This is an optimization exercise on Yosys and OpenROAD, whose aim is small area and a short achievable clock period, not a production implementation. The RTL was checked by simulation tests, not by an equivalence proof against the original design. The series may have gaps, and a smaller design here may also do less where the tests do not look. Power and IR drop assume default switching activity.

==> run_1/layer_met1.png <==
Supply wires on this layer in gray. Cells faint in the background.
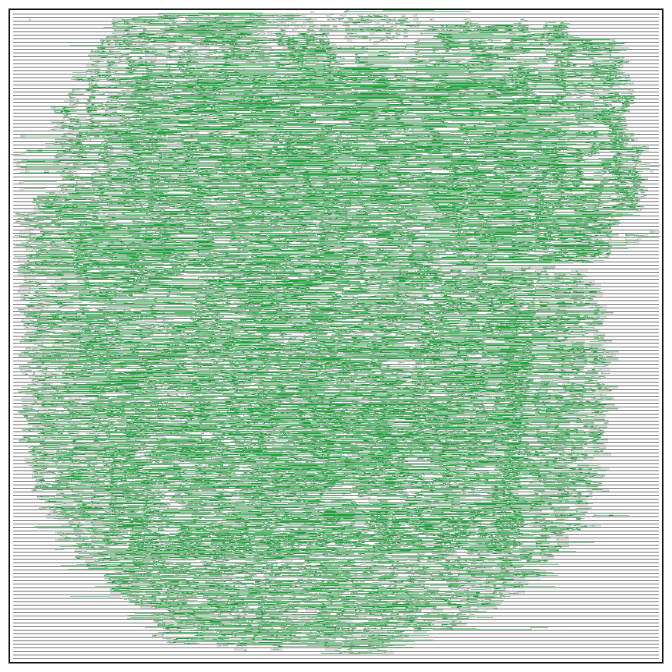
==> run_1/layer_met2.png <==
Scale bar: 200 um. Cells faint in the background.
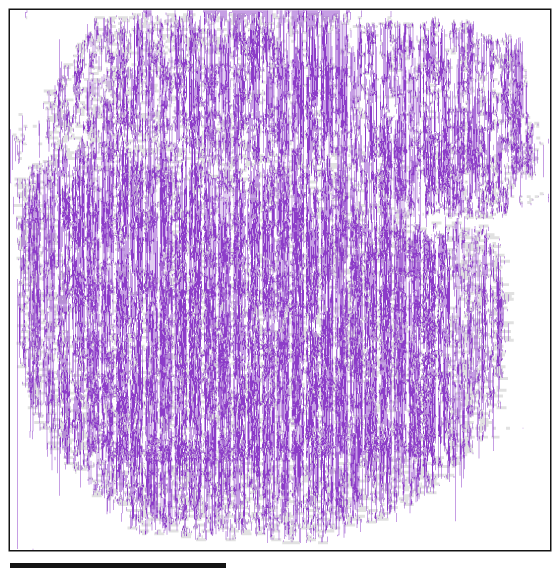
==> run_1/layer_met3.png <==
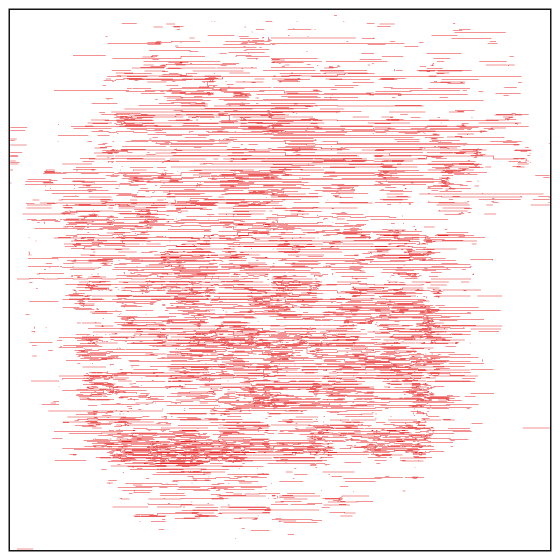
==> flow/design.v <==
module ALU(func, op1, op2, result);
parameter DataWidth = 32;
input [3:0]func;
input [DataWidth-1:0] op1;
input [DataWidth-1:0] op2;
output reg [DataWidth-1:0] result;
localparam ZERO = 0,
        ADD = 1,
        SUB = 2,
        SLL = 3,
        SLT = 4,
        XOR = 5,
        OR = 6, 
        AND = 7,
        SRL = 8,
        SRA = 9,
        SLTU= 10;
always@(*)begin
        case(func)
            ADD:begin
                result <= op1 + op2;
            end
            SUB:begin
                result <= op1 - op2;
            end
            SLL:begin
                result <= (op1 << op2[4:0]);
            end
            SLT:begin
                result <= ($signed(op1) < $signed(op2));
            end
            XOR:begin
                result <= op1 ^ op2;
            end
            OR:begin
                result <= op1 | op2;
            end
            AND:begin
                result <= op1 & op2;
            end
            SRL:begin
               result <= (op1 >> op2[4:0]); 
            end
            SRA:begin
                result <= ({{32{op1[31]}}, op1} >> op2[4:0] );
            end
            SLTU:begin
                result <= op1 < op2;
            end
            default: result <= 0;
        endcase
    end
endmodule
module ALU_Ctrl(opcode, funct3, funct7, alu_funct);
input [6:0]opcode;
input [2:0]funct3;
input [6:0]funct7;
output reg [3:0]alu_funct;
localparam ZERO = 0,
        ADD = 1,
        SUB = 2,
        SLL = 3,
        SLT = 4,
        XOR = 5,
        OR = 6, 
        AND = 7,
        SRL = 8,
        SRA = 9,
        SLTU= 10;
always@(*)begin
    case(opcode)
        7'b0000011:begin     
            alu_funct <= ADD; 
        end                  
        7'b0010011:begin     
            case(funct3)
                0:  alu_funct <= ADD;
                1:  alu_funct <= SLL;
                2:  alu_funct <= SLT;
                3:  alu_funct <= SLTU;
                4:  alu_funct <= XOR;
                5:  alu_funct <= (funct7[5]) ? SRA : SRL;
                6:  alu_funct <= OR;
                7:  alu_funct <= AND;
                default: alu_funct <= ZERO;
            endcase
        end
        7'b1100111:begin     
            alu_funct <= ADD; 
        end
        7'b0100011:begin     
            alu_funct <= ADD; 
        end
        7'b0110011:begin     
            case(funct3)
                0:  alu_funct <= (funct7[5]) ? SUB : ADD;
                1:  alu_funct <= SLL;
                2:  alu_funct <= SLT;
                3:  alu_funct <= SLTU;
                4:  alu_funct <= XOR;
                5:  alu_funct <= (funct7[5]) ? SRA : SRL;
                6:  alu_funct <= OR;
                7:  alu_funct <= AND;
                default: alu_funct <= ZERO;
            endcase
        end
        7'b1100011:begin     
            alu_funct <= ADD;
        end                  
        7'b0110111:begin     
            alu_funct <= ADD; 
        end
        7'b0010111:begin     
            alu_funct <= ADD; 
        end
        7'b1101111:begin     
            alu_funct <= ADD; 
        end
        default: alu_funct <= ZERO;   
    endcase
end
endmodule
module EXE (instruction,instruction_address,reg1_data,reg2_data,immediate,aluop1_source,aluop2_source,mem_alu_result,if_jump_flag,if_jump_address);
input [31:0]instruction;
input [31:0]instruction_address;
input [31:0]reg1_data;
input [31:0]reg2_data;
input [31:0]immediate;
input aluop1_source;
input aluop2_source;
output [31:0]mem_alu_result;
output reg if_jump_flag;
output [31:0]if_jump_address;
wire [6:0] opcode;
wire [2:0] funct3;
wire [6:0] funct7;
wire [4:0] rd;
wire [4:0] uimm;
assign opcode = instruction[6:0];
assign funct3 = instruction[14:12];
assign funct7 = instruction[31:25];
assign rd = instruction[11:7];
assign uimm = instruction[19:15];
wire [3:0] func;
wire [31:0] op1;
wire [31:0] op2;
wire [31:0] result;
ALU u_ALU(.func(func), .op1(op1), .op2(op2), .result(result));
ALU_Ctrl u_ALU_Ctrl(.opcode(opcode), .funct3(funct3), .funct7(funct7), .alu_funct(func));
assign op1 = (aluop1_source == 0) ? reg1_data : instruction_address;
assign op2 = (aluop2_source == 0) ? reg2_data : immediate;
assign mem_alu_result = result;
assign if_jump_address = immediate + ((opcode == 7'b1100111) ? reg1_data : instruction_address);
always @(*)begin
        if((opcode == 7'b1101111) || 
           (opcode == 7'b1100111) || 
           ((opcode == 7'b1100011) && (
           (funct3 == 3'b000 && reg1_data == reg2_data) || 
           (funct3 == 3'b001 && reg1_data != reg2_data) ||
           (funct3 == 3'b100 && ($signed(reg1_data) < $signed(reg2_data)))  ||
           (funct3 == 3'b101 && ($signed(reg1_data) >= $signed(reg2_data))) ||
           (funct3 == 3'b110 && reg1_data < reg2_data) ||
           (funct3 == 3'b111 && reg1_data >= reg2_data)))
        )
        begin
            if_jump_flag <= 1'b1;
        end
        else 
            if_jump_flag <= 1'b0;
    end
endmodule
module ID (clk, rst, instruction, pre_jump_flag_id,instruction_to_exe,instruction_address,instruction_address_to_exe_and_wb,ex_immediate,ex_aluop1_source,ex_aluop2_source,memory_read_enable,memory_write_enable,wb_reg_write_source, read_data1, read_data2, write_data);
input clk,rst;
input  [31:0] instruction;
input pre_jump_flag_id;
input [31:0] instruction_address;
output reg [31:0] instruction_to_exe;
output reg [31:0] instruction_address_to_exe_and_wb;
input [31:0]write_data;
reg [4:0] regs_reg1_read_address;
reg [4:0] regs_reg2_read_address;
output reg [31:0] ex_immediate;
output reg ex_aluop1_source;
output reg ex_aluop2_source;
output reg memory_read_enable;
output reg memory_write_enable;
output reg [1:0] wb_reg_write_source;
reg reg_write_enable;
reg [4:0] reg_write_address;
wire [6:0] opcode;
wire [2:0] funct3;
wire [6:0] funct7;
wire [4:0] rd;
wire [4:0] rs1;
wire [4:0] rs2;
assign opcode = instruction[6:0];
assign funct3 = instruction[14:12];
assign funct7 = instruction[31:25];
assign rd = instruction[11:7];
assign rs1 = instruction[19:15];
assign rs2 = instruction[24:20];
output [31:0]read_data1;
output [31:0]read_data2;
reg [31:0]registers[0:31];
integer i;
assign read_data1 = (regs_reg1_read_address == 0) ? 0 : registers[regs_reg1_read_address];
assign read_data2 = (regs_reg2_read_address == 0) ? 0 : registers[regs_reg2_read_address];
always@(posedge clk or posedge rst)begin
    if(rst)begin
        for (i = 0;i < 32;i = i + 1) begin
            registers[i] <= 0;
        end
    end
    else begin
        if(reg_write_enable && reg_write_address != 0)begin
            registers[reg_write_address] <= write_data;
        end
    end
end
always @(posedge clk or posedge rst)begin
    if(rst)begin
        regs_reg1_read_address <= 5'd0;
        regs_reg2_read_address <= 5'd0;
        ex_immediate <= 32'd0;
        ex_aluop1_source <= 1'd0;
        ex_aluop2_source <= 1'd1;
        memory_read_enable <= 1'd0;
        memory_write_enable <= 1'd0;
        wb_reg_write_source <= 1'd0;
        reg_write_enable <= 1'd1;
        reg_write_address <= 1'd0;
        instruction_to_exe <= 32'h0000_0013;
        instruction_address_to_exe_and_wb <= 32'h00;
    end
    else begin
        regs_reg1_read_address <= (opcode == 7'b0110111)?5'd0:rs1;
        regs_reg2_read_address <= rs2;
        instruction_to_exe <= instruction;
        instruction_address_to_exe_and_wb <= instruction_address;
        case (opcode)
            7'b0010011:ex_immediate <= {{21{instruction[31]}},instruction[30:20]};                    
            7'b0000011:ex_immediate <= {{21{instruction[31]}},instruction[30:20]};                    
            7'b1100111:ex_immediate <= {{21{instruction[31]}},instruction[30:20]};                    
            7'b0100011:ex_immediate <= {{21{instruction[31]}},instruction[30:25],instruction[11:7]};  
            7'b1100011:ex_immediate <= {{20{instruction[31]}},instruction[7],instruction[30:25],instruction[11:8],1'b0};  
            7'b0110111:ex_immediate <= {{{instruction[31:12]}},{12{1'b0}}};                             
            7'b0010111:ex_immediate <= {{{instruction[31:12]}},{12{1'b0}}};                             
            7'b1101111:ex_immediate <= {{12{instruction[31]}},instruction[19:12],instruction[20],instruction[30:21],1'b0};  
            default:   ex_immediate <= {{20{instruction[31]}},instruction[31:20]};
        endcase
        case (opcode)
            7'b1100011:ex_aluop1_source <= 1'b1;  
            7'b0010111:ex_aluop1_source <= 1'b1;  
            7'b1101111:ex_aluop1_source <= 1'b1;  
            default:   ex_aluop1_source <= 1'b0;
        endcase
        ex_aluop2_source <= (opcode == 7'b0110011)?1'b0:1'b1;  
        memory_read_enable <= (opcode == 7'b0000011);        
        memory_write_enable <= (opcode == 7'b0100011);       
        case (opcode)
            7'b0000011 : wb_reg_write_source <= 2'd1;        
            7'b1101111 : wb_reg_write_source <= 2'd3;        
            7'b1100111 : wb_reg_write_source <= 2'd3;        
            default:     wb_reg_write_source <= 2'd0;        
        endcase
        case (opcode)
            7'b0110011:reg_write_enable <= 1'b1;  
            7'b0010011:reg_write_enable <= 1'b1;  
            7'b0000011:reg_write_enable <= 1'b1;  
            7'b0010111:reg_write_enable <= 1'b1;  
            7'b0110111:reg_write_enable <= 1'b1;  
            7'b1101111:reg_write_enable <= 1'b1;  
            7'b1100111:reg_write_enable <= 1'b1;  
            default:   reg_write_enable <= 1'b0;
        endcase
        reg_write_address <= rd;
        if(pre_jump_flag_id)begin
            regs_reg1_read_address <= 5'd0;
            regs_reg2_read_address <= 5'd0;
            ex_immediate <= 32'd0;
            ex_aluop1_source <= 1'd0;
            ex_aluop2_source <= 1'd1;
            memory_read_enable <= 1'd0;
            memory_write_enable <= 1'd0;
            wb_reg_write_source <= 1'd0;
            reg_write_enable <= 1'd1;
            reg_write_address <= 1'd0;
            instruction_to_exe <= 32'h0000_0013;
            instruction_address_to_exe_and_wb <= instruction_address_to_exe_and_wb;
        end
    end
end
endmodule
module IF (clk,rst,jump_flag_id,jump_address_id,instruction_read_data,instruction_address);
input clk,rst;
input jump_flag_id;
input [31:0] jump_address_id;
input [31:0] instruction_read_data;
output reg [31:0] instruction_address;
reg [31:0] pre_instruction_address;
always @(posedge clk or posedge rst)begin
    if(rst)begin
        instruction_address <= 32'h0;
        pre_instruction_address <= 32'h0;
    end
    else begin
        pre_instruction_address <= (jump_flag_id) ? jump_address_id: pre_instruction_address + 32'd4;
        instruction_address <= (jump_flag_id) ? jump_address_id: pre_instruction_address + 32'd4;
    end
end
endmodule
module MemoryAccess(alu_result, reg2_data, memory_read_enable, memory_write_enable, funct3, wb_memory_read_data, address, write_data, write_strobe, read_data); 
parameter DataWidth = 32;
parameter AddrWidth = 32;
parameter WordSize = 4;
parameter ByteBits = 8;
input [DataWidth-1:0]alu_result;
input [DataWidth-1:0]reg2_data;
input memory_read_enable;
input memory_write_enable;
input [2:0]funct3;
output reg [DataWidth-1:0]wb_memory_read_data;
output [AddrWidth-1:0]address;
output reg [DataWidth-1:0]write_data;
output reg [WordSize-1:0]write_strobe;
input [DataWidth-1:0]read_data;
wire [1:0]mem_address_index = alu_result[1:0];
wire [DataWidth-1:0]data = read_data;
assign address = alu_result;
wire [DataWidth-1:0]index_shift = (mem_address_index << 3);
integer i;
always@(*)begin
    write_data <= 0;
    write_strobe <= 0;
    wb_memory_read_data <= 0;
    if(memory_read_enable)begin
        case(funct3)
            3'b000:begin
                case(mem_address_index)
                    0:begin
                        wb_memory_read_data <= {{24{data[7]}}, data[7:0]};
                    end
                    1:begin
                        wb_memory_read_data <= {{24{data[15]}}, data[15:8]};
                    end
                    2:begin
                        wb_memory_read_data <= {{24{data[23]}}, data[23:16]};
                    end
                    default: wb_memory_read_data <= {{24{data[31]}}, data[31:24]};
                endcase
            end
            3'b100:begin
                case(mem_address_index)
                    0:begin
                        wb_memory_read_data <= {{24'd0}, data[7:0]};
                    end
                    1:begin
                        wb_memory_read_data <= {{24'd0}, data[15:8]};
                    end
                    2:begin
                        wb_memory_read_data <= {{24'd0}, data[23:16]};
                    end
                    default: wb_memory_read_data <= {{24'd0}, data[31:24]};
                endcase
            end
            3'b001:begin
                if(mem_address_index == 0)
                    wb_memory_read_data <= {{16{data[15]}}, data[15:0]};
                else
                    wb_memory_read_data <= {{16{data[31]}}, data[31:16]};
            end
            3'b101:begin
                if(mem_address_index == 0)
                    wb_memory_read_data <= {{16'd0}, data[15:0]};
                else
                    wb_memory_read_data <= {{16'd0}, data[31:16]};
            end
            3'b010:begin
                wb_memory_read_data <= data;
            end
            default: wb_memory_read_data <= 0;
        endcase
      end
      else if(memory_write_enable)begin
        write_data <= reg2_data;
        write_strobe <= 0;
        if(funct3 == 3'b000)begin
            write_strobe[mem_address_index] <= 1;
            write_data <= (reg2_data[ByteBits-1:0] << index_shift);
        end
        else if(funct3 == 3'b001)begin
            if(mem_address_index == 0)begin
                for(i=0;i<2;i=i+1)
                    write_strobe[i] <= 1;
                write_data <= reg2_data[15:0];
            end
            else begin
                for(i=2;i<4;i=i+1)begin
                    write_strobe[i] <= 1;
                end
                write_data <= (reg2_data[15:0] << 16);
            end
        end
        else if(funct3 == 3'b010)begin
            for(i=0;i<4;i=i+1)
                write_strobe[i] <= 1;
        end
      end
    end
endmodule
module WriteBack(instruction_address, alu_result, memory_read_data, regs_write_source, regs_write_data);
parameter DataWidth = 32;
parameter AddrWidth = 32;
input [AddrWidth-1:0]instruction_address;
input [DataWidth-1:0]alu_result;
input [DataWidth-1:0]memory_read_data;
input [1:0]regs_write_source;
output reg [DataWidth-1:0]regs_write_data;
always@(*)begin
    if(regs_write_source == 2'd1)
        regs_write_data <= memory_read_data;
    else if(regs_write_source == 2'd3)
        regs_write_data <= instruction_address + 4;
    else 
        regs_write_data <= alu_result;
end
endmodule
module CPU(clk,rst,data_out,instr_out,instr_read,data_read,instr_addr,data_addr,data_write,data_in);
parameter PhysicalRegisterAddrWidth = 5;
parameter DataWidth = 32;
parameter AddrWidth = 32;
parameter WordSize = 4;
parameter ByteBits = 8;
input             clk;                               
input             rst;                               
input      [31:0] data_out;   
input      [31:0] instr_out;  
output            instr_read; 
output     [31:0] instr_addr; 
output            data_read;  
output [31:0] data_addr;  
output [3:0]  data_write; 
output [31:0] data_in;    
wire [11:0] real_data_addr;
assign real_data_addr = data_addr[13:2];
assign instr_read = 1;
wire write_enable;
wire [PhysicalRegisterAddrWidth-1:0]write_address;
wire [DataWidth-1:0]write_data;
wire [PhysicalRegisterAddrWidth-1:0]read_address1;
wire [PhysicalRegisterAddrWidth-1:0]read_address2;
wire [DataWidth-1:0]read_data1;
wire [DataWidth-1:0]read_data2;
wire [31:0] instruction = instr_out;
wire jump_flag_id;
wire [31:0] jump_address_id;
wire [31:0] instruction_address;
assign instr_addr = instruction_address;
IF U_IF(
    .clk(clk),
    .rst(rst),
    .jump_flag_id(jump_flag_id),
    .jump_address_id(jump_address_id),
    .instruction_read_data(instr_out), 
    .instruction_address(instruction_address)
    );
wire [31:0] ex_immediate;
wire ex_aluop1_source;
wire ex_aluop2_source;
wire memory_read_enable;
assign data_read = memory_read_enable;
wire memory_write_enable;
wire [1:0] wb_reg_write_source;
wire [31:0] instruction_to_exe;
wire [31:0] instruction_address_to_exe_and_wb;
ID U_ID(
    .clk(clk),
    .rst(rst),
    .instruction(instr_out),
    .pre_jump_flag_id(jump_flag_id),
    .instruction_to_exe(instruction_to_exe),
    .instruction_address(instruction_address),
    .instruction_address_to_exe_and_wb(instruction_address_to_exe_and_wb),
    .read_data1(read_data1),
    .read_data2(read_data2),
    .write_data(write_data),
    .ex_immediate(ex_immediate),
    .ex_aluop1_source(ex_aluop1_source),
    .ex_aluop2_source(ex_aluop2_source),
    .memory_read_enable(memory_read_enable),
    .memory_write_enable(memory_write_enable),
    .wb_reg_write_source(wb_reg_write_source)
    );
wire [31:0]mem_alu_result;
EXE U_EXE(
    .instruction(instruction_to_exe),
    .instruction_address(instruction_address_to_exe_and_wb),
    .reg1_data(read_data1),
    .reg2_data(read_data2),
    .immediate(ex_immediate),
    .aluop1_source(ex_aluop1_source),
    .aluop2_source(ex_aluop2_source),
    .mem_alu_result(mem_alu_result),
    .if_jump_flag(jump_flag_id),
    .if_jump_address(jump_address_id)
    );
wire [DataWidth-1:0]memory_read_data;
WriteBack U_WB(
    .instruction_address(instruction_address_to_exe_and_wb), 
    .alu_result(mem_alu_result), 
    .memory_read_data(memory_read_data), 
    .regs_write_source(wb_reg_write_source),
    .regs_write_data(write_data)
    );
wire [2:0]funct3;
assign funct3 = instruction_to_exe[14:12];
MemoryAccess U_MemoryAccess(
    .alu_result(mem_alu_result), 
    .reg2_data(read_data2), 
    .memory_read_enable(memory_read_enable),
    .memory_write_enable(memory_write_enable), 
    .funct3(funct3), 
    .wb_memory_read_data(memory_read_data),
    .address(data_addr),
    .write_data(data_in),
    .write_strobe(data_write),
    .read_data(data_out)
    ); 
endmodule
==> flow/run.sh <==
#!/bin/bash
# synth_recipe.tcl (not shown) runs the flow's synth.tcl, then flattens the netlist and writes it again
# the make line also repeats each setting of config.mk as NAME=value (left out here)
make -C /OpenROAD-flow-scripts/flow DESIGN_CONFIG=/design/flow/config.mk WORK_HOME=/design/flow/orfs CLKGATE_MAP_FILE= SYNTH_SCRIPT=/design/flow/synth_recipe.tcl finish
==> flow/config.mk <==
export PLATFORM = sky130hd
export DESIGN_NAME = CPU
export DESIGN_NICKNAME = CPU
export VERILOG_FILES = /design/flow/design.v
export SDC_FILE = /design/flow/constraint.sdc
export NUM_CORES = 4
export LEC_CHECK = 0
export CAP_MARGIN = 20
export CORE_MARGIN = 2
export CORE_UTILIZATION = 30
export PLACE_DENSITY = 0.5
export SETUP_SLACK_MARGIN = 0.5
export SLEW_MARGIN = 20
==> flow/constraint.sdc <==
create_clock -name core_clock -period 12.0 [get_ports {clk}]
set_input_delay 2.4000 -clock core_clock [delete_from_list [all_inputs] [get_ports {clk}]]
set_output_delay 2.4000 -clock core_clock [all_outputs]
set_load 0.01 [all_outputs]
==> flow_metrics.env, run 1 <==
export IMPL_synth_cells=8745
export IMPL_gp_congestion=1.06
export IMPL_synth_fa_ha_area_frac=0.0283
export IMPL_cp_slowest_stage_delay_ns=0.91
export IMPL_fp_dieW_um=501
export IMPL_crit_end="data_in[29]"
export IMPL_rsz0062_at_grt="true"
export IMPL_vdd_ir_drop_max_v=0.000154
export IMPL_worst_path_buf_inv=9
export IMPL_firstDrtPassIters=11
export IMPL_cts_max_path_buffers=3
export IMPL_status="timing/DRC/antenna clean"
export IMPL_cts_buffers=136
export IMPL_final_cell_mix="nor2_1 (1,214), dfrtp_1 (1,108), nand2_1 (702)"
export IMPL_ys_seq_area_frac=0.379
export IMPL_dieArea_sq_um=251000
export IMPL_dpl_hpwl_um=361000
export IMPL_post_route_period_util=0.955
export IMPL_drv_slew=0
export IMPL_grt_usage=0.405
export IMPL_design_core_area_sq_um=246000
export IMPL_hp_start="U_ID.registers[3][2]$_DFFE_PP0P_"
export IMPL_worst_setup_path_type="register to output port"
export IMPL_clock_sinks=1121
export IMPL_ant_nets=0
export IMPL_insertion_delay_ns=0.90
export IMPL_via_per_inst=6.80
export IMPL_synth_cell_type_count=123
export IMPL_cts_tree="done"
export IMPL_place_area_sq_um=81000
export IMPL_arrival_ns=9.06
export IMPL_place_ws_ns=0.833
export IMPL_fmax_mhz=87.3
export IMPL_avgSynthCellArea_sq_um=8.47
export IMPL_cp_required_ns=9.60
export IMPL_setup_worst_path_start_class="register"
export IMPL_r2r_end="U_ID.registers[9][23]$_DFFE_PP0P_"
export IMPL_grt_pass1_vias=75000
export IMPL_r2r_slack_ns=2.75
export IMPL_ioPinCount=168
export IMPL_numPortBuffers=166
export IMPL_power_density_nw_per_um2=166
export IMPL_cts_max_level=4
export IMPL_rr_startpoint="U_ID.regs_reg1_read_address[2]$_DFF_PP0_"
export IMPL_ys_warnings_count=8
export IMPL_grt_antenna_before_repair=59
export IMPL_slew_headroom=0.122
export IMPL_cpMaxStageDelayCell="nor4_2"
export IMPL_min_path_cells=2
export IMPL_final_nets=9022
export IMPL_synth_mux_area_frac=0.0544
export IMPL_hold_viol=0
export IMPL_drc=0
export IMPL_clk_pin_slew_ns=0.06
export IMPL_start_util=0.301
export IMPL_area_growth_pct=17.1
export IMPL_place_inst=11800
export IMPL_synth_top_family_by_area="compound AO/OA/AOI/OAI gates"
export IMPL_critPathTopFamily="compound AO/OA/AOI/OAI gates"
export IMPL_yosys_area_share_xor_xnor=0.0112
export IMPL_maxCapViolations=0
export IMPL_drive_gt1_frac=0.174
export IMPL_grt_pass1_wl_um=695000
export IMPL_holdWs_ns=0.487
export IMPL_ys_ff_latch=1121
export IMPL_final_cell_area_sq_um=86700
export IMPL_hold_class="register to register"
export IMPL_gr_usage_met1=0.530
export IMPL_stdcell_count=12200
export IMPL_crit_fanout=23
export IMPL_grt_max_degree=170
export IMPL_finalSetupViolCount=0
export IMPL_synth_async_reset_ratio=1.00
export IMPL_yosys_area_share_simple=0.227
export IMPL_synth_ff_type="dfrtp_1"
export IMPL_layout_commonest_cell="nor2_1"
export IMPL_cts_root_buf="clkbuf_16"
export IMPL_syn_area_sq_um=74100
export IMPL_synth_edf_count=0
export IMPL_worst_slew_pin_slew_ns=1.31
export IMPL_wl_per_cell_um=43.4
export IMPL_rr_worst_depth=27
export IMPL_drt_iter0_markers=15600
export IMPL_fin_crit_ns=11.46
export IMPL_fin_skew_ns=0.0855
export IMPL_layout_setup_ws_ns=0.540
export IMPL_utilization=0.353
export IMPL_timing_setup_tns_ns=0
export IMPL_num_rows=182
export IMPL_die_height_um=501
export IMPL_crit_cells=28
export IMPL_synth_fp_nets=8976
export IMPL_busiest_layer="met2"
export IMPL_cp_end_kind="output port"
export IMPL_synth_compound_area_frac=0.241
export IMPL_overflow=0
export IMPL_hold_path_end="U_ID.registers[3][2]$_DFFE_PP0P_"
export IMPL_startpoint="U_ID.regs_reg1_read_address[2]$_DFF_PP0_"
export IMPL_p_leak_nw=38.1
export IMPL_total_power_mw=14.4
export IMPL_critPathMostFrequentCell="buf_4"
About layer_met1.png:
share of all routed wire = 39%
main direction = horizontal
nets with wire on the layer = 8,566
wire length on this layer = 206 mm
via count: 82,900
Detailed Route WL: 528,000 um

About layer_met2.png:
nets with wire on the layer = 7,135
share of all routed wire = 39%
longest straight run = 250 um
GR Util met2: 0.539

About layer_met3.png:
share of all routed wire = 14%
wire length on this layer = 71.8 mm
main direction = horizontal
nets with wire on the layer = 1,564
longest straight run = 238 um
GRT met3 Usage: 0.153

[run 1: cell families after synthesis]
| kind of cell | after synthesis |
|---|---|
| xor+xnor | 95 |
| mux | 340 |
| simple gates | 3487 |
| other cells | 1 |
| fa+ha+maj | 166 |
| compound gates | 2556 |
| flops | 1121 |
| buf+inv | 979 |
[run 1: Yosys cell counts (105+ instances only)]
cell       count  area, sq um
mux2_2       213         2400
a22oi_1      368         2760
o21ai_1      199          996
ha_1         162         2030
nor3_1       142          711
a21oi_2      214         1870
buf_2        182          911
nand4_1      105          657
a21oi_1      587         2940
o21ai_0      226         1130
clkbuf_1     502         1880
nor2_1      1271         4770
a2111oi_0    132         1160
dfrtp_1     1116        27900
inv_1        170          638
and3_1       571         3570
nand2_1      725         2720
nand3_1      262         1310
a31oi_1      129          807
[run 1: routing by layer]
metal / wire, um / up-vias / part of all wire
met1: 206000 / 41500 / 0.39
met5: 529 / - / 0.0010
met2: 205000 / 7250 / 0.39
li1: - / 32100 / -
met3: 71800 / 1973 / 0.14
met4: 44700 / 36 / 0.085
[run 1: flip-flops by register name, indices dropped and copies added, names as in the netlist]
name and cells:
U_ID.ex_aluop1_source 1, U_ID.ex_aluop2_source 1, U_ID.ex_immediate 32, U_ID.instruction_address_to_exe_and_wb 32
U_ID.instruction_to_exe 21, U_ID.memory_read_enable 1, U_ID.memory_write_enable 1, U_ID.reg_write_enable 1
U_ID.registers 992, U_ID.regs_reg1_read_address 5, U_ID.wb_reg_write_source 2, U_IF.pre_instruction_address 32
[run 1: layout make-up]
class                   instances  area (sq um)
diodes                         63           158
clock buffers                 190          3970
clock inverters                57           841
fillers                     25100        159000
inverters                     182           687
multi-input cells            6650         42800
flip-flops and latches       1121         28100
well taps                    3220          4030
repair buffers                700          6140
[run 1: tightest hold or removal path, stage by stage, from the launching register on]
cell     delay [ns]
dfrtp_1        0.34
nand2_1        0.05
o21ai_0        0.06
[run 1: report_power, final]
part | leakage [nW] | switching (mW) | total, mW | internal, mW
clock | 2.38 | 1.89 | 4.56 | 2.67
sequential | 11.3 | 0.853 | 5.13 | 4.28
combinational | 24.4 | 3.07 | 4.68 | 1.61
[run 1: timing repair]
action / in CTS / in global routing
gates resized for setup: 5 / 22
setup endpoints to repair: 48 / 43
cloned: 0 / 5
pin swaps: 11 / 14
setup buffers: 27 / 31
hold buffers: 0 / 0
==> run_1/layer_met4.png <==
Scale bar: 200 um. Supply wires on this layer in gray.
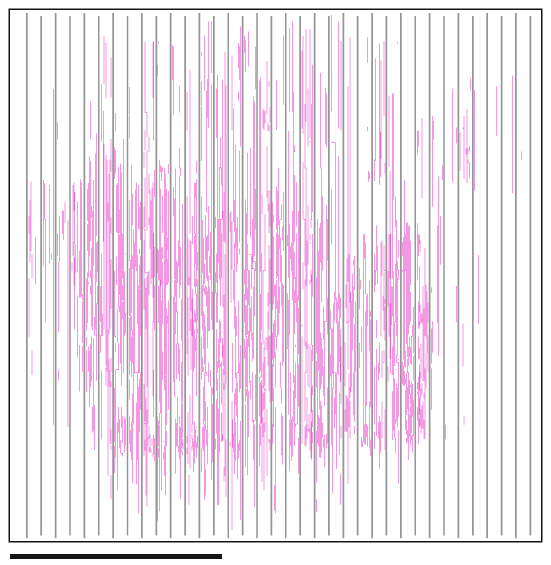

==> run 2: a larger rewrite; changed files in full <==
==> flow/design.v <==
module CPU(clk,rst,data_out,instr_out,instr_read,data_read,instr_addr,data_addr,data_write,data_in);
input             clk;
input             rst;
input      [31:0] data_out;
input      [31:0] instr_out;
output            instr_read;
output     [31:0] instr_addr;
output            data_read;
output     [31:0] data_addr;
output     [3:0]  data_write;
output     [31:0] data_in;
localparam OP_LOAD   = 7'b0000011,
           OP_IMM    = 7'b0010011,
           OP_AUIPC  = 7'b0010111,
           OP_STORE  = 7'b0100011,
           OP_OP     = 7'b0110011,
           OP_LUI    = 7'b0110111,
           OP_BRANCH = 7'b1100011,
           OP_JALR   = 7'b1100111,
           OP_JAL    = 7'b1101111;
localparam F_ADD = 4'd0, F_SUB = 4'd1, F_SLL = 4'd2, F_SLT = 4'd3, F_SLTU = 4'd4,
           F_XOR = 4'd5, F_OR  = 4'd6, F_AND = 4'd7, F_SRL = 4'd8, F_SRA  = 4'd9;
assign instr_read = 1'b1;
reg  [31:0] pc;
reg  [31:0] x1, x2, x3;
reg  [4:0]  e_rd;
reg  [2:0]  e_f3;
reg  [3:0]  e_fn;
reg         e_wen;       
reg         e_load;
reg         e_store;
reg         e_jal;       
reg         e_br;        
reg  [31:0] rf [1:31];
reg  [31:1] rf_v;
wire [31:0] sum  = x1 + x2;
wire [32:0] diff = {1'b0, x1} - {1'b0, x2};
wire        ltu  = diff[32];
wire        lt   = diff[32] ^ x1[31] ^ x2[31];
wire        eq   = (x1 == x2);
wire [4:0]  sh   = x2[4:0];
wire        sll  = (e_fn == F_SLL);
reg  [31:0] x1_rev, sh_rev;
integer k;
always @(*) for (k = 0; k < 32; k = k + 1) x1_rev[k] = x1[31-k];
wire [31:0] sh_in  = sll ? x1_rev : x1;
wire        sh_fill = (e_fn == F_SRA) & x1[31];
wire [63:0] sh_ext = {{32{sh_fill}}, sh_in} >> sh;
wire [31:0] sh_out = sh_ext[31:0];
always @(*) for (k = 0; k < 32; k = k + 1) sh_rev[k] = sh_out[31-k];
reg  [31:0] alu;
always @(*) begin
    case (e_fn)
        F_ADD:   alu = sum;
        F_SUB:   alu = diff[31:0];
        F_SLL:   alu = sh_rev;
        F_SLT:   alu = {31'd0, lt};
        F_SLTU:  alu = {31'd0, ltu};
        F_XOR:   alu = x1 ^ x2;
        F_OR:    alu = x1 | x2;
        F_AND:   alu = x1 & x2;
        F_SRL:   alu = sh_out;
        F_SRA:   alu = sh_out;
        default: alu = 32'd0;
    endcase
end
wire [1:0] idx = sum[1:0];
assign data_addr = sum;
assign data_read = e_load;
assign data_in   = e_f3[1] ? x3 : e_f3[0] ? {2{x3[15:0]}} : {4{x3[7:0]}};
reg [3:0] strobe;
always @(*) begin
    strobe = 4'd0;
    if (e_store) begin
        case (e_f3)
            3'b000:  strobe = 4'b0001 << idx;
            3'b001:  strobe = (idx == 2'd0) ? 4'b0011 : 4'b1100;
            3'b010:  strobe = 4'b1111;
            default: strobe = 4'd0;
        endcase
    end
end
assign data_write = strobe;
reg [31:0] ld;
always @(*) begin
    case (e_f3)
        3'b000:  case (idx)
                     2'd0: ld = {{24{data_out[7]}},  data_out[7:0]};
                     2'd1: ld = {{24{data_out[15]}}, data_out[15:8]};
                     2'd2: ld = {{24{data_out[23]}}, data_out[23:16]};
                     default: ld = {{24{data_out[31]}}, data_out[31:24]};
                 endcase
        3'b100:  case (idx)
                     2'd0: ld = {24'd0, data_out[7:0]};
                     2'd1: ld = {24'd0, data_out[15:8]};
                     2'd2: ld = {24'd0, data_out[23:16]};
                     default: ld = {24'd0, data_out[31:24]};
                 endcase
        3'b001:  ld = (idx == 2'd0) ? {{16{data_out[15]}}, data_out[15:0]} : {{16{data_out[31]}}, data_out[31:16]};
        3'b101:  ld = (idx == 2'd0) ? {16'd0, data_out[15:0]} : {16'd0, data_out[31:16]};
        3'b010:  ld = data_out;
        default: ld = 32'd0;
    endcase
end
wire [31:0] wb = e_load ? ld : e_jal ? x3 : alu;
reg cond;
always @(*) begin
    case (e_f3)
        3'b000:  cond = eq;
        3'b001:  cond = ~eq;
        3'b100:  cond = lt;
        3'b101:  cond = ~lt;
        3'b110:  cond = ltu;
        3'b111:  cond = ~ltu;
        default: cond = 1'b0;
    endcase
end
wire        jump   = e_jal | (e_br & cond);
wire [31:0] target = e_br ? x3 : sum;
wire [31:0] pc4    = pc + 32'd4;
always @(posedge clk or posedge rst) begin
    if (rst) pc <= 32'd0;
    else     pc <= jump ? target : pc4;
end
assign instr_addr = pc;
integer r;
always @(posedge clk) begin
    for (r = 1; r < 32; r = r + 1)
        if (e_wen && e_rd == r) rf[r] <= wb;
end
always @(posedge clk or posedge rst) begin
    if (rst) rf_v <= 31'd0;
    else if (e_wen) rf_v[e_rd] <= 1'b1;
end
wire [31:0] in = instr_out;
wire [6:0]  opc = in[6:0];
wire [2:0]  f3  = in[14:12];
wire [4:0]  rd  = in[11:7];
wire [4:0]  rs1 = (opc == OP_LUI) ? 5'd0 : in[19:15];
wire [4:0]  rs2 = in[24:20];
reg  [31:0] rd1, rd2;
always @(*) begin
    rd1 = 32'd0;
    rd2 = 32'd0;
    for (r = 1; r < 32; r = r + 1) begin
        if (rs1 == r && rf_v[r]) rd1 = rd1 | rf[r];
        if (rs2 == r && rf_v[r]) rd2 = rd2 | rf[r];
    end
end
wire fw1 = e_wen && (e_rd == rs1);
wire fw2 = e_wen && (e_rd == rs2);
wire [31:0] v1 = fw1 ? wb : rd1;
wire [31:0] v2 = fw2 ? wb : rd2;
reg [31:0] imm;
always @(*) begin
    case (opc)
        OP_STORE:          imm = {{21{in[31]}}, in[30:25], in[11:7]};
        OP_LUI, OP_AUIPC:  imm = {in[31:12], 12'd0};
        OP_JAL:            imm = {{12{in[31]}}, in[19:12], in[20], in[30:21], 1'b0};
        default:           imm = {{21{in[31]}}, in[30:20]};
    endcase
end
wire [31:0] immb = {{20{in[31]}}, in[7], in[30:25], in[11:8], 1'b0};
wire d_op  = (opc == OP_OP);
wire d_imm = (opc == OP_IMM);
wire d_br  = (opc == OP_BRANCH);
wire d_st  = (opc == OP_STORE);
wire d_pc1 = (opc == OP_AUIPC) || (opc == OP_JAL);
wire d_jal = (opc == OP_JAL) || (opc == OP_JALR);
wire d_wen = (d_op || d_imm || opc == OP_LOAD || opc == OP_AUIPC || opc == OP_LUI || d_jal) && (rd != 5'd0);
reg [3:0] d_fn;
always @(*) begin
    d_fn = F_ADD;
    if (d_op || d_imm) begin
        case (f3)
            3'd0: d_fn = (d_op && in[30]) ? F_SUB : F_ADD;
            3'd1: d_fn = F_SLL;
            3'd2: d_fn = F_SLT;
            3'd3: d_fn = F_SLTU;
            3'd4: d_fn = F_XOR;
            3'd5: d_fn = in[30] ? F_SRA : F_SRL;
            3'd6: d_fn = F_OR;
            default: d_fn = F_AND;
        endcase
    end
end
always @(posedge clk) begin
    x1   <= d_pc1 ? pc : v1;
    x2   <= (d_op || d_br) ? v2 : imm;
    x3   <= d_st ? v2 : d_br ? (pc + immb) : pc4;
    e_rd <= rd;
    e_f3 <= f3;
    e_fn <= d_fn;
end
always @(posedge clk or posedge rst) begin
    if (rst) begin
        e_wen   <= 1'b0;
        e_load  <= 1'b0;
        e_store <= 1'b0;
        e_jal   <= 1'b0;
        e_br    <= 1'b0;
    end else if (jump) begin
        e_wen   <= 1'b0;
        e_load  <= 1'b0;
        e_store <= 1'b0;
        e_jal   <= 1'b0;
        e_br    <= 1'b0;
    end else begin
        e_wen   <= d_wen;
        e_load  <= (opc == OP_LOAD);
        e_store <= d_st;
        e_jal   <= d_jal;
        e_br    <= d_br;
    end
end
endmodule
==> run_2/layer_met4.png <==
Scale bar: 100 um. Supply wires on this layer in gray.
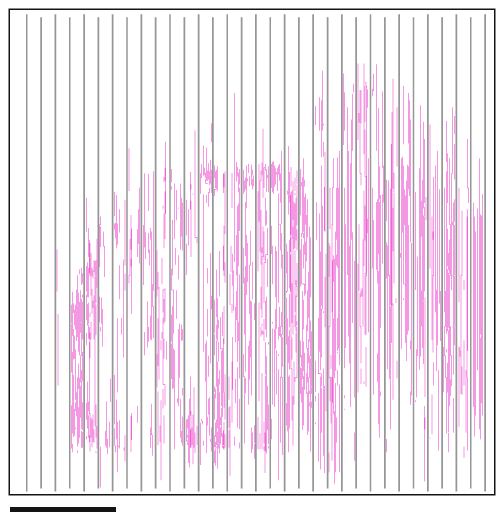
main direction = vertical
share of all routed wire = 9.1%
longest straight run = 256 um
via count: 60,100
Detailed Route WL: 380,000 um

==> run 2 against run 1 <==
Net effect: clock-buffer cell count shrank 49; clock power fell by 13%; largest power group unchanged; worst setup slack improved by 3.1 ns; via count decreased by 28%; sequential share of layout area rose by 14 points; cell count shrank 31%; hold slack improved by 0.11 ns.
==> flow_metrics.env, run 2 <==
export IMPL_grt_antenna_before_repair=42
export IMPL_ys_ff_latch=1168
export IMPL_grt_usage=0.346
export IMPL_largest_register="rf"
export IMPL_grt_pass1_wl_um=498000
export IMPL_numPortBuffers=166
export IMPL_slew_headroom=0.138
export IMPL_holdWs_ns=0.600
export IMPL_cts_resized=0
export IMPL_fill_cells=20200
export IMPL_p_int_mw=7.52
export IMPL_crit_fanout=32
export IMPL_design_core_area_sq_um=205000
export IMPL_place_ws_ns=4.29
export IMPL_grt_pass1_vias=55200
export IMPL_cp_end_kind="output port"
export IMPL_fin_skew_ns=0.0761
export IMPL_post_route_period_util=0.694
export IMPL_start_util=0.302
export IMPL_utilization=0.351
export IMPL_comb_power_share=0.178
export IMPL_layout_setup_ws_ns=3.67
export IMPL_synth_cells=5460
export IMPL_worst_setup_path_type="register to output port"
export IMPL_final_cell_area_sq_um=72000
export IMPL_vdd_ir_drop_max_v=0.000159
export IMPL_cts_max_path_buffers=3
export IMPL_multi_input_area_sq_um=26700
export IMPL_synth_async_reset_ratio=0.0582
export IMPL_ctsHoldBuffers=0
export IMPL_drt_iter0_markers=13500
export IMPL_arrival_ns=5.93
export IMPL_cts_max_level=3
export IMPL_power_density_nw_per_um2=152
export IMPL_area_growth_pct=16.2
export IMPL_cts_post_setup_buffers_inserted=0
export IMPL_wl_per_cell_um=45.3
export IMPL_p_switching_mw=3.43
export IMPL_via_per_inst=7.16
export IMPL_seqPwrFrac=0.459
export IMPL_synth_ff_type="edfxtp_1"
export IMPL_ant_nets=0
export IMPL_drv_slew=0
export IMPL_cts_tree="done"
export IMPL_rsz0062_at_grt="false"
export IMPL_cp_required_ns=9.60
export IMPL_dieArea_sq_um=210000
export IMPL_largest_reg_flops=992
export IMPL_setup_worst_path_start_class="register"
export IMPL_insertion_delay_ns=0.82
export IMPL_drive_gt1_frac=0.127
export IMPL_gp_congestion=1.02
export IMPL_synth_fp_nets=5669
export IMPL_clk_pin_slew_ns=0.06
export IMPL_ioPinCount=168
export IMPL_p_leak_nw=24.1
export IMPL_timing_setup_tns_ns=0
export IMPL_syn_area_sq_um=62000
export IMPL_finalSetupViolCount=0
export IMPL_netlist_area_leader_share=0.481
export IMPL_clock_sinks=1168
export IMPL_drc=0
export IMPL_overflow=0
export IMPL_hold_viol=0
export IMPL_fmax_mhz=120
export IMPL_cts_root_buf="clkbuf_16"
export IMPL_layout_commonest_cell="edfxtp_1"
export IMPL_total_power_mw=10.9
export IMPL_place_inst=8125
export IMPL_worst_slew_pin_slew_ns=1.28
export IMPL_regArea_sq_um=33700
export IMPL_final_nets=5771
export IMPL_synth_area_leaders="edfxtp_1 (48%), a22oi_1 (4.8%), a221oi_1 (3.5%)"
export IMPL_synth_cell_type_count=100
export IMPL_status="timing/DRC/antenna clean"
export IMPL_grt_max_degree=69
export IMPL_ys_warnings_count=2
export IMPL_ys_seq_area_frac=0.543
export IMPL_dpl_hpwl_um=245000
export IMPL_stdcell_count=8383
export IMPL_final_cell_mix="edfxtp_1 (992), a22oi_1 (392), nand2_1 (378)"
export IMPL_cts_buffers=121
export IMPL_place_area_sq_um=67800
export IMPL_p_clk_frac=0.362
export IMPL_switching_share=0.313
export IMPL_avgSynthCellArea_sq_um=11.4
export IMPL_maxCapViolations=0
export IMPL_synth_common_cells="edfxtp_1 (992), a22oi_1 (393), nand2_1 (378)"
export IMPL_hold_class="register to register"
export IMPL_fin_crit_ns=8.33
export IMPL_yosys_area_top_type="edfxtp_1"
export IMPL_synth_edf_count=992
export IMPL_yosysMostFrequentCell="edfxtp_1"
export IMPL_firstDrtPassIters=14
==> run_2/chip.png <==
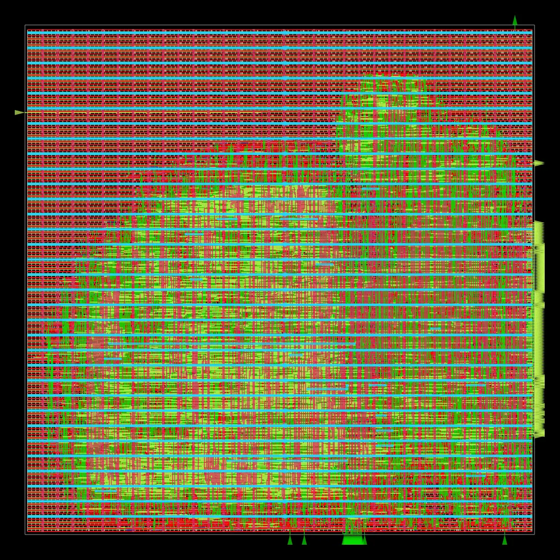
Die Y: 459 um
row cnt: 166
Die W: 459 um

[run 2: cell types whose count changed in the layout (fill, tap and decap cells not counted), moves of 318 or more]
cell,before,now
edfxtp_1,0,992
a21oi_1,579,261
dfrtp_1,1108,66
nor2_1,1214,247
nand2_1,702,378
and3_1,570,31
[run 2: logic make-up after synthesis]
family,after synthesis,share of synthesized area
compound gates,1926,0.233
xor+xnor,104,0.0147
fa+ha+maj,143,0.0292
buf+inv,579,0.0367
flops,1168,0.543
mux,140,0.0326
other cells,1,0.0000605
simple gates,1399,0.111
[run 2: routing by layer]
layer	vias up	wire length, um	track usage
met2	6064	156000	0.499
met3	1683	54400	0.132
li1	22300	-	-
met1	29900	134000	0.420
met4	38	34400	0.246
met5	-	595	0.000918
[run 2: final cells by class]
cell class                      instances  share of cell area
Sequential cell                      1168               0.467
Multi-Input combinational cell       3713               0.371
Timing Repair Buffer                  416              0.0494
Tap cell                             2688              0.0467
Clock buffer                          141              0.0441
Clock inverter                         88              0.0128
Inverter                              142             0.00742
Antenna cell                           27            0.000938
[run 2: path summary, 6_finish.rpt]
kind,depth (start not counted),end,start,slack (ns)
max,13,data_addr[28],x2[4]$_DFF_P_,3.67
min,2,pc[19]$_DFF_PP0_,x3[19]$_DFF_P_,0.60
max reg2reg,12,x1[1]$_DFF_P_,e_fn[1]$_SDFF_PN0_,5.41
min reg2reg,2,pc[19]$_DFF_PP0_,x3[19]$_DFF_P_,0.60
max in group asynchronous,3,e_jal$_DFF_PP0_,rst,9.03
min in group asynchronous,3,pc[13]$_DFF_PP0_,rst,2.24
[run 2: critical path, stage by stage (launching register included)]
cell and delay [ns]:
dfxtp_1 0.31, buf_4 0.36, inv_1 0.40, ha_1 0.58
and3_1 0.23, a22o_1 0.21, nand3_1 0.21, a2111oi_1 0.53
buf_4 0.25, o2111ai_1 0.19, nand3_1 0.13, nor3b_1 0.94
inv_1 0.22, clkdlybuf4s50_1 0.57
[run 2: power by group through the flow]
| stage | logic (mW) | registers (mW) | clock network [mW] |
|---|---|---|---|
| global placement | 1.87 | 5.09 | 0 |
| floorplan | 0.989 | 4.86 | 0 |
| global route | 2.02 | 5.00 | 4.12 |
| CTS | 1.88 | 5.00 | 3.96 |
| finish | 1.95 | 5.03 | 3.96 |
| detailed placement | 1.88 | 5.08 | 0 |
==> run_2/layer_met2.png <==
Scale bar: 100 um. Cells faint in the background.
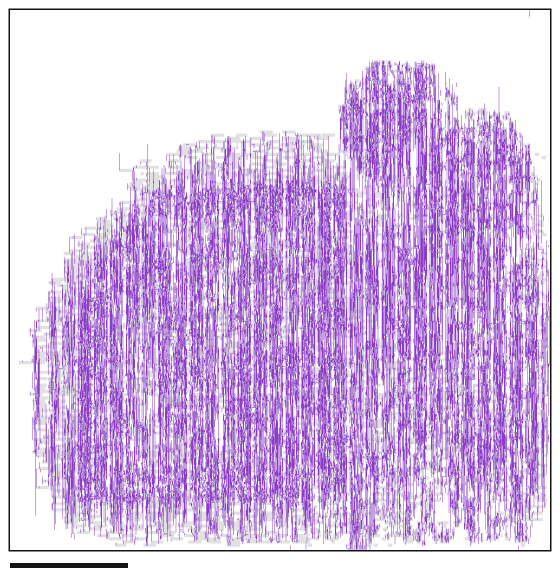

==> run 3: changes to the inputs <==
--- a/flow/config.mk
+++ b/flow/config.mk
@@ -9,5 +9,5 @@
 export CORE_MARGIN = 2
-export CORE_UTILIZATION = 30
-export PLACE_DENSITY = 0.5
-export SETUP_SLACK_MARGIN = 0.5
+export CORE_UTILIZATION = 45
+export PLACE_DENSITY = 0.6
+export SETUP_SLACK_MARGIN = 5
 export SLEW_MARGIN = 20
==> run_3/layer_met2.png <==
Scale bar: 100 um. Cells faint in the background.
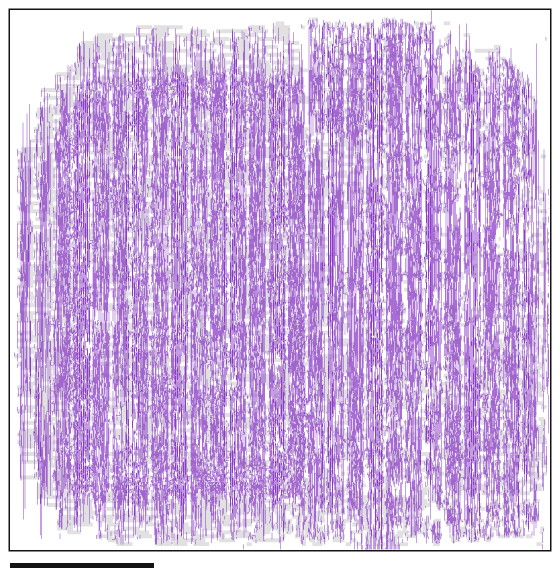
wire length on this layer = 142 mm
main direction = vertical
share of all routed wire = 40%
GR Util met2: 0.689
via count: 60,100
Detailed Route WL: 355,000 um

==> run 3 against run 2 <==
Net effect: still clean; die area decreased by 33%; combinational power about the same; wire length decreased by 6.6%; sequential power about the same; via count increased by 0.14%; global-route usage increased by 14 points; utilization increased by 17 points; sequential share of layout area increased by 0.73 points; cell count decreased by 11%; highest routed layer unchanged.
==> flow_metrics.env, run 3 <==
export IMPL_status="timing/DRC/antenna clean"
export IMPL_final_cell_mix="edfxtp_1 (992), a22oi_1 (392), nand2_1 (376)"
export IMPL_clk_pin_slew_ns=0.07
export IMPL_fin_crit_ns=7.07
export IMPL_synth_ff_type="edfxtp_1"
export IMPL_cp_required_ns=9.60
export IMPL_avgSynthCellArea_sq_um=11.4
export IMPL_cp_end_kind="output port"
export IMPL_rsz0062_at_grt="true"
export IMPL_wl_per_cell_um=47.6
export IMPL_dpl_hpwl_um=223000
export IMPL_hold_class="register to register"
export IMPL_numPortBuffers=166
export IMPL_drv_slew=0
export IMPL_fmax_mhz=142
export IMPL_fin_skew_ns=0.0559
export IMPL_regArea_sq_um=33700
export IMPL_slew_headroom=0.0662
export IMPL_vdd_ir_drop_max_v=0.000129
export IMPL_drc=0
export IMPL_syn_area_sq_um=62000
export IMPL_overflow=0
export IMPL_total_power_mw=10.9
export IMPL_seqPwrFrac=0.461
export IMPL_fp_dieW_um=375
export IMPL_via_per_inst=8.08
export IMPL_critPathMostFrequentCell="o21bai_1"
export IMPL_p_switching_mw=3.32
export IMPL_comb_power_share=0.177
export IMPL_drive_gt1_frac=0.131
export IMPL_start_util=0.452
export IMPL_worst_setup_path_type="register to output port"
export IMPL_largest_register="rf"
export IMPL_final_cell_area_sq_um=70900
export IMPL_grt_pass1_wl_um=470000
export IMPL_critPathTopFamily="compound AO/OA/AOI/OAI gates"
export IMPL_synth_area_leaders="edfxtp_1 (48%), a22oi_1 (4.8%), a221oi_1 (3.5%)"
export IMPL_yosysMostFrequentCell="edfxtp_1"
export IMPL_die_height_um=375
export IMPL_layout_setup_ws_ns=4.93
export IMPL_yosys_area_top_type="edfxtp_1"
export IMPL_insertion_delay_ns=0.78
export IMPL_holdWs_ns=0.556
==> run_3/layer_met4.png <==
Scale bar: 100 um. Supply wires on this layer in gray.
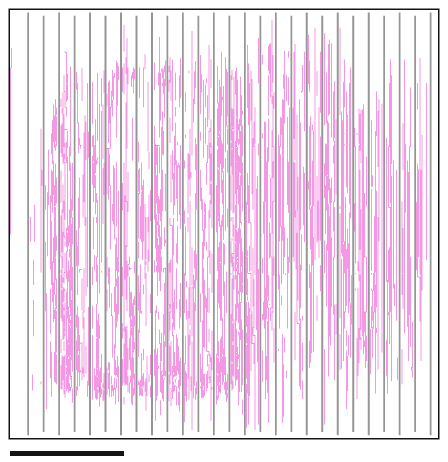
wire length on this layer = 38.7 mm
main direction = vertical
share of all routed wire = 11%
nets with wire on the layer = 465
longest straight run = 239 um

## run 3: cell counts after synthesis
Identical to the previous run, type by type.
## run 3: layer usage
layer	wire [um]	vias to the layer above	global-route usage
met3	58100	2180	0.209
met1	115000	28900	0.573
li1	-	22300	-
met5	665	-	0.0161
met2	142000	6753	0.689
met4	38700	46	0.395
## run 3: area by class of cell
class,instances,share of cell area
clock buffers,143,0.0445
multi-input cells,3713,0.379
clock inverters,74,0.0132
well taps,1794,0.0316
diodes,22,0.000776
repair buffers,388,0.0483
inverters,142,0.00767
flip-flops and latches,1168,0.475
repair inverters,1,0.0000705
## run 3: cells by family (layout without fill, tap and decap cells)
| kind of cell | count (synthesis) | count (layout) | share of synthesized area |
|---|---|---|---|
| compound gates | 1926 | 1926 | 0.233 |
| simple gates | 1399 | 1399 | 0.111 |
| flops | 1168 | 1168 | 0.543 |
| buf+inv | 579 | 748 | 0.0367 |
| fa+ha+maj | 143 | 143 | 0.0292 |
| mux | 140 | 140 | 0.0326 |
| xor+xnor | 104 | 104 | 0.0147 |
| other cells | 1 | 23 | 0.0000605 |
## run 3: timing repair
action	4_1_cts	5_1_grt
buffers inserted	2	1
gates cloned	1	0
setup endpoints to repair	22	11
pin swaps	0	0
gates resized for setup	55	12
## run 3: worst paths after layout
| check | startpoint | endpoint | slack, ns | cells after the start |
|---|---|---|---|---|
| max in group asynchronous | rst | e_jal$_DFF_PP0_ | 9.08 | 3 |
| worst max-delay path | x2[4]$_DFF_P_ | data_addr[20] | 4.93 | 11 |
| worst min-delay path | rf_v[15]$_DFFE_PP0P_ | rf_v[15]$_DFFE_PP0P_ | 0.56 | 1 |
| worst max register to register | e_fn[3]$_SDFF_PN0_ | x2[9]$_DFF_P_ | 5.91 | 12 |
| worst min register to register | rf_v[15]$_DFFE_PP0P_ | rf_v[15]$_DFFE_PP0P_ | 0.56 | 1 |
| min in group asynchronous | rst | pc[13]$_DFF_PP0_ | 2.23 | 3 |
## run 3: power by group through the flow
stage                     Clock (mW)  Combinational, mW  Sequential (mW)
after floorplan                    0              0.989             4.86
after global placement             0               1.80             5.07
after detailed placement           0               1.81             5.07
after CTS                       3.92               1.83             4.98
after global routing            4.09               2.00             4.99
final                           3.95               1.93             5.01
==> run_3/layer_met3.png <==
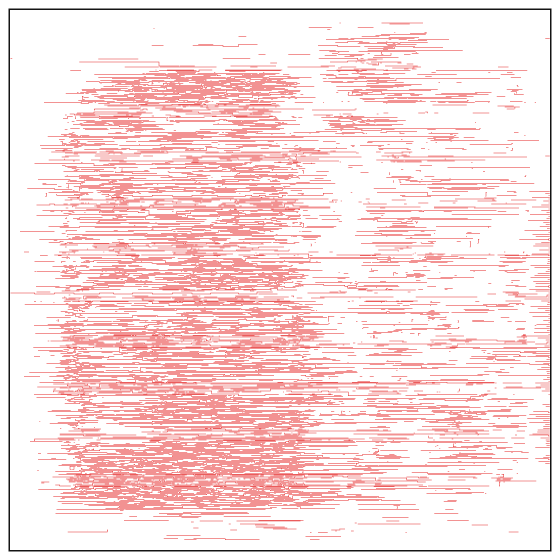

==> run 4: changes to the inputs <==
--- a/flow/design.v
+++ b/flow/design.v
@@ -25,2 +25,4 @@
 reg  [31:0] x1, x2, x3;
+reg  [31:0] a1, a2;      
+reg  [4:0]  e_sh;        
 reg  [4:0]  e_rd;
@@ -28,2 +30,3 @@
 reg  [3:0]  e_fn;
+reg         e_sub;
 reg         e_wen;       
@@ -35,8 +38,8 @@
 reg  [31:1] rf_v;
-wire [31:0] sum  = x1 + x2;
-wire [32:0] diff = {1'b0, x1} - {1'b0, x2};
-wire        ltu  = diff[32];
-wire        lt   = diff[32] ^ x1[31] ^ x2[31];
+wire [32:0] as;
+Alu_Add u_as(.a(x1), .b(x2), .sub(e_sub), .s(as));
+wire        ltu  = ~as[32];
+wire        lt   = ltu ^ x1[31] ^ x2[31];
 wire        eq   = (x1 == x2);
-wire [4:0]  sh   = x2[4:0];
+wire [4:0]  sh   = e_sh;
 wire        sll  = (e_fn == F_SLL);
@@ -47,4 +50,7 @@
 wire        sh_fill = (e_fn == F_SRA) & x1[31];
-wire [63:0] sh_ext = {{32{sh_fill}}, sh_in} >> sh;
-wire [31:0] sh_out = sh_ext[31:0];
+wire [31:0] sh_s1  = sh[0] ? {{1{sh_fill}},  sh_in[31:1]}  : sh_in;
+wire [31:0] sh_s2  = sh[1] ? {{2{sh_fill}},  sh_s1[31:2]}  : sh_s1;
+wire [31:0] sh_s3  = sh[2] ? {{4{sh_fill}},  sh_s2[31:4]}  : sh_s2;
+wire [31:0] sh_s4  = sh[3] ? {{8{sh_fill}},  sh_s3[31:8]}  : sh_s3;
+wire [31:0] sh_out = sh[4] ? {{16{sh_fill}}, sh_s4[31:16]} : sh_s4;
 always @(*) for (k = 0; k < 32; k = k + 1) sh_rev[k] = sh_out[31-k];
@@ -53,4 +59,4 @@
     case (e_fn)
-        F_ADD:   alu = sum;
-        F_SUB:   alu = diff[31:0];
+        F_ADD:   alu = as[31:0];
+        F_SUB:   alu = as[31:0];
         F_SLL:   alu = sh_rev;
@@ -66,4 +72,6 @@
 end
-wire [1:0] idx = sum[1:0];
-assign data_addr = sum;
+wire [31:0] ea;
+Addr_Add u_ea(.a(a1), .b(a2), .s(ea));
+wire [1:0] idx = ea[1:0];
+assign data_addr = ea;
 assign data_read = e_load;
@@ -118,3 +126,3 @@
 wire        jump   = e_jal | (e_br & cond);
-wire [31:0] target = e_br ? x3 : sum;
+wire [31:0] target = ea;
 wire [31:0] pc4    = pc + 32'd4;
@@ -138,3 +146,3 @@
 wire [4:0]  rd  = in[11:7];
-wire [4:0]  rs1 = (opc == OP_LUI) ? 5'd0 : in[19:15];
+wire [4:0]  rs1 = in[19:15];
 wire [4:0]  rs2 = in[24:20];
@@ -167,3 +175,3 @@
 wire d_st  = (opc == OP_STORE);
-wire d_pc1 = (opc == OP_AUIPC) || (opc == OP_JAL);
+wire d_lui = (opc == OP_LUI);
 wire d_jal = (opc == OP_JAL) || (opc == OP_JALR);
@@ -187,5 +195,8 @@
 always @(posedge clk) begin
-    x1   <= d_pc1 ? pc : v1;
+    x1   <= d_lui ? 32'd0 : (opc == OP_AUIPC) ? pc : v1;
+    a1   <= (d_br || opc == OP_JAL) ? pc : v1;
+    a2   <= d_br ? immb : imm;
+    e_sh <= d_op ? v2[4:0] : imm[4:0];
     x2   <= (d_op || d_br) ? v2 : imm;
-    x3   <= d_st ? v2 : d_br ? (pc + immb) : pc4;
+    x3   <= d_st ? v2 : pc4;
     e_rd <= rd;
@@ -193,2 +204,3 @@
     e_fn <= d_fn;
+    e_sub <= d_br || d_fn == F_SUB || d_fn == F_SLT || d_fn == F_SLTU;
 end
@@ -216 +228,12 @@
 endmodule
+module Addr_Add(a, b, s);
+input  [31:0] a, b;
+output [31:0] s;
+assign s = a + b;
+endmodule
+module Alu_Add(a, b, sub, s);
+input  [31:0] a, b;
+input         sub;
+output [32:0] s;
+assign s = {1'b0, a} + {1'b0, b ^ {32{sub}}} + {32'd0, sub};
+endmodule
==> flow/flow/run.sh (new file) <==
#!/bin/bash
# The standard layout (standard.sh: standard synthesis, floorplan,
# placement, CTS, routing) with a larger setup repair margin, so that the
# resizer keeps improving paths beyond the 12 ns clock. Constraints and
# clock period are unchanged.
set -euo pipefail
bash standard.sh SETUP_SLACK_MARGIN=6.5 finish > standard_flow.log 2>&1
==> flow/standard.sh (new file) <==
#!/bin/bash
# synth_recipe.tcl (not shown) runs the flow's synth.tcl, then flattens the netlist and writes it again
# the make line also repeats each setting of config.mk as NAME=value (left out here)
make -C /OpenROAD-flow-scripts/flow DESIGN_CONFIG=/design/flow/config.mk WORK_HOME=/design/flow/orfs CLKGATE_MAP_FILE= SYNTH_SCRIPT=/design/flow/synth_recipe.tcl "${@:-finish}"
--- a/flow/config.mk
+++ b/flow/config.mk
@@ -9,3 +9,5 @@
 export CORE_MARGIN = 2
-export CORE_UTILIZATION = 45
+export CORE_UTILIZATION = 35
+export CTS_CLUSTER_DIAMETER = 100
+export CTS_CLUSTER_SIZE = 20
 export PLACE_DENSITY = 0.6
@@ -13 +15,2 @@
 export SLEW_MARGIN = 20
+export SYNTH_HIERARCHICAL = 1
removed: flow/run.sh
==> run_4/layer_met3.png <==
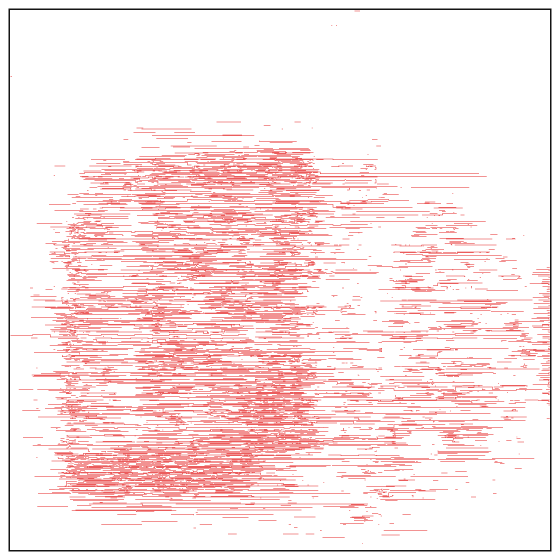
wire length on this layer = 52.3 mm
main direction = horizontal
share of all routed wire = 16%
nets with wire on the layer = 1,275
Detailed Route WL: 332,000 um
GRT met3 Usage: 0.142

==> run_4/chip.png <==
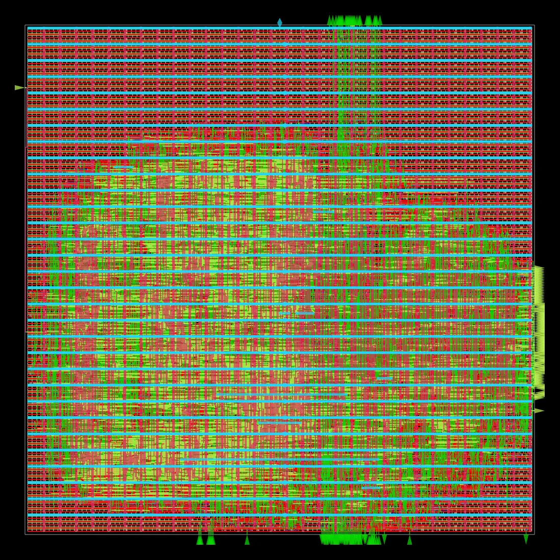
row cnt: 155
final core occ: 0.398

==> run 4 against run 3 <==
Net effect: power shrank 17%; sequential share of layout area grew 2.0 points; synthesized cell count is 1.2% lower; clock skew down 0.0079 ns; die area up 29%; critical path depth is 1 higher; global-route usage decreased by 13 points; worst setup slack gained 1.2 ns; largest cell class unchanged.
==> flow_metrics.env, run 4 <==
export IMPL_status="timing/DRC/antenna clean"
export IMPL_r2r_slack_ns=6.57
export IMPL_final_cell_mix="edfxtp_1 (992), a22oi_1 (678), nand2_1 (454)"
export IMPL_grt_pass1_vias=53400
export IMPL_wl_met1_um=108000
export IMPL_cts_resized=214
export IMPL_fin_skew_ns=0.0480
export IMPL_synth_common_cells="edfxtp_1 (992), a22oi_1 (678), nand2_1 (461)"
export IMPL_final_nets=5643
export IMPL_fmax_mhz=171
export IMPL_largest_reg_flops=992
export IMPL_drv_slew=0
export IMPL_ys_ff_latch=1238
export IMPL_design_core_area_sq_um=178000
export IMPL_numPortBuffers=166
export IMPL_cts_root_buf="clkbuf_16"
export IMPL_netlist_area_leader_share=0.476
export IMPL_die_height_um=427
export IMPL_yosys_area_share_xor_xnor=0.0185
export IMPL_synth_cell_type_count=102
export IMPL_fill_cells=16900
export IMPL_cts_max_level=3
export IMPL_synth_top_family_by_area="compound AO/OA/AOI/OAI gates"
export IMPL_power_density_nw_per_um2=128
export IMPL_yosys_area_share_simple=0.114
export IMPL_gp_congestion=1.08
export IMPL_p_clk_frac=0.297
export IMPL_maxCapViolations=0
export IMPL_startpoint="a1[0]$_DFF_P_"
export IMPL_synth_fp_nets=5608
export IMPL_cts_post_setup_buffers_inserted=23
export IMPL_synth_async_reset_ratio=0.0549
export IMPL_wl_met3_um=52300
export IMPL_cts_tree="done"
export IMPL_post_route_period_util=0.487
export IMPL_synth_area_leaders="edfxtp_1 (48%), a22oi_1 (8.1%), dfxtp_1 (5.7%)"
export IMPL_via_per_inst=7.36
export IMPL_worst_path_buf_inv=3
export IMPL_ant_nets=0
export IMPL_cts_buffers=73
export IMPL_slew_headroom=0.198
export IMPL_cts_max_path_buffers=3
export IMPL_synth_mux_area_frac=0.0413
export IMPL_rsz0062_at_grt="true"
export IMPL_drt_iter0_markers=14100
export IMPL_ys_warnings_count=8
export IMPL_ioPinCount=168
export IMPL_critPathTopFamily="compound AO/OA/AOI/OAI gates"
export IMPL_p_int_mw=6.47
export IMPL_hold_class="register to register"
export IMPL_syn_area_sq_um=62600
export IMPL_dieArea_sq_um=182000
export IMPL_wl_met2_um=137000
export IMPL_rr_startpoint="x1[8]$_SDFF_PP0_"
export IMPL_ctsHoldBuffers=0
export IMPL_highest_layer="met5"
export IMPL_cp_slowest_stage_delay_ns=0.38
export IMPL_ys_seq_area_frac=0.560
export IMPL_yosysMostFrequentCell="edfxtp_1"
export IMPL_crit_cells=12
export IMPL_grt_max_degree=69
export IMPL_fin_crit_ns=5.85
export IMPL_r2r_end="x3[17]$_DFF_P_"
export IMPL_dr_total_vias=57700
export IMPL_largest_register="rf"
export IMPL_grt_pass1_wl_um=444000
export IMPL_start_util=0.352
export IMPL_clock_sinks=1238
export IMPL_crit_end="data_addr[22]"
export IMPL_p_switching_mw=2.59
export IMPL_synth_ff_type="edfxtp_1"
export IMPL_worst_setup_path_type="register to output port"
export IMPL_synth_compound_area_frac=0.203
export IMPL_place_area_sq_um=67400
export IMPL_p_leak_nw=24.7
export IMPL_arrival_ns=3.45
export IMPL_fp_dieW_um=427
export IMPL_crit_fanout=3
export IMPL_rr_worst_depth=17
export IMPL_timing_setup_tns_ns=0
export IMPL_clk_pin_slew_ns=0.09
export IMPL_synth_cells=5396
export IMPL_setup_worst_path_start_class="register"
export IMPL_finalSetupViolCount=0
export IMPL_path_cells="ha_4 > fa_2 > a21o_1 > a31o_4 > buf_6 > nand3_4 > o221ai_4 > buf_12 > nand4_1 > nand2_2 > xor2_4 > buf_6"
export IMPL_switching_share=0.286
export IMPL_grt_usage=0.352
export IMPL_worst_slew_pin_slew_ns=1.20
export IMPL_layout_setup_ws_ns=6.15
export IMPL_yosys_area_top_type="edfxtp_1"
export IMPL_vdd_ir_drop_max_v=0.0000970
export IMPL_synth_edf_count=992
export IMPL_wl_per_cell_um=42.4
export IMPL_insertion_delay_ns=0.77
export IMPL_cpMaxStageDelayCell="fa_2"
export IMPL_layout_commonest_cell="edfxtp_1"
export IMPL_place_ws_ns=5.18
export IMPL_cp_required_ns=9.60
export IMPL_firstDrtPassIters=13
==> run 4: final cells by class <==
type	instances	area [sq um]	area share
inverter	118	448	0.00632
clock buffer	101	1970	0.0278
antenna	13	32.5	0.000459
timing repair inverter	1	7.51	0.000106
tap	2355	2950	0.0416
timing repair buffer	385	3400	0.0479
sequential	1238	35100	0.495
multi-input combinational	3614	26900	0.379
clock inverter	11	148	0.00208
==> run 4: per-module statistics from Yosys (local to each module, per instance) <==
module    copies in the design  area (sq um)  cells inside  flops+latches
CPU                          1         58700          4855           1238
Alu_Add                      1          2100           300              0
Addr_Add                     1          1740           241              0
==> run 4: through the flow <==
step | hold slack, ns | power, mW | util
3_5_place_dp | 0.477 | 6.34 | 0.379
2_1_floorplan | 0.433 | 5.61 | -
5_1_grt | 0.513 | 9.22 | 0.398
3_3_place_gp | 0.481 | 6.33 | 0.379
6_report | 0.514 | 9.06 | 0.398
4_1_cts | 0.498 | 8.94 | 0.396
==> run 4: routing by layer <==
| metal | GRT usage | up-vias |
|---|---|---|
| li1 | - | 21500 |
| met1 | 0.412 | 27800 |
| met2 | 0.510 | 6314 |
| met3 | 0.142 | 2010 |
| met4 | 0.279 | 18 |
| met5 | 0.00344 | - |
==> run 4: cells by family (layout without fill, tap and decap cells) <==
group           count (synthesis)  in the layout
compound gates               1721           1721
xor+xnor                      132            132
fa+ha+maj                     146            146
buf+inv                       546            616
flops                        1238           1238
mux                           186            186
other cells                     1             14
simple gates                 1426           1428
==> run 4: how the worst min path moves through the flow <==
stage,slack (ns),end,start,cells past startpoint
final,0.51,rf_v[12]$_DFFE_PP0P_,rf_v[12]$_DFFE_PP0P_,1
after global routing,0.51,rf_v[13]$_DFFE_PP0P_,rf_v[13]$_DFFE_PP0P_,1
after CTS,0.50,rf_v[12]$_DFFE_PP0P_,rf_v[12]$_DFFE_PP0P_,1
after detailed placement,0.48,rf_v[12]$_DFFE_PP0P_,rf_v[12]$_DFFE_PP0P_,1
after global placement,0.48,rf_v[13]$_DFFE_PP0P_,rf_v[13]$_DFFE_PP0P_,1
after floorplan,0.43,rf_v[12]$_DFFE_PP0P_,rf_v[12]$_DFFE_PP0P_,1
==> run 4: power by group through the flow <==
stage               clock (mW)  sequential, mW  combinational (mW)
floorplan                    0            5.00               0.609
global placement             0            5.15                1.18
CTS                       2.67            5.05                1.23
global route              2.82            5.07                1.33
detailed placement           0            5.15                1.19
finish                    2.69            5.08                1.28
==> run_4/layer_met4.png <==
Scale bar: 100 um. Supply wires on this layer in gray.
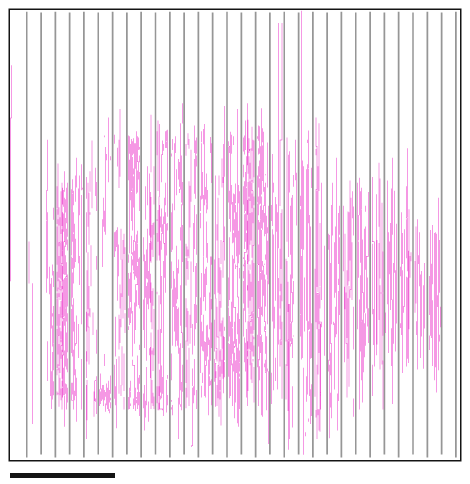

==> run 5: changes to the inputs <==
--- a/flow/design.v
+++ b/flow/design.v
@@ -24,3 +24,3 @@
 reg  [31:0] pc;
-reg  [31:0] x1, x2, x3;
+reg  [31:0] x1, x2;      
 reg  [31:0] a1, a2;      
@@ -39,6 +39,7 @@
 wire [32:0] as;
-Alu_Add u_as(.a(x1), .b(x2), .sub(e_sub), .s(as));
+wire [31:0] ap, ag;      
+Alu_Add u_as(.a(x1), .b(x2), .sub(e_sub), .s(as), .p(ap), .g(ag));
 wire        ltu  = ~as[32];
 wire        lt   = ltu ^ x1[31] ^ x2[31];
-wire        eq   = (x1 == x2);
+wire        eq   = &ap;     
 wire [4:0]  sh   = e_sh;
@@ -64,5 +65,5 @@
         F_SLTU:  alu = {31'd0, ltu};
-        F_XOR:   alu = x1 ^ x2;
-        F_OR:    alu = x1 | x2;
-        F_AND:   alu = x1 & x2;
+        F_XOR:   alu = ap;
+        F_OR:    alu = ap | ag;
+        F_AND:   alu = ag;
         F_SRL:   alu = sh_out;
@@ -77,3 +78,3 @@
 assign data_read = e_load;
-assign data_in   = e_f3[1] ? x3 : e_f3[0] ? {2{x3[15:0]}} : {4{x3[7:0]}};
+assign data_in   = e_f3[1] ? x2 : e_f3[0] ? {2{x2[15:0]}} : {4{x2[7:0]}};
 reg [3:0] strobe;
@@ -112,3 +113,3 @@
 end
-wire [31:0] wb = e_load ? ld : e_jal ? x3 : alu;
+wire [31:0] wb = e_load ? ld : e_jal ? x2 : alu;
 reg cond;
@@ -178,2 +179,5 @@
 wire d_wen = (d_op || d_imm || opc == OP_LOAD || opc == OP_AUIPC || opc == OP_LUI || d_jal) && (rd != 5'd0);
+wire [31:0] aimm = d_st ? {{21{in[31]}}, in[30:25], in[11:7]}
+                 : (opc == OP_JAL) ? {{12{in[31]}}, in[19:12], in[20], in[30:21], 1'b0}
+                 : {{21{in[31]}}, in[30:20]};
 reg [3:0] d_fn;
@@ -197,6 +201,5 @@
     a1   <= (d_br || opc == OP_JAL) ? pc : v1;
-    a2   <= d_br ? immb : imm;
+    a2   <= d_br ? immb : aimm;
     e_sh <= d_op ? v2[4:0] : imm[4:0];
-    x2   <= (d_op || d_br) ? v2 : imm;
-    x3   <= d_st ? v2 : pc4;
+    x2   <= (d_op || d_br || d_st) ? v2 : d_jal ? pc4 : imm;
     e_rd <= rd;
@@ -233,3 +236,3 @@
 endmodule
-module Alu_Add(a, b, sub, s);
+module Alu_Add(a, b, sub, s, p, g);
 input  [31:0] a, b;
@@ -237,3 +240,7 @@
 output [32:0] s;
-assign s = {1'b0, a} + {1'b0, b ^ {32{sub}}} + {32'd0, sub};
+output [31:0] p, g;      
+wire   [31:0] bs = b ^ {32{sub}};
+assign p = a ^ bs;
+assign g = a & bs;
+assign s = {1'b0, a} + {1'b0, bs} + {32'd0, sub};
 endmodule
==> flow/flow/run.sh (replaced) <==
#!/bin/bash
# The standard layout (standard.sh: standard synthesis, floorplan,
# placement, CTS, routing), made with two changes:
#  - the resizer's setup repair aims past the 12 ns clock (larger margin);
#  - the port buffers are buf_2 cells instead of delay buffers.
# The clock period and constraints are unchanged; every port keeps a buffer.
set -euo pipefail
bash standard.sh SETUP_SLACK_MARGIN=6.5 "BUFFER_PORTS_ARGS=-buffer_cell sky130_fd_sc_hd__buf_2" finish > standard_flow.log 2>&1
--- a/flow/config.mk
+++ b/flow/config.mk
@@ -12,3 +12,3 @@
 export CTS_CLUSTER_SIZE = 20
-export PLACE_DENSITY = 0.6
+export PLACE_DENSITY = 0.5
 export SETUP_SLACK_MARGIN = 5
==> run_5/layer_met4.png <==
Scale bar: 100 um. Supply wires on this layer in gray.
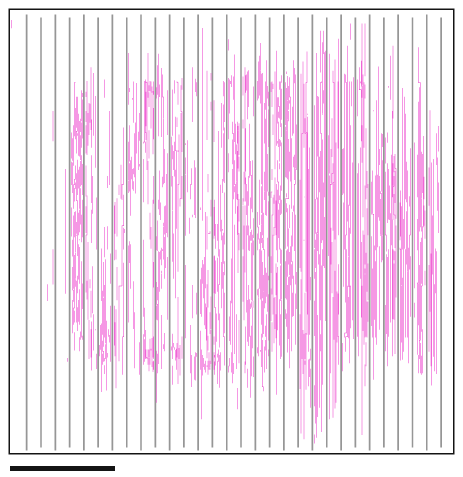
share of all routed wire = 11%
main direction = vertical
wire length on this layer = 38.0 mm
nets with wire on the layer = 399
longest straight run = 256 um
Detailed Route WL: 351,000 um
via count: 55,900

==> run_5/layer_met2.png <==
Scale bar: 100 um. Cells faint in the background.
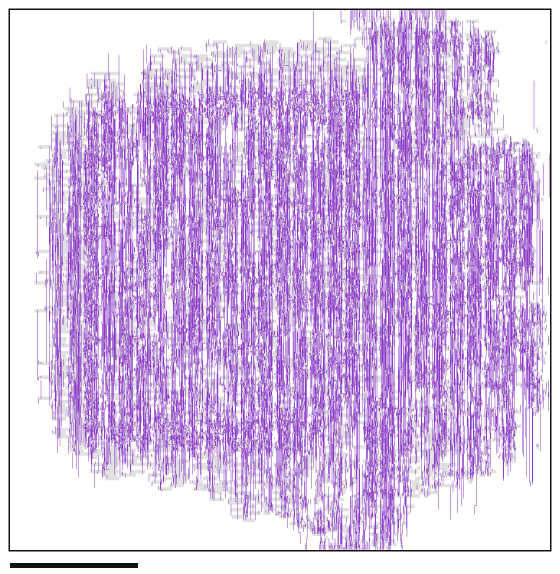
longest straight run = 180 um
share of all routed wire = 41%
main direction = vertical
wire length on this layer = 144 mm
nets with wire on the layer = 4,588
GR Util met2: 0.560

==> run 5 against run 4 <==
Net effect: via count down 3.2%; power decreased by 5.2%; non-clock buffer count down 11; sequential power shrank 4.9%; clock skew is 0.0043 ns lower; wire length rose by 5.6%; critical path depth unchanged; die area fell by 2.8%; flip-flop and latch count is 43 lower; highest routed layer unchanged.
==> flow_metrics.env, run 5 <==
export IMPL_status="timing/DRC/antenna clean"
export IMPL_final_nets=5322
export IMPL_cpMaxStageDelayCell="dfxtp_2"
export IMPL_fin_skew_ns=0.0437
export IMPL_synth_common_cells="edfxtp_1 (992), a22oi_1 (744), nand2_1 (391)"
export IMPL_netlist_area_leader_share=0.490
export IMPL_cts_buffers=71
export IMPL_yosys_area_top_type="edfxtp_1"
export IMPL_design_core_area_sq_um=172000
export IMPL_place_ws_ns=5.82
export IMPL_hold_viol=0
export IMPL_startpoint="a2[0]$_SDFF_PP0_"
export IMPL_grt_pass1_wl_um=461000
export IMPL_slew_headroom=0.0959
export IMPL_arrival_ns=3.27
export IMPL_synth_area_leaders="edfxtp_1 (49%), a22oi_1 (9.2%), dfxtp_1 (4.4%)"
export IMPL_largest_register="rf"
export IMPL_post_route_period_util=0.473
export IMPL_cp_slowest_stage_delay_ns=0.35
export IMPL_grt_pass1_vias=51700
export IMPL_cp_end_kind="output port"
export IMPL_fp_dieW_um=421
export IMPL_hold_class="register to register"
export IMPL_layout_setup_ws_ns=6.33
export IMPL_synth_edf_count=992
export IMPL_p_int_mw=6.14
export IMPL_fin_crit_ns=5.67
export IMPL_maxCapViolations=0
export IMPL_drv_slew=0
export IMPL_critPathTopFamily="compound AO/OA/AOI/OAI gates"
export IMPL_numPortBuffers=166
export IMPL_start_util=0.353
export IMPL_synth_cells=5156
export IMPL_timing_setup_tns_ns=0
export IMPL_firstDrtPassIters=14
export IMPL_grt_antenna_before_repair=17
export IMPL_ant_nets=0
export IMPL_cts_max_level=3
export IMPL_drive_gt1_frac=0.163
export IMPL_place_inst=7386
export IMPL_via_per_inst=7.41
export IMPL_final_cell_area_sq_um=67600
export IMPL_place_area_sq_um=64600
export IMPL_cts_max_path_buffers=3
export IMPL_grt_max_degree=69
export IMPL_cts_tree="done"
export IMPL_stdcell_count=7536
export IMPL_largest_reg_flops=992
export IMPL_ys_warnings_count=8
export IMPL_wl_per_cell_um=46.6
export IMPL_hp_start="rf_v[28]$_DFFE_PP0P_"
export IMPL_clk_pin_slew_ns=0.10
export IMPL_drt_iter0_markers=12500
export IMPL_synth_async_reset_ratio=0.0569
export IMPL_worst_setup_path_type="register to output port"
export IMPL_crit_fanout=4
export IMPL_power_density_nw_per_um2=127
export IMPL_clock_sinks=1195
export IMPL_ys_ff_latch=1195
export IMPL_syn_area_sq_um=60800
export IMPL_cts_root_buf="clkbuf_16"
export IMPL_finalSetupViolCount=0
export IMPL_synth_ff_type="edfxtp_1"
export IMPL_synth_fp_nets=5302
export IMPL_utilization=0.393
export IMPL_insertion_delay_ns=0.73
export IMPL_avgSynthCellArea_sq_um=11.8
export IMPL_area_growth_pct=11.2
export IMPL_die_height_um=421
export IMPL_num_rows=152
export IMPL_overflow=0
export IMPL_drc=0
export IMPL_worst_path_buf_inv=3
export IMPL_grt_usage=0.385
export IMPL_cp_required_ns=9.60
export IMPL_ioPinCount=168
export IMPL_total_power_mw=8.58
export IMPL_yosysMostFrequentCell="edfxtp_1"
export IMPL_p_clk_frac=0.305
export IMPL_p_switching_mw=2.44
export IMPL_rsz0062_at_grt="true"
export IMPL_switching_share=0.285
export IMPL_gp_congestion=1.05
export IMPL_comb_power_share=0.132
export IMPL_fill_cells=16400
export IMPL_dpl_hpwl_um=214000
export IMPL_seqPwrFrac=0.562
export IMPL_final_cell_mix="edfxtp_1 (992), a22oi_1 (744), nand2_1 (386)"
export IMPL_layout_commonest_cell="edfxtp_1"
export IMPL_vdd_ir_drop_max_v=0.0000855
export IMPL_holdWs_ns=0.509
export IMPL_p_leak_nw=23.3
export IMPL_dieArea_sq_um=177000
## run 5: cell count changes after synthesis, moves of 43 or more
cell,delta
a22oi_1,+66
ha_1,-66
inv_1,-66
nor2_1,-79
nand2_1,-70
dfxtp_1,-43
## run 5: layout make-up
| type | instances | area (sq um) | area share |
|---|---|---|---|
| multi-input combinational | 3484 | 25700 | 0.380 |
| timing repair buffer | 374 | 2510 | 0.0372 |
| clock buffer | 105 | 1970 | 0.0291 |
| clock inverter | 10 | 88.8 | 0.00131 |
| tap | 2310 | 2890 | 0.0428 |
| sequential | 1195 | 34200 | 0.507 |
| antenna | 8 | 20.0 | 0.000296 |
| inverter | 50 | 189 | 0.00280 |
## run 5: final timing paths
path	cells after the start	to	slack (ns)
worst max-delay path	12	data_addr[28]	6.33
worst min-delay path	1	rf_v[28]$_DFFE_PP0P_	0.51
worst max register to register	15	rf[4][0]$_DFFE_PP_	6.55
worst min register to register	1	rf_v[28]$_DFFE_PP0P_	0.51
max in group asynchronous	3	pc[15]$_DFF_PP0_	9.55
min in group asynchronous	3	e_wen$_DFF_PP0_	1.87
## run 5: timing repair
action,in CTS,in global routing
endpoints found under the setup margin,85,150
resized for setup,83,30
hold buffers,0,0
setup buffers,16,7
pin swaps,28,10
## run 5: per-module statistics from Yosys (local to each module, per instance)
| module | flip-flops and latches | cell area, sq um |
|---|---|---|
| Addr_Add | 0 | 1740 |
| CPU | 1195 | 57000 |
| Alu_Add | 0 | 2080 |
## run 5: logic make-up (layout without fill, tap and decap cells)
family	count (synthesis)	in the layout	synth area share
compound gates	1730	1730	0.212
xor+xnor	138	138	0.0199
fa+ha+maj	81	81	0.0169
buf+inv	477	539	0.0310
flops	1195	1195	0.563
mux	190	190	0.0443
other cells	1	9	0.0000617
simple gates	1344	1344	0.113
## run 5: metal layers
layer | share of wire | routed length, um | up-vias | global-route usage
met5 | 0.0017 | 610 | - | 0.0112
met4 | 0.11 | 38000 | 29 | 0.323
met3 | 0.15 | 52000 | 1843 | 0.153
met2 | 0.41 | 144000 | 5746 | 0.560
met1 | 0.33 | 116000 | 27400 | 0.445
li1 | - | - | 20900 | -
## run 5: power groups by stage
stage	registers (mW)	clock network, mW	logic (mW)
floorplan	4.81	0	0.539
global placement	4.91	0	1.02
detailed placement	4.91	0	1.02
CTS	4.82	2.61	1.05
global route	4.82	2.75	1.17
finish	4.83	2.62	1.14
==> run_5/chip.png <==
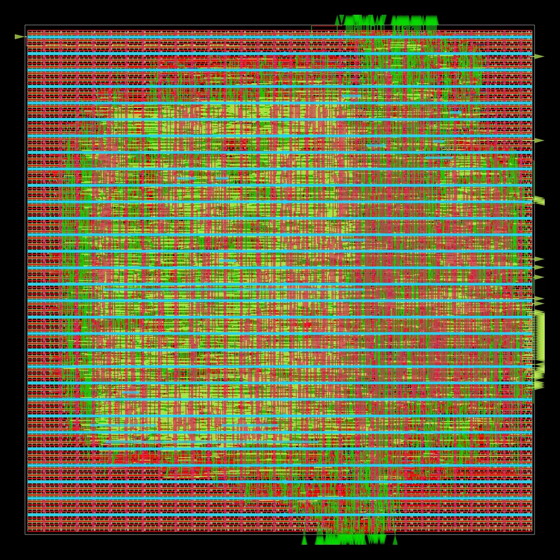

==> run 6: changes to the inputs <==
--- a/flow/config.mk
+++ b/flow/config.mk
@@ -7,3 +7,3 @@
 export LEC_CHECK = 0
-export CAP_MARGIN = 20
+export CAP_MARGIN = 40
 export CORE_MARGIN = 2
@@ -14,3 +14,3 @@
 export SETUP_SLACK_MARGIN = 5
-export SLEW_MARGIN = 20
+export SLEW_MARGIN = 40
 export SYNTH_HIERARCHICAL = 1
==> run_6/chip.png <==
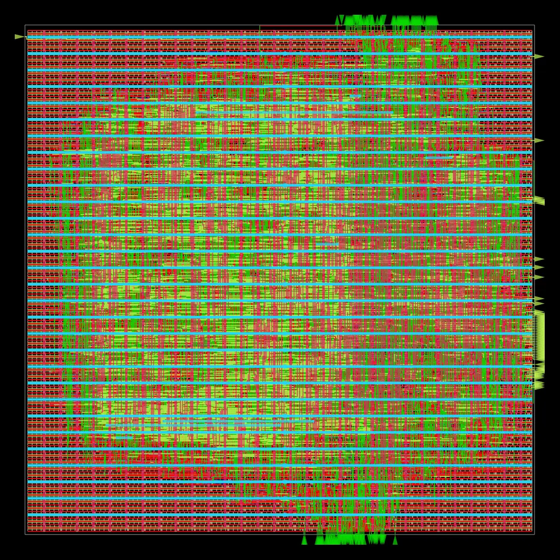
Ports: 168
row cnt: 152
Die Y: 421 um
die area: 177,000 sq um
non-filler cells, final: 7,561

==> run_6/layer_met2.png <==
Scale bar: 100 um. Cells faint in the background.
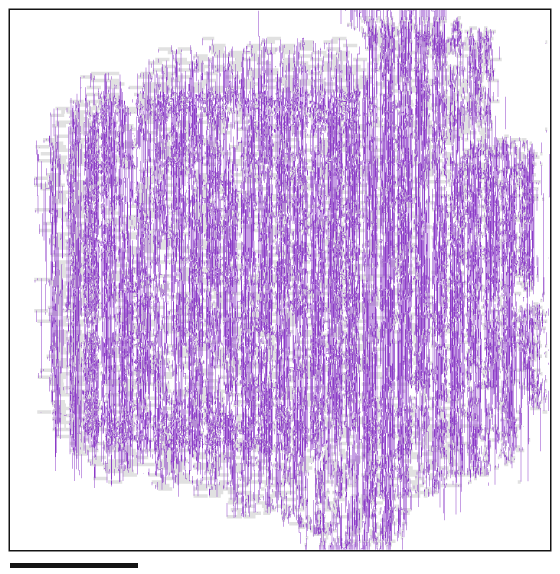
share of all routed wire = 42%
longest straight run = 128 um
nets with wire on the layer = 4,594
main direction = vertical
GR Util met2: 0.558
Detailed Route WL: 351,000 um
via count: 56,200

==> run 6 against run 5 <==
Net effect: worst setup slack better by 0.063 ns; still clean; synthesized area unchanged; first-iteration DRC count down 2.9%; critical endpoint is now a1[30]$_DFF_P_; highest routed layer unchanged; largest cell class unchanged; cell count up 0.33%; utilization up 0.27 points.
==> flow_metrics.env, run 6 <==
export IMPL_fmax_mhz=178
export IMPL_holdWs_ns=0.502
export IMPL_maxCapViolations=0
export IMPL_worst_slew_pin_slew_ns=1.09
export IMPL_cp_required_ns=12.65
export IMPL_cpMaxStageDelayCell="and4b_2"
export IMPL_ant_nets=0
export IMPL_fin_crit_ns=5.61
export IMPL_grt_pass1_wl_um=462000
export IMPL_cts_max_path_buffers=3
export IMPL_drv_slew=0
export IMPL_p_switching_mw=2.45
export IMPL_overflow=0
export IMPL_fin_skew_ns=0.0398
export IMPL_ys_ff_latch=1195
export IMPL_synth_compound_area_frac=0.212
export IMPL_yosysMostFrequentCell="edfxtp_1"
export IMPL_critPathTopFamily="simple AND/OR/NAND/NOR gates"
export IMPL_yosys_area_share_simple=0.113
export IMPL_crit_fanout=21
export IMPL_grt_pass1_vias=52200
export IMPL_hold_class="register to register"
export IMPL_p_int_mw=6.14
export IMPL_seqPwrFrac=0.562
export IMPL_p_clk_frac=0.307
export IMPL_utilization=0.395
export IMPL_status="timing/DRC/antenna clean"
export IMPL_wl_per_cell_um=46.4
export IMPL_cp_slowest_stage_delay_ns=0.83
export IMPL_via_per_inst=7.43
export IMPL_grt_usage=0.385
export IMPL_place_ws_ns=5.97
export IMPL_avgSynthCellArea_sq_um=11.8
export IMPL_final_cell_area_sq_um=68000
export IMPL_finalSetupViolCount=0
export IMPL_firstDrtPassIters=13
export IMPL_vdd_ir_drop_max_v=0.0000904
export IMPL_p_leak_nw=23.4
export IMPL_cts_root_buf="clkbuf_16"
export IMPL_synth_edf_count=992
export IMPL_synth_fp_nets=5302
export IMPL_dpl_hpwl_um=215000
export IMPL_area_growth_pct=11.9
export IMPL_final_nets=5333
export IMPL_grt_antenna_before_repair=21
export IMPL_ctsHoldBuffers=0
export IMPL_synth_area_leaders="edfxtp_1 (49%), a22oi_1 (9.2%), dfxtp_1 (4.4%)"
export IMPL_synth_mux_area_frac=0.0443
export IMPL_total_power_mw=8.59
export IMPL_highest_layer="met5"
export IMPL_setup_worst_path_start_class="input pin"
export IMPL_switching_share=0.285
export IMPL_gp_congestion=1.05
export IMPL_slew_headroom=0.275
export IMPL_layout_setup_ws_ns=6.39
export IMPL_largest_register="rf"
export IMPL_final_cell_mix="edfxtp_1 (992), a22oi_1 (744), nand2_1 (386)"
export IMPL_synth_top_family_by_area="compound AO/OA/AOI/OAI gates"
export IMPL_design_core_area_sq_um=172000
export IMPL_syn_area_sq_um=60800
export IMPL_synth_cell_type_count=107
export IMPL_synth_common_cells="edfxtp_1 (992), a22oi_1 (744), nand2_1 (391)"
export IMPL_cts_buffers=71
export IMPL_netlist_area_leader_share=0.490
export IMPL_comb_power_share=0.130
export IMPL_worst_setup_path_type="input pin to register"
export IMPL_hold_viol=0
export IMPL_numPortBuffers=166
export IMPL_wl_met2_um=146000
export IMPL_ys_seq_area_frac=0.563
export IMPL_drt_iter0_markers=12100
export IMPL_cp_end_kind="register"
export IMPL_clk_pin_slew_ns=0.10
export IMPL_place_area_sq_um=64900
export IMPL_cts_tree="done"
export IMPL_drive_gt1_frac=0.170
export IMPL_grt_max_degree=69
export IMPL_synth_cells=5156
export IMPL_insertion_delay_ns=0.74
export IMPL_layout_commonest_cell="edfxtp_1"
export IMPL_synth_ff_type="edfxtp_1"
export IMPL_path_cells="buf_2 > nor3b_1 > and4b_2 > buf_4 > a22oi_1 > and4_1 > nand3_1 > o21ai_0 > o211ai_1"
export IMPL_yosys_area_top_type="edfxtp_1"
export IMPL_synth_async_reset_ratio=0.0569
export IMPL_wl_met3_um=51200
export IMPL_wl_met1_um=117000
export IMPL_power_density_nw_per_um2=126
export IMPL_place_inst=7392
export IMPL_yosys_area_share_xor_xnor=0.0199
export IMPL_cts_max_level=3
export IMPL_clock_sinks=1195
export IMPL_timing_setup_tns_ns=0
export IMPL_arrival_ns=6.26
export IMPL_largest_reg_flops=992
export IMPL_worst_path_buf_inv=2
export IMPL_synth_fa_ha_area_frac=0.0169
export IMPL_start_util=0.353
export IMPL_fp_dieW_um=421
export IMPL_rsz0062_at_grt="true"
export IMPL_ys_warnings_count=8
export IMPL_drc=0
export IMPL_post_route_period_util=0.467
run 6: cell counts after synthesis:
No cell type changed its count.
run 6: layout make-up:
cell class	count	area (sq um)
Sequential cell	1195	34200
Antenna cell	21	52.6
Timing Repair Buffer	385	2690
Fill cell	16400	104000
Clock inverter	9	128
Inverter	50	190
Tap cell	2310	2890
Clock buffer	107	1950
Multi-Input combinational cell	3484	25900
run 6: path summary, 6_finish.rpt:
path,from,to,slack (ns),cells past startpoint
max,instr_out[17],a1[30]$_DFF_P_,6.39,9
min,rf_v[28]$_DFFE_PP0P_,rf_v[28]$_DFFE_PP0P_,0.50,1
max reg2reg,e_fn[2]$_DFF_P_,rf[29][9]$_DFFE_PP_,6.68,9
min reg2reg,rf_v[28]$_DFFE_PP0P_,rf_v[28]$_DFFE_PP0P_,0.50,1
max in group asynchronous,rst,pc[23]$_DFF_PP0_,9.55,3
min in group asynchronous,rst,e_wen$_DFF_PP0_,1.87,3
run 6: cells by family (layout without fill, tap and decap cells):
kind of cell	after synthesis	in the layout
buf+inv	477	551
compound gates	1730	1730
flops	1195	1195
mux	190	190
other cells	1	22
xor+xnor	138	138
fa+ha+maj	81	81
simple gates	1344	1344
run 6: metal layers:
layer / global-route usage / up-vias
li1: - / 20900
met1: 0.448 / 27600
met2: 0.558 / 5831
met3: 0.151 / 1787
met4: 0.320 / 14
met5: 0.0123 / -
run 6: power by group through the flow:
stage | registers [mW] | clock network (mW) | logic (mW)
after floorplan | 4.81 | 0 | 0.539
after global placement | 4.91 | 0 | 1.02
after detailed placement | 4.91 | 0 | 1.03
after CTS | 4.82 | 2.62 | 1.05
after global routing | 4.82 | 2.77 | 1.15
final | 4.83 | 2.64 | 1.12
run 6: Yosys stat by module (local to each module, per instance):
| module | area, sq um | flip-flops and latches | copies in the design | cells inside |
|---|---|---|---|---|
| CPU | 57000 | 1195 | 1 | 4624 |
| Addr_Add | 1740 | 0 | 1 | 241 |
| Alu_Add | 2080 | 0 | 1 | 291 |
run 6: worst register-to-register path, stage by stage (launching register included):
cell and delay, ns:
dfxtp_1 0.77, or4b_2 0.25, buf_4 0.59, mux2i_1 0.80
mux2i_1 0.26, a221oi_1 0.81, o2111ai_1 0.46, o22ai_1 0.39
nand2_1 0.11, nand2_2 0.56
run 6: repair_timing:
item	in CTS	in global routing
setup buffers	17	9
pin swaps	27	17
gates resized for setup	80	46
endpoints found under the setup margin	54	80
==> run_6/layer_met4.png <==
Scale bar: 100 um. Supply wires on this layer in gray.
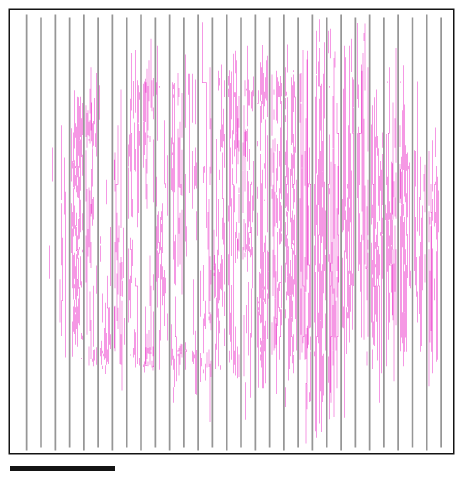

==> run 7: changes to the inputs <==
--- a/flow/design.v
+++ b/flow/design.v
@@ -26,3 +26,2 @@
 reg  [31:0] a1, a2;      
-reg  [4:0]  e_sh;        
 reg  [4:0]  e_rd;
@@ -44,3 +43,3 @@
 wire        eq   = &ap;     
-wire [4:0]  sh   = e_sh;
+wire [4:0]  sh   = x2[4:0];
 wire        sll  = (e_fn == F_SLL);
@@ -202,3 +201,2 @@
     a2   <= d_br ? immb : aimm;
-    e_sh <= d_op ? v2[4:0] : imm[4:0];
     x2   <= (d_op || d_br || d_st) ? v2 : d_jal ? pc4 : imm;
==> run_7/layer_met4.png <==
Scale bar: 100 um. Supply wires on this layer in gray.
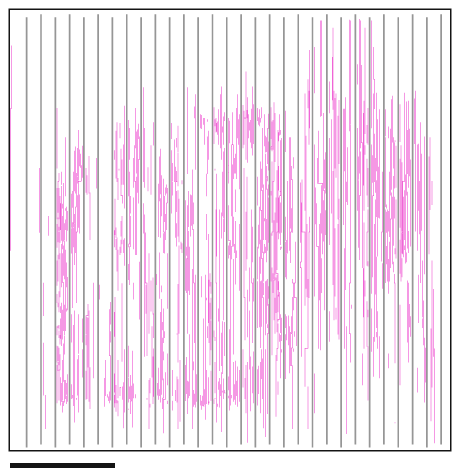
wire length on this layer = 30.9 mm
share of all routed wire = 8.9%
longest straight run = 218 um
nets with wire on the layer = 327
main direction = vertical
Detailed Route WL: 345,000 um
via count: 55,100

==> run_7/layer_met1.png <==
Supply wires on this layer in gray. Cells faint in the background.
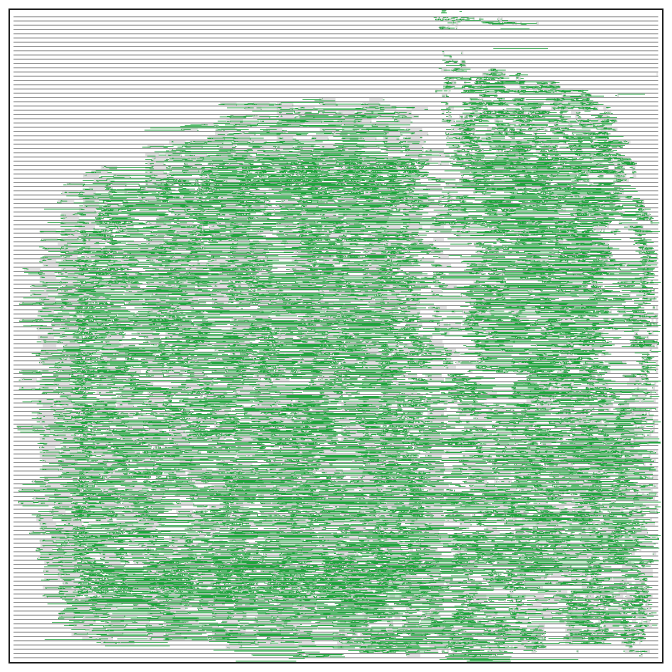
main direction = horizontal
nets with wire on the layer = 4,930
met1 Resource Use GR: 0.465

==> run 7 against run 6 <==
Net effect: still clean on timing, DRC and antenna; power increased by 0.47%; non-clock buffer count increased by 12; clock-buffer cell count decreased by 7; critical endpoint is now a1[12]$_DFF_P_; highest routed layer unchanged.
==> flow_metrics.env, run 7 <==
export IMPL_comb_power_share=0.131
export IMPL_highest_layer="met5"
export IMPL_ys_warnings_count=8
export IMPL_drc=0
export IMPL_startpoint="instr_out[16]"
export IMPL_r2r_slack_ns=6.69
export IMPL_netlist_area_leader_share=0.497
export IMPL_gp_congestion=1.06
export IMPL_p_switching_mw=2.50
export IMPL_cts_tree="done"
export IMPL_synth_top_family_by_area="compound AO/OA/AOI/OAI gates"
export IMPL_maxCapViolations=0
export IMPL_num_rows=151
export IMPL_vdd_ir_drop_max_v=0.000114
export IMPL_area_growth_pct=12.3
export IMPL_status="timing/DRC/antenna clean"
export IMPL_dpl_hpwl_um=209000
export IMPL_drive_gt1_frac=0.171
export IMPL_p_int_mw=6.13
export IMPL_rr_startpoint="x2[15]$_DFF_P_"
export IMPL_synth_edf_count=992
export IMPL_timing_setup_tns_ns=0
export IMPL_synth_fa_ha_area_frac=0.0171
export IMPL_start_util=0.353
export IMPL_cts_root_buf="clkbuf_16"
export IMPL_setup_worst_path_start_class="input pin"
export IMPL_wl_met1_um=120000
export IMPL_grt_pass1_wl_um=454000
export IMPL_cp_slowest_stage_delay_ns=0.84
export IMPL_synth_ff_type="edfxtp_1"
export IMPL_grt_pass1_vias=50700
export IMPL_crit_fanout=18
export IMPL_cts_max_path_buffers=3
export IMPL_final_cell_mix="edfxtp_1 (992), a22oi_1 (591), nand2_1 (303)"
export IMPL_synth_async_reset_ratio=0.0571
export IMPL_utilization=0.397
export IMPL_synth_common_cells="edfxtp_1 (992), a22oi_1 (591), clkbuf_1 (353)"
export IMPL_synth_fp_nets=5173
export IMPL_synth_area_leaders="edfxtp_1 (50%), a22oi_1 (7.4%), dfxtp_1 (4.3%)"
export IMPL_wl_met2_um=144000
export IMPL_drt_iter0_markers=12300
export IMPL_hold_class="register to register"
export IMPL_insertion_delay_ns=0.75
==> run 7: kinds of logic (layout without fill, tap and decap cells) <==
kind of cell	count (synthesis)	count (layout)
simple gates	1250	1250
compound gates	1762	1762
fa+ha+maj	81	81
flops	1190	1190
mux	130	130
xor+xnor	137	137
buf+inv	476	556
other cells	1	12
==> run 7: layout make-up <==
type | count | area (sq um)
flip-flops and latches | 1190 | 34100
repair buffers | 397 | 2750
diodes | 11 | 27.5
multi-input cells | 3361 | 25300
inverters | 48 | 181
fillers | 16200 | 102000
well taps | 2218 | 2780
clock inverters | 11 | 191
clock buffers | 100 | 1960
==> run 7: power groups by stage <==
stage,Clock (mW),Combinational [mW],Sequential [mW]
finish,2.67,1.13,4.83
global route,2.81,1.17,4.82
CTS,2.67,1.08,4.81
detailed placement,0,1.05,4.91
global placement,0,1.04,4.91
floorplan,0,0.555,4.81
==> run 7: metrics by stage <==
stage	std cells	cell area, sq um	power (mW)	worst slack, ns	hold slack, ns
after CTS	7321	66900	8.56	6.42	0.522
after floorplan	5027	59900	5.36	6.52	0.433
after global routing	7326	67300	8.80	6.36	0.581
after global placement	7179	63800	5.95	5.65	0.505
final	7336	67300	8.63	6.40	0.528
after detailed placement	7189	64200	5.96	5.66	0.494
==> run 7: how the worst min path moves through the flow <==
stage                         start                   end  slack [ns]  depth (start not counted)
4_1_cts        rf_v[29]$_DFFE_PP0P_  rf_v[29]$_DFFE_PP0P_        0.52                          1
5_1_grt        rf_v[16]$_DFFE_PP0P_  rf_v[16]$_DFFE_PP0P_        0.58                          1
2_1_floorplan  rf_v[14]$_DFFE_PP0P_  rf_v[14]$_DFFE_PP0P_        0.43                          1
3_5_place_dp   rf_v[29]$_DFFE_PP0P_  rf_v[29]$_DFFE_PP0P_        0.49                          1
3_3_place_gp   rf_v[29]$_DFFE_PP0P_  rf_v[29]$_DFFE_PP0P_        0.50                          1
6_report       rf_v[29]$_DFFE_PP0P_  rf_v[29]$_DFFE_PP0P_        0.53                          1
==> run 7: what timing repair did <==
action                                 4_1_cts  5_1_grt
hold buffers                                 0        0
setup endpoints to repair                   23       54
setup buffers                               21        3
pin swaps                                   23       26
endpoints found under the hold margin        0        0
resized for setup                           85       55
==> run 7: per-module statistics from Yosys (local to each module, per instance) <==
| module | cell area (sq um) | cells |
|---|---|---|
| CPU | 56100 | 4495 |
| Addr_Add | 1740 | 241 |
| Alu_Add | 2080 | 291 |
==> run_7/chip.png <==
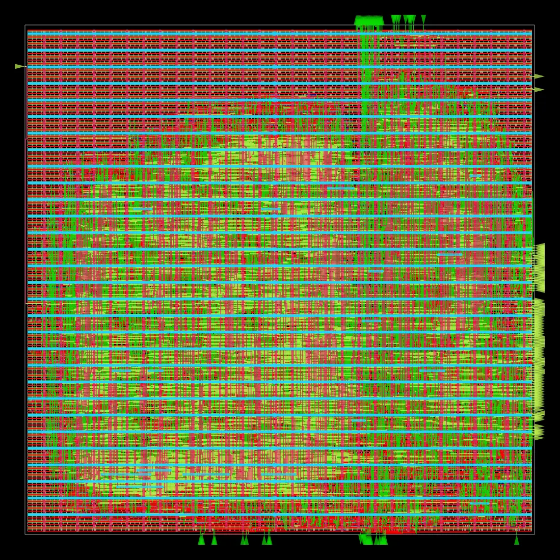

==> run 8: changes to the inputs <==
==> flow/flow/run.sh (replaced) <==
#!/bin/bash
# The standard layout (standard.sh: standard synthesis, floorplan,
# placement, CTS, routing), made with two changes:
#  - the resizer's setup repair aims past the 12 ns clock (larger margin);
#  - the port buffers are buf_1 cells instead of delay buffers.
# The clock period and constraints are unchanged; every port keeps a buffer.
set -euo pipefail
bash standard.sh SETUP_SLACK_MARGIN=6.5 "BUFFER_PORTS_ARGS=-buffer_cell sky130_fd_sc_hd__buf_1" finish > standard_flow.log 2>&1
--- a/flow/config.mk
+++ b/flow/config.mk
@@ -9,6 +9,6 @@
 export CORE_MARGIN = 2
-export CORE_UTILIZATION = 35
+export CORE_UTILIZATION = 40
 export CTS_CLUSTER_DIAMETER = 100
 export CTS_CLUSTER_SIZE = 20
-export PLACE_DENSITY = 0.5
+export PLACE_DENSITY = 0.55
 export SETUP_SLACK_MARGIN = 5
@@ -16 +16,2 @@
 export SYNTH_HIERARCHICAL = 1
+export TNS_END_PERCENT = 10
==> run_8/chip.png <==
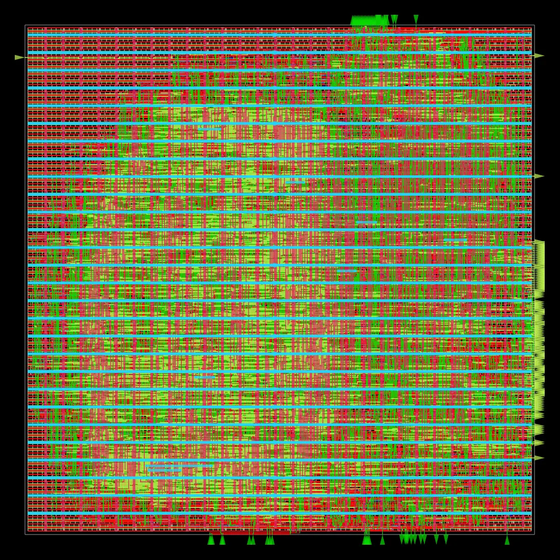
Die W: 391 um
die area: 153,000 sq um
Detailed Route WL: 344,000 um
fin area: 66,300 sq um

==> run 8 against run 7 <==
Net effect: sequential share of layout area grew 0.70 points; sequential power is essentially flat; first-iteration DRC count shrank 2.4%; still clean on timing, DRC and antenna; critical path depth is the same; critical endpoint is now a1[5]$_DFF_P_; fmax shrank 2.9%; synthesized cell count is the same; flip-flop and latch count is the same.
==> flow_metrics.env, run 8 <==
export IMPL_firstDrtPassIters=14
export IMPL_finalSetupViolCount=0
export IMPL_synth_cell_type_count=110
export IMPL_ant_nets=0
export IMPL_p_leak_nw=22.2
export IMPL_cp_slowest_stage_delay_ns=0.76
export IMPL_holdWs_ns=0.554
export IMPL_path_cells="buf_1 > nor3b_1 > and3_2 > buf_4 > a22o_1 > a221oi_1 > nand4b_1 > nor3_1 > or3_1 > o21ai_0"
export IMPL_critPathTopFamily="simple AND/OR/NAND/NOR gates"
export IMPL_num_rows=142
export IMPL_p_switching_mw=2.45
export IMPL_grt_pass1_vias=50800
export IMPL_arrival_ns=6.40
export IMPL_cp_end_kind="register"
export IMPL_fill_cells=13600
export IMPL_post_route_period_util=0.481
export IMPL_worst_slew_pin_slew_ns=1.01
export IMPL_utilization=0.444
export IMPL_place_ws_ns=5.64
export IMPL_ys_seq_area_frac=0.569
export IMPL_synth_mux_area_frac=0.0334
export IMPL_ioPinCount=168
export IMPL_clock_sinks=1190
export IMPL_slew_headroom=0.327
export IMPL_grt_usage=0.435
export IMPL_cts_tree="done"
export IMPL_avgSynthCellArea_sq_um=11.9
export IMPL_largest_reg_flops=992
export IMPL_drive_gt1_frac=0.132
export IMPL_rsz0062_at_grt="true"
export IMPL_maxCapViolations=0
export IMPL_ys_warnings_count=8
export IMPL_cts_max_level=3
export IMPL_comb_power_share=0.128
export IMPL_area_growth_pct=10.7
export IMPL_power_density_nw_per_um2=129
export IMPL_synth_compound_area_frac=0.222
export IMPL_fin_skew_ns=0.0705
export IMPL_yosysMostFrequentCell="edfxtp_1"
export IMPL_layout_commonest_cell="edfxtp_1"
export IMPL_cts_root_buf="clkbuf_16"
export IMPL_cp_required_ns=12.63
export IMPL_cpMaxStageDelayCell="and3_2"
export IMPL_status="timing/DRC/antenna clean"
export IMPL_timing_setup_tns_ns=0
export IMPL_insertion_delay_ns=0.75
export IMPL_place_area_sq_um=63700
export IMPL_numPortBuffers=166
export IMPL_dpl_hpwl_um=214000
export IMPL_ctsHoldBuffers=0
export IMPL_total_power_mw=8.53
export IMPL_grt_antenna_before_repair=16
export IMPL_worst_path_buf_inv=2
export IMPL_synth_fa_ha_area_frac=0.0171
export IMPL_synth_fp_nets=5173
export IMPL_yosys_area_share_simple=0.107
export IMPL_vdd_ir_drop_max_v=0.000102
export IMPL_p_clk_frac=0.306
export IMPL_drt_iter0_markers=12000
==> run_8/layer_met3.png <==
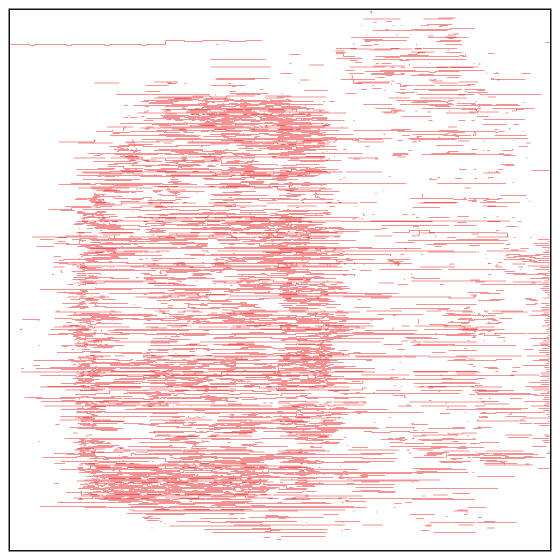
main direction = horizontal
wire length on this layer = 52.3 mm
share of all routed wire = 15%
longest straight run = 207 um
nets with wire on the layer = 1,224
GRT met3 Usage: 0.173
via count: 55,500

[run 8: cell count changes in the layout (fill, tap and decap cells not counted), sizes merged]
cell	change
clkinv	-3
a21oi	+1
inv	+2
diode	-2
clkbuf	-2
buf	-8
[run 8: final timing paths]
| check | start | end | slack [ns] | cells after the start |
|---|---|---|---|---|
| worst max register to register | e_sub$_DFF_P_ | a1[0]$_DFF_P_ | 6.42 | 17 |
| min in group asynchronous | rst | pc[30]$_DFF_PP0_ | 1.81 | 3 |
| max in group asynchronous | rst | e_load$_DFF_PP0_ | 9.67 | 3 |
| worst min register to register | rf_v[19]$_DFFE_PP0P_ | rf_v[19]$_DFFE_PP0P_ | 0.55 | 1 |
| worst min-delay path | rf_v[19]$_DFFE_PP0P_ | rf_v[19]$_DFFE_PP0P_ | 0.55 | 1 |
| worst max-delay path | instr_out[18] | a1[5]$_DFF_P_ | 6.23 | 10 |
[run 8: layout make-up]
type,count,share of cell area
Multi-Input combinational cell,3362,0.376
Antenna cell,9,0.000340
Tap cell,1944,0.0367
Timing Repair Buffer,396,0.0380
Clock inverter,10,0.00243
Sequential cell,1190,0.514
Clock buffer,91,0.0289
Inverter,48,0.00274
[run 8: per-layer routing]
metal  wire, um  part of all wire  vias up  track usage
met5        158           0.00046        -      0.00255
met4      32700             0.095       16        0.312
met3      52300              0.15     1752        0.173
met2     140000              0.41     5942        0.624
met1     118000              0.34    27200        0.531
li1           -                 -    20600            -
[run 8: cells by family (layout without fill, tap and decap cells)]
logic type | after synthesis | in the layout
compound gates | 1762 | 1763
simple gates | 1250 | 1250
flops | 1190 | 1190
buf+inv | 476 | 545
other cells | 1 | 10
fa+ha+maj | 81 | 81
xor+xnor | 137 | 137
mux | 130 | 130
[run 8: power groups by stage]
stage | Clock, mW | Combinational (mW) | Sequential [mW]
after global routing | 2.74 | 1.14 | 4.82
after CTS | 2.60 | 1.04 | 4.82
after detailed placement | 0 | 1.03 | 4.91
final | 2.61 | 1.10 | 4.83
after global placement | 0 | 1.01 | 4.91
after floorplan | 0 | 0.555 | 4.81
[run 8: modules after synthesis, one instance, submodules excluded]
module | cells | area, sq um | flops+latches
Addr_Add | 241 | 1740 | 0
CPU | 4495 | 56100 | 1190
Alu_Add | 291 | 2080 | 0
[run 8: repair_timing]
item,4_1_cts,5_1_grt
pin swaps,19,6
gates resized for setup,60,18
endpoints found under the setup margin,57,52
gates cloned,1,0
buffers inserted,11,2
==> run_8/worst_path.png <==
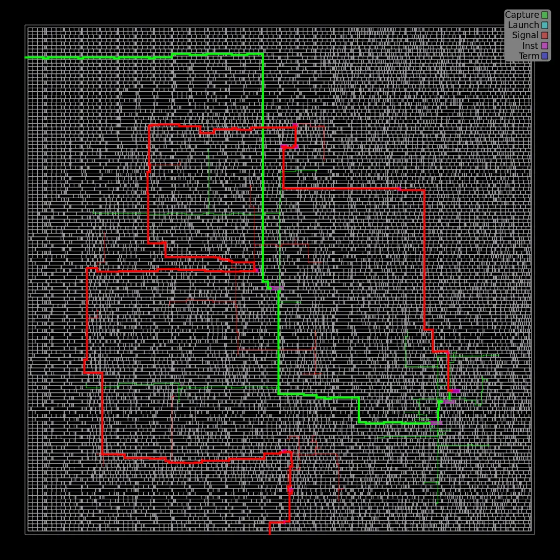

==> run 9: changes to the inputs <==
--- a/flow/config.mk
+++ b/flow/config.mk
@@ -11,3 +11,3 @@
 export CTS_CLUSTER_DIAMETER = 100
-export CTS_CLUSTER_SIZE = 20
+export CTS_CLUSTER_SIZE = 25
 export PLACE_DENSITY = 0.55
==> run_9/worst_path.png <==
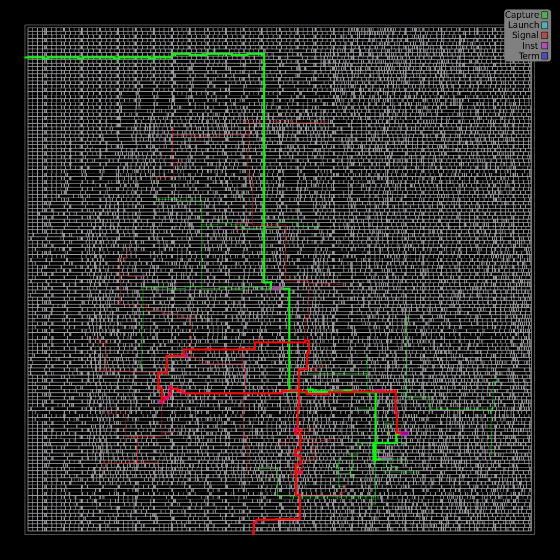
final core occ: 0.442
non-filler cells, final: 7,033
setup ws final: 6.16 ns
setup_tns: 0 ns

==> run_9/layer_met3.png <==
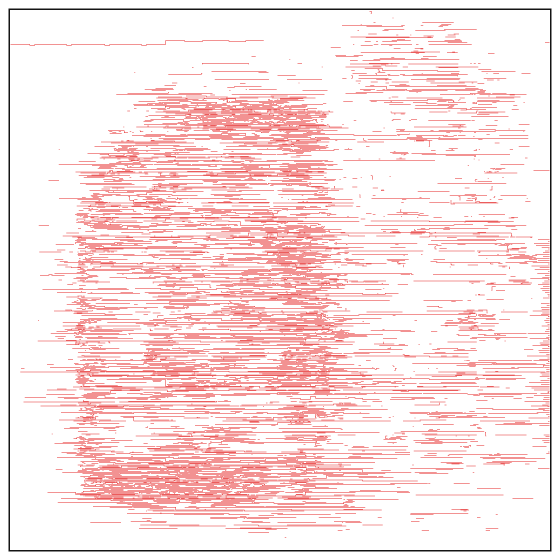
share of all routed wire = 15%
nets with wire on the layer = 1,216
GRT met3 Usage: 0.164
Detailed Route WL: 343,000 um
via count: 55,600

==> run 9 against run 8 <==
Net effect: power shrank 2.9%; combinational power is essentially flat; synthesized cell count is the same; sequential share of layout area grew 0.27 points; sequential power is essentially flat; global-route usage shrank 0.18 points; largest power group unchanged; highest routed layer unchanged.
==> flow_metrics.env, run 9 <==
export IMPL_status="timing/DRC/antenna clean"
export IMPL_syn_area_sq_um=59900
export IMPL_gr_usage_met1=0.533
export IMPL_drc=0
export IMPL_ys_seq_area_frac=0.569
export IMPL_path_cells="buf_1 > nor2b_1 > and3_2 > buf_4 > a22o_1 > a221oi_1 > nand3_1 > or4_1 > o22ai_1 > o21ai_0"
export IMPL_yosys_area_top_type="edfxtp_1"
export IMPL_yosysMostFrequentCell="edfxtp_1"
export IMPL_grt_pass1_vias=50600
export IMPL_busiest_layer="met2"
export IMPL_r2r_slack_ns=6.40
export IMPL_rr_worst_depth=17
export IMPL_highest_layer="met5"
export IMPL_cp_end_kind="register"
export IMPL_ys_warnings_count=8
export IMPL_vdd_ir_drop_max_v=0.000130
export IMPL_cts_buffers=58
export IMPL_synth_common_cells="edfxtp_1 (992), a22oi_1 (591), clkbuf_1 (353)"
export IMPL_cp_required_ns=12.61
export IMPL_maxCapViolations=0
export IMPL_final_cell_mix="edfxtp_1 (992), a22oi_1 (591), nand2_1 (303)"
export IMPL_grt_usage=0.433
export IMPL_layout_commonest_cell="edfxtp_1"
export IMPL_cts_root_buf="clkbuf_16"
export IMPL_r2r_end="a1[0]$_DFF_P_"
export IMPL_hp_start="rf_v[16]$_DFFE_PP0P_"
export IMPL_largest_register="rf"
export IMPL_firstDrtPassIters=14
export IMPL_crit_fanout=17
export IMPL_startpoint="instr_out[15]"
export IMPL_holdWs_ns=0.552
export IMPL_synth_async_reset_ratio=0.0571
export IMPL_synth_edf_count=992
export IMPL_hold_viol=0
export IMPL_post_route_period_util=0.487
export IMPL_netlist_area_leader_share=0.497
export IMPL_die_height_um=391
export IMPL_clk_pin_slew_ns=0.11
export IMPL_rr_startpoint="e_sub$_DFF_P_"
export IMPL_avgSynthCellArea_sq_um=11.9
export IMPL_start_util=0.402
export IMPL_largest_reg_flops=992
export IMPL_grt_max_degree=69
export IMPL_worst_slew_pin_slew_ns=1.04
export IMPL_fmax_mhz=171
export IMPL_fin_skew_ns=0.0964
export IMPL_via_per_inst=7.90
export IMPL_final_nets=5201
export IMPL_synth_ff_type="edfxtp_1"
export IMPL_cp_slowest_stage_delay_ns=0.64
export IMPL_slew_headroom=0.304
export IMPL_place_inst=6925
export IMPL_cts_tree="done"
export IMPL_overflow=0
export IMPL_dpl_hpwl_um=214000
export IMPL_wl_met3_um=51800
export IMPL_worst_setup_path_type="input pin to register"
export IMPL_ys_ff_latch=1190
export IMPL_hold_class="register to register"
export IMPL_gp_congestion=1.04
export IMPL_ioPinCount=168
export IMPL_num_rows=142
export IMPL_cpMaxStageDelayCell="buf_1"
export IMPL_grt_pass1_wl_um=451000
export IMPL_setup_worst_path_start_class="input pin"
export IMPL_wl_per_cell_um=48.7
export IMPL_drive_gt1_frac=0.131
export IMPL_arrival_ns=6.45
export IMPL_place_area_sq_um=63700
export IMPL_power_density_nw_per_um2=126
export IMPL_area_growth_pct=10.1
export IMPL_numPortBuffers=166
export IMPL_wl_met2_um=140000
-- run 9: cell types whose count changed in the layout (fill, tap and decap cells not counted), sizes merged --
cell	delta
clkbuf	-22
buf	+1
inv	+1
diode	+2
clkinv	+1
-- run 9: modules after synthesis, one instance, submodules excluded --
| module | cells | times used |
|---|---|---|
| CPU | 4495 | 1 |
| Alu_Add | 291 | 1 |
| Addr_Add | 241 | 1 |
-- run 9: stage by stage --
stage	util	power [mW]	setup WS, ns
final	0.442	8.29	6.16
after detailed placement	0.427	5.93	5.64
after global routing	0.442	8.45	6.26
after CTS	0.441	8.20	6.42
after floorplan	-	5.36	6.52
after global placement	0.425	5.93	5.42
-- run 9: what timing repair did --
| action | in CTS | in global routing |
|---|---|---|
| pin swaps | 26 | 1 |
| buffers inserted | 12 | 0 |
| hold buffers | 0 | 0 |
| gates cloned | 1 | 0 |
| setup endpoints to repair | 55 | 47 |
| resized for setup | 78 | 4 |
-- run 9: cell families (layout without fill, tap and decap cells) --
group,Yosys count,after routing,synth area share
mux,130,130,0.0334
simple gates,1250,1250,0.107
buf+inv,476,526,0.0317
compound gates,1762,1763,0.222
fa+ha+maj,81,81,0.0171
flops,1190,1190,0.569
other cells,1,12,0.0000626
xor+xnor,137,137,0.0202
-- run 9: worst min-delay path by stage --
| stage | end | slack (ns) | cells past startpoint |
|---|---|---|---|
| 2_1_floorplan | rf_v[14]$_DFFE_PP0P_ | 0.43 | 1 |
| 3_3_place_gp | rf_v[19]$_DFFE_PP0P_ | 0.51 | 1 |
| 3_5_place_dp | rf_v[19]$_DFFE_PP0P_ | 0.51 | 1 |
| 4_1_cts | rf_v[19]$_DFFE_PP0P_ | 0.55 | 1 |
| 5_1_grt | rf_v[16]$_DFFE_PP0P_ | 0.58 | 1 |
| 6_report | rf_v[16]$_DFFE_PP0P_ | 0.55 | 1 |
-- run 9: worst max-delay path: cells and delay by family --
family          cells  cell delay [ns]
simple gates        4             1.60
compound gates      4             1.34
buf+inv             2             1.07
-- run 9: final cells by class --
cell class,count,area [sq um]
diodes,11,27.5
multi-input cells,3362,25000
clock buffers,71,1530
flip-flops and latches,1190,34100
fillers,13700,83200
well taps,1944,2430
clock inverters,12,211
repair buffers,395,2510
inverters,48,181
-- run 9: report_power, final --
part / switching, mW / leakage, nW / internal (mW)
Sequential: 0.207 / 10.9 / 4.62
Combinational: 0.783 / 10.3 / 0.311
Clock: 1.42 / 0.841 / 0.936
==> run_9/layer_met2.png <==
Scale bar: 100 um. Cells faint in the background.
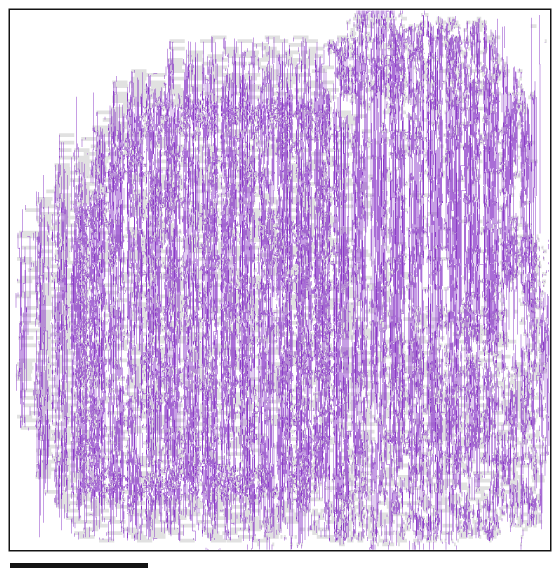

==> run 10: changes to the inputs <==
--- a/flow/design.v
+++ b/flow/design.v
@@ -148,2 +148,5 @@
 wire [4:0]  rs2 = in[24:20];
+wire [31:1] sel1, sel2;
+Reg_Sel u_sel1(.addr(rs1), .valid(rf_v), .sel(sel1));
+Reg_Sel u_sel2(.addr(rs2), .valid(rf_v), .sel(sel2));
 reg  [31:0] rd1, rd2;
@@ -153,4 +156,4 @@
     for (r = 1; r < 32; r = r + 1) begin
-        if (rs1 == r && rf_v[r]) rd1 = rd1 | rf[r];
-        if (rs2 == r && rf_v[r]) rd2 = rd2 | rf[r];
+        if (sel1[r]) rd1 = rd1 | rf[r];
+        if (sel2[r]) rd2 = rd2 | rf[r];
     end
@@ -244 +247,8 @@
 endmodule
+module Reg_Sel(addr, valid, sel);
+input  [4:0]  addr;
+input  [31:1] valid;
+output reg [31:1] sel;
+integer r;
+always @(*) for (r = 1; r < 32; r = r + 1) sel[r] = (addr == r) && valid[r];
+endmodule
==> flow/flow/run.sh (replaced) <==
#!/bin/bash
# The standard layout (standard.sh: standard synthesis, floorplan,
# placement, CTS, routing), made with two changes:
#  - the resizer's setup repair aims past the 12 ns clock (larger margin);
#  - the port buffers are buf_2 cells instead of delay buffers.
# The clock period and constraints are unchanged; every port keeps a buffer.
set -euo pipefail
bash standard.sh SETUP_SLACK_MARGIN=6.5 "BUFFER_PORTS_ARGS=-buffer_cell sky130_fd_sc_hd__buf_2" finish > standard_flow.log 2>&1
--- a/flow/config.mk
+++ b/flow/config.mk
@@ -9,6 +9,6 @@
 export CORE_MARGIN = 2
-export CORE_UTILIZATION = 40
+export CORE_UTILIZATION = 35
 export CTS_CLUSTER_DIAMETER = 100
-export CTS_CLUSTER_SIZE = 25
-export PLACE_DENSITY = 0.55
+export CTS_CLUSTER_SIZE = 20
+export PLACE_DENSITY = 0.5
 export SETUP_SLACK_MARGIN = 5
@@ -16,2 +16 @@
 export SYNTH_HIERARCHICAL = 1
-export TNS_END_PERCENT = 10
==> run_10/layer_met2.png <==
Scale bar: 100 um. Cells faint in the background.
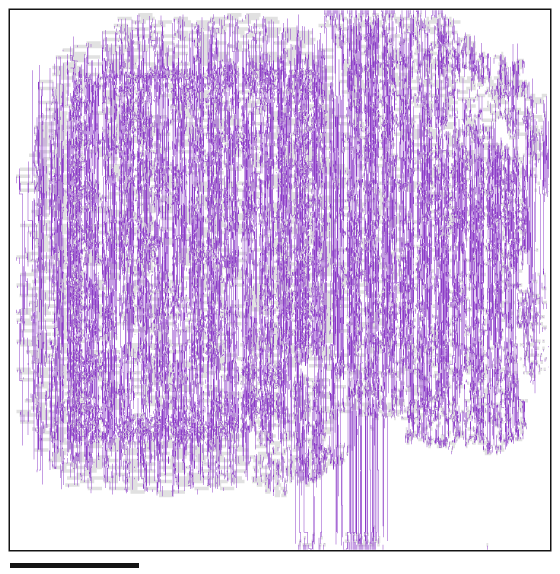
wire length on this layer = 147 mm
nets with wire on the layer = 4,478
longest straight run = 155 um
main direction = vertical
via count: 55,400
Detailed Route WL: 352,000 um
GR Util met2: 0.576

==> run 10 against run 9 <==
Net effect: cell count is 3.8% higher; wire length grew 2.8%; clock power is 12% higher; sequential share of layout area down 1.1 points; hold slack got worse by 0.024 ns; die area grew 15%; register-to-register slack improved by 0.29 ns; combinational power is 17% higher; cell area grew 2.3%; fmax increased by 4.2%; critical endpoint is now a1[21]$_DFF_P_.
==> flow_metrics.env, run 10 <==
export IMPL_cts_max_path_buffers=3
export IMPL_design_core_area_sq_um=171000
export IMPL_final_cell_area_sq_um=67500
export IMPL_crit_fanout=19
export IMPL_largest_reg_flops=992
export IMPL_grt_antenna_before_repair=27
export IMPL_ioPinCount=168
export IMPL_yosysMostFrequentCell="edfxtp_1"
export IMPL_drc=0
export IMPL_gp_congestion=1.05
export IMPL_hold_viol=0
export IMPL_fin_skew_ns=0.0452
export IMPL_worst_slew_pin_slew_ns=1.01
export IMPL_die_height_um=419
export IMPL_cts_buffers=72
export IMPL_setup_worst_path_start_class="input pin"
export IMPL_grt_pass1_wl_um=463000
export IMPL_slew_headroom=0.318
export IMPL_synth_async_reset_ratio=0.0571
export IMPL_via_per_inst=7.59
export IMPL_cp_required_ns=12.56
export IMPL_netlist_area_leader_share=0.495
export IMPL_grt_max_degree=50
export IMPL_timing_setup_tns_ns=0
export IMPL_grt_pass1_vias=51500
export IMPL_cpMaxStageDelayCell="o22ai_1"
export IMPL_hold_class="register to register"
export IMPL_fill_cells=16200
export IMPL_synth_ff_type="edfxtp_1"
export IMPL_r2r_slack_ns=6.69
export IMPL_synth_area_leaders="edfxtp_1 (50%), a221oi_1 (5.0%), a22o_1 (4.5%)"
export IMPL_largest_register="rf"
export IMPL_p_leak_nw=22.8
export IMPL_r2r_end="rf[19][30]$_DFFE_PP_"
export IMPL_drt_iter0_markers=12200
export IMPL_cp_slowest_stage_delay_ns=0.71
export IMPL_status="timing/DRC/antenna clean"
export IMPL_startpoint="instr_out[16]"
export IMPL_layout_commonest_cell="edfxtp_1"
export IMPL_fp_dieW_um=419
export IMPL_ys_seq_area_frac=0.567
export IMPL_drv_slew=0
export IMPL_grt_usage=0.390
export IMPL_arrival_ns=6.16
export IMPL_start_util=0.351
export IMPL_final_cell_mix="edfxtp_1 (992), a221oi_1 (340), a22o_1 (312)"
export IMPL_overflow=0
export IMPL_cts_max_level=3
export IMPL_firstDrtPassIters=9
export IMPL_rsz0062_at_grt="true"
export IMPL_num_rows=152
export IMPL_syn_area_sq_um=60200
export IMPL_vdd_ir_drop_max_v=0.000104
export IMPL_fin_crit_ns=5.60
export IMPL_path_cells="buf_2 > and3b_2 > and3_2 > buf_4 > a22o_1 > a221oi_1 > nand3_1 > or4_1 > o22ai_1 > o21ai_0"
export IMPL_wl_per_cell_um=48.3
export IMPL_yosys_area_top_type="edfxtp_1"
export IMPL_clock_sinks=1190
export IMPL_finalSetupViolCount=0
export IMPL_stdcell_count=7299
export IMPL_numPortBuffers=166
export IMPL_synth_cell_type_count=106
export IMPL_place_area_sq_um=64600
export IMPL_worst_setup_path_type="input pin to register"
export IMPL_ant_nets=0
export IMPL_final_nets=5159
export IMPL_ys_warnings_count=9
export IMPL_clk_pin_slew_ns=0.08
export IMPL_rr_startpoint="x2[11]$_DFF_P_"
export IMPL_insertion_delay_ns=0.76
export IMPL_maxCapViolations=0
export IMPL_cts_tree="done"
export IMPL_place_inst=7153
export IMPL_fmax_mhz=178
export IMPL_dieArea_sq_um=175000
export IMPL_ctsHoldBuffers=0
export IMPL_crit_end="a1[21]$_DFF_P_"
export IMPL_post_route_period_util=0.467
export IMPL_dpl_hpwl_um=220000
export IMPL_area_growth_pct=12.2
export IMPL_synth_fp_nets=5068
export IMPL_ys_ff_latch=1190
export IMPL_power_density_nw_per_um2=130
export IMPL_cp_end_kind="register"
export IMPL_avgSynthCellArea_sq_um=12.2
export IMPL_multi_input_area_sq_um=25500
export IMPL_synth_cells=4924
export IMPL_cts_root_buf="clkbuf_16"
export IMPL_synth_edf_count=992
export IMPL_regArea_sq_um=34100
export IMPL_rr_worst_depth=13
export IMPL_drive_gt1_frac=0.186
export IMPL_synth_common_cells="edfxtp_1 (992), a221oi_1 (341), a22o_1 (312)"
==> run_10/layer_met1.png <==
Supply wires on this layer in gray. Cells faint in the background.
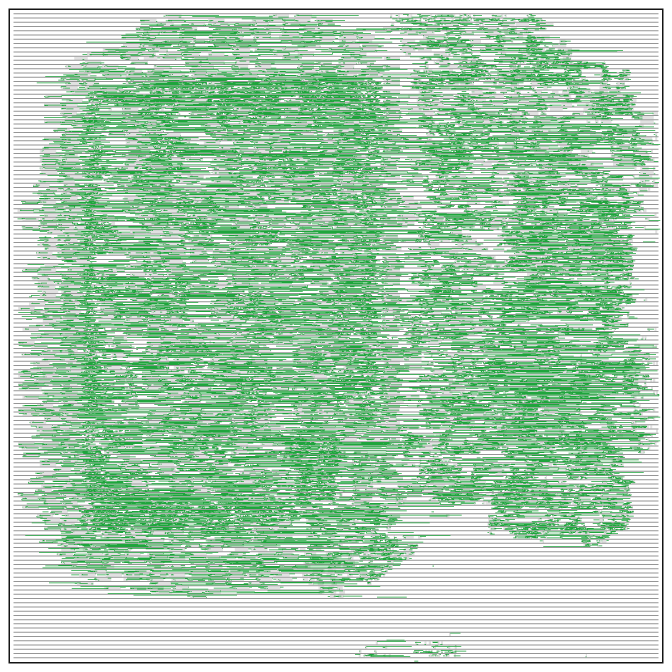
main direction = horizontal
wire length on this layer = 119 mm
longest straight run = 153 um
nets with wire on the layer = 4,879
share of all routed wire = 34%
met1 Resource Use GR: 0.456

## run 10: worst min path at each step
stage                     cells after the start                  from  slack (ns)                   end
after floorplan                               1        e_br$_DFF_PP0_        0.42      e_load$_DFF_PP0_
after global routing                          1        e_br$_DFF_PP0_        0.54      e_load$_DFF_PP0_
final                                         1   rf_v[5]$_DFFE_PP0P_        0.53   rf_v[5]$_DFFE_PP0P_
after detailed placement                      1  rf_v[30]$_DFFE_PP0P_        0.50  rf_v[30]$_DFFE_PP0P_
after CTS                                     1   rf_v[5]$_DFFE_PP0P_        0.52   rf_v[5]$_DFFE_PP0P_
after global placement                        1        e_br$_DFF_PP0_        0.51      e_load$_DFF_PP0_
## run 10: cell families after synthesis
group	synth area share
buf+inv	0.0278
mux	0.0428
flops	0.567
fa+ha+maj	0.0165
other cells	0.0000623
compound gates	0.226
simple gates	0.101
xor+xnor	0.0197
## run 10: stage by stage
step                power, mW  utilization  worst slack, ns  hold WS [ns]
finish                   8.78        0.394             6.40         0.529
global route             8.95        0.394             6.35         0.542
CTS                      8.70        0.392             6.43         0.522
detailed placement       6.13        0.377             5.93         0.498
global placement         6.12        0.375             5.32         0.505
floorplan                5.46            -             6.77         0.423
## run 10: critical path: cells and delay by family
kind / cells / cell delay (ns)
AND/OR/NAND/NOR: 4 / 1.48
buffers and inverters: 2 / 0.73
AO/OA/AOI/OAI: 4 / 1.49
## run 10: cell type report
type / count / area share
clock inverters: 10 / 0.00247
flip-flops and latches: 1190 / 0.506
well taps: 2233 / 0.0414
multi-input cells: 3316 / 0.379
clock buffers: 99 / 0.0288
repair buffers: 390 / 0.0396
inverters: 45 / 0.00254
diodes: 16 / 0.000593
## run 10: power by group
group,switching [mW],internal (mW),leakage (nW)
combinational,0.897,0.381,10.9
sequential,0.213,4.65,10.9
clock,1.48,1.16,1.02
## run 10: modules after synthesis, one instance, submodules excluded
module,flops+latches,times used
CPU,1190,1
Alu_Add,0,1
Addr_Add,0,1
Reg_Sel,0,2
## run 10: layer usage
layer / track usage / part of all wire
met2: 0.576 / 0.42
met5: 0.00917 / 0.00071
met1: 0.456 / 0.34
met3: 0.154 / 0.14
met4: 0.291 / 0.10
## run 10: repair_timing
action	4_1_cts	5_1_grt
cloned	0	0
buffers inserted	13	6
pin swaps	23	13
endpoints found under the hold margin	0	0
resized for setup	83	28
endpoints found under the setup margin	20	141

[separate check: timing with driven ports]
How much do the figures lean on ideal ports? The routed layouts below were timed once more, with nothing changed but the port constraints.
Step 1 sets driving cells, clkbuf_16 on the clock port and buf_2 on the other inputs (assumed; they add their load-dependent delay and slew).
Step 2 times the ports against the registers' clock, not the clock port: input delays grow and output delays shrink by t, the midpoint of the rising clock arrivals with the driver on.
Three values: ideal, step 1, step 2; two values: the first two.
run | t, ns | setup slack, ns | worst setup path at the end | slew at the worst register clock pin (ns)
run 1 | 0.942 | 0.540 / 0.451 / 1.393 | register to output | 0.07 / 0.07
run 2 | 0.863 | 3.672 / 3.587 / 4.149 | input to register | 0.10 / 0.10
run 3 | 0.833 | 4.934 / 4.857 / 4.493 | input to register | 0.08 / 0.08
run 4 | 0.821 | 6.153 / 6.073 / 5.436 | input to register | 0.10 / 0.10
run 5 | 0.790 | 6.329 / 6.248 / 5.711 | input to register | 0.10 / 0.10
run 6 | 0.804 | 6.392 / 6.313 / 5.646 | input to register | 0.10 / 0.10
run 7 | 0.790 | 6.395 / 6.345 / 5.663 | input to register | 0.10 / 0.10
run 8 | 0.797 | 6.229 / 6.275 / 5.478 | input to register | 0.10 / 0.10
run 9 | 0.823 | 6.161 / 6.210 / 5.387 | input to register | 0.11 / 0.11
run 10 | 0.820 | 6.396 / 6.332 / 5.635 | input to register | 0.10 / 0.10
After both steps setup and hold are still met in every run listed. The setup slack of run 9, which loses most, moves by +0.049 ns with the drivers and by -0.774 ns with both steps.
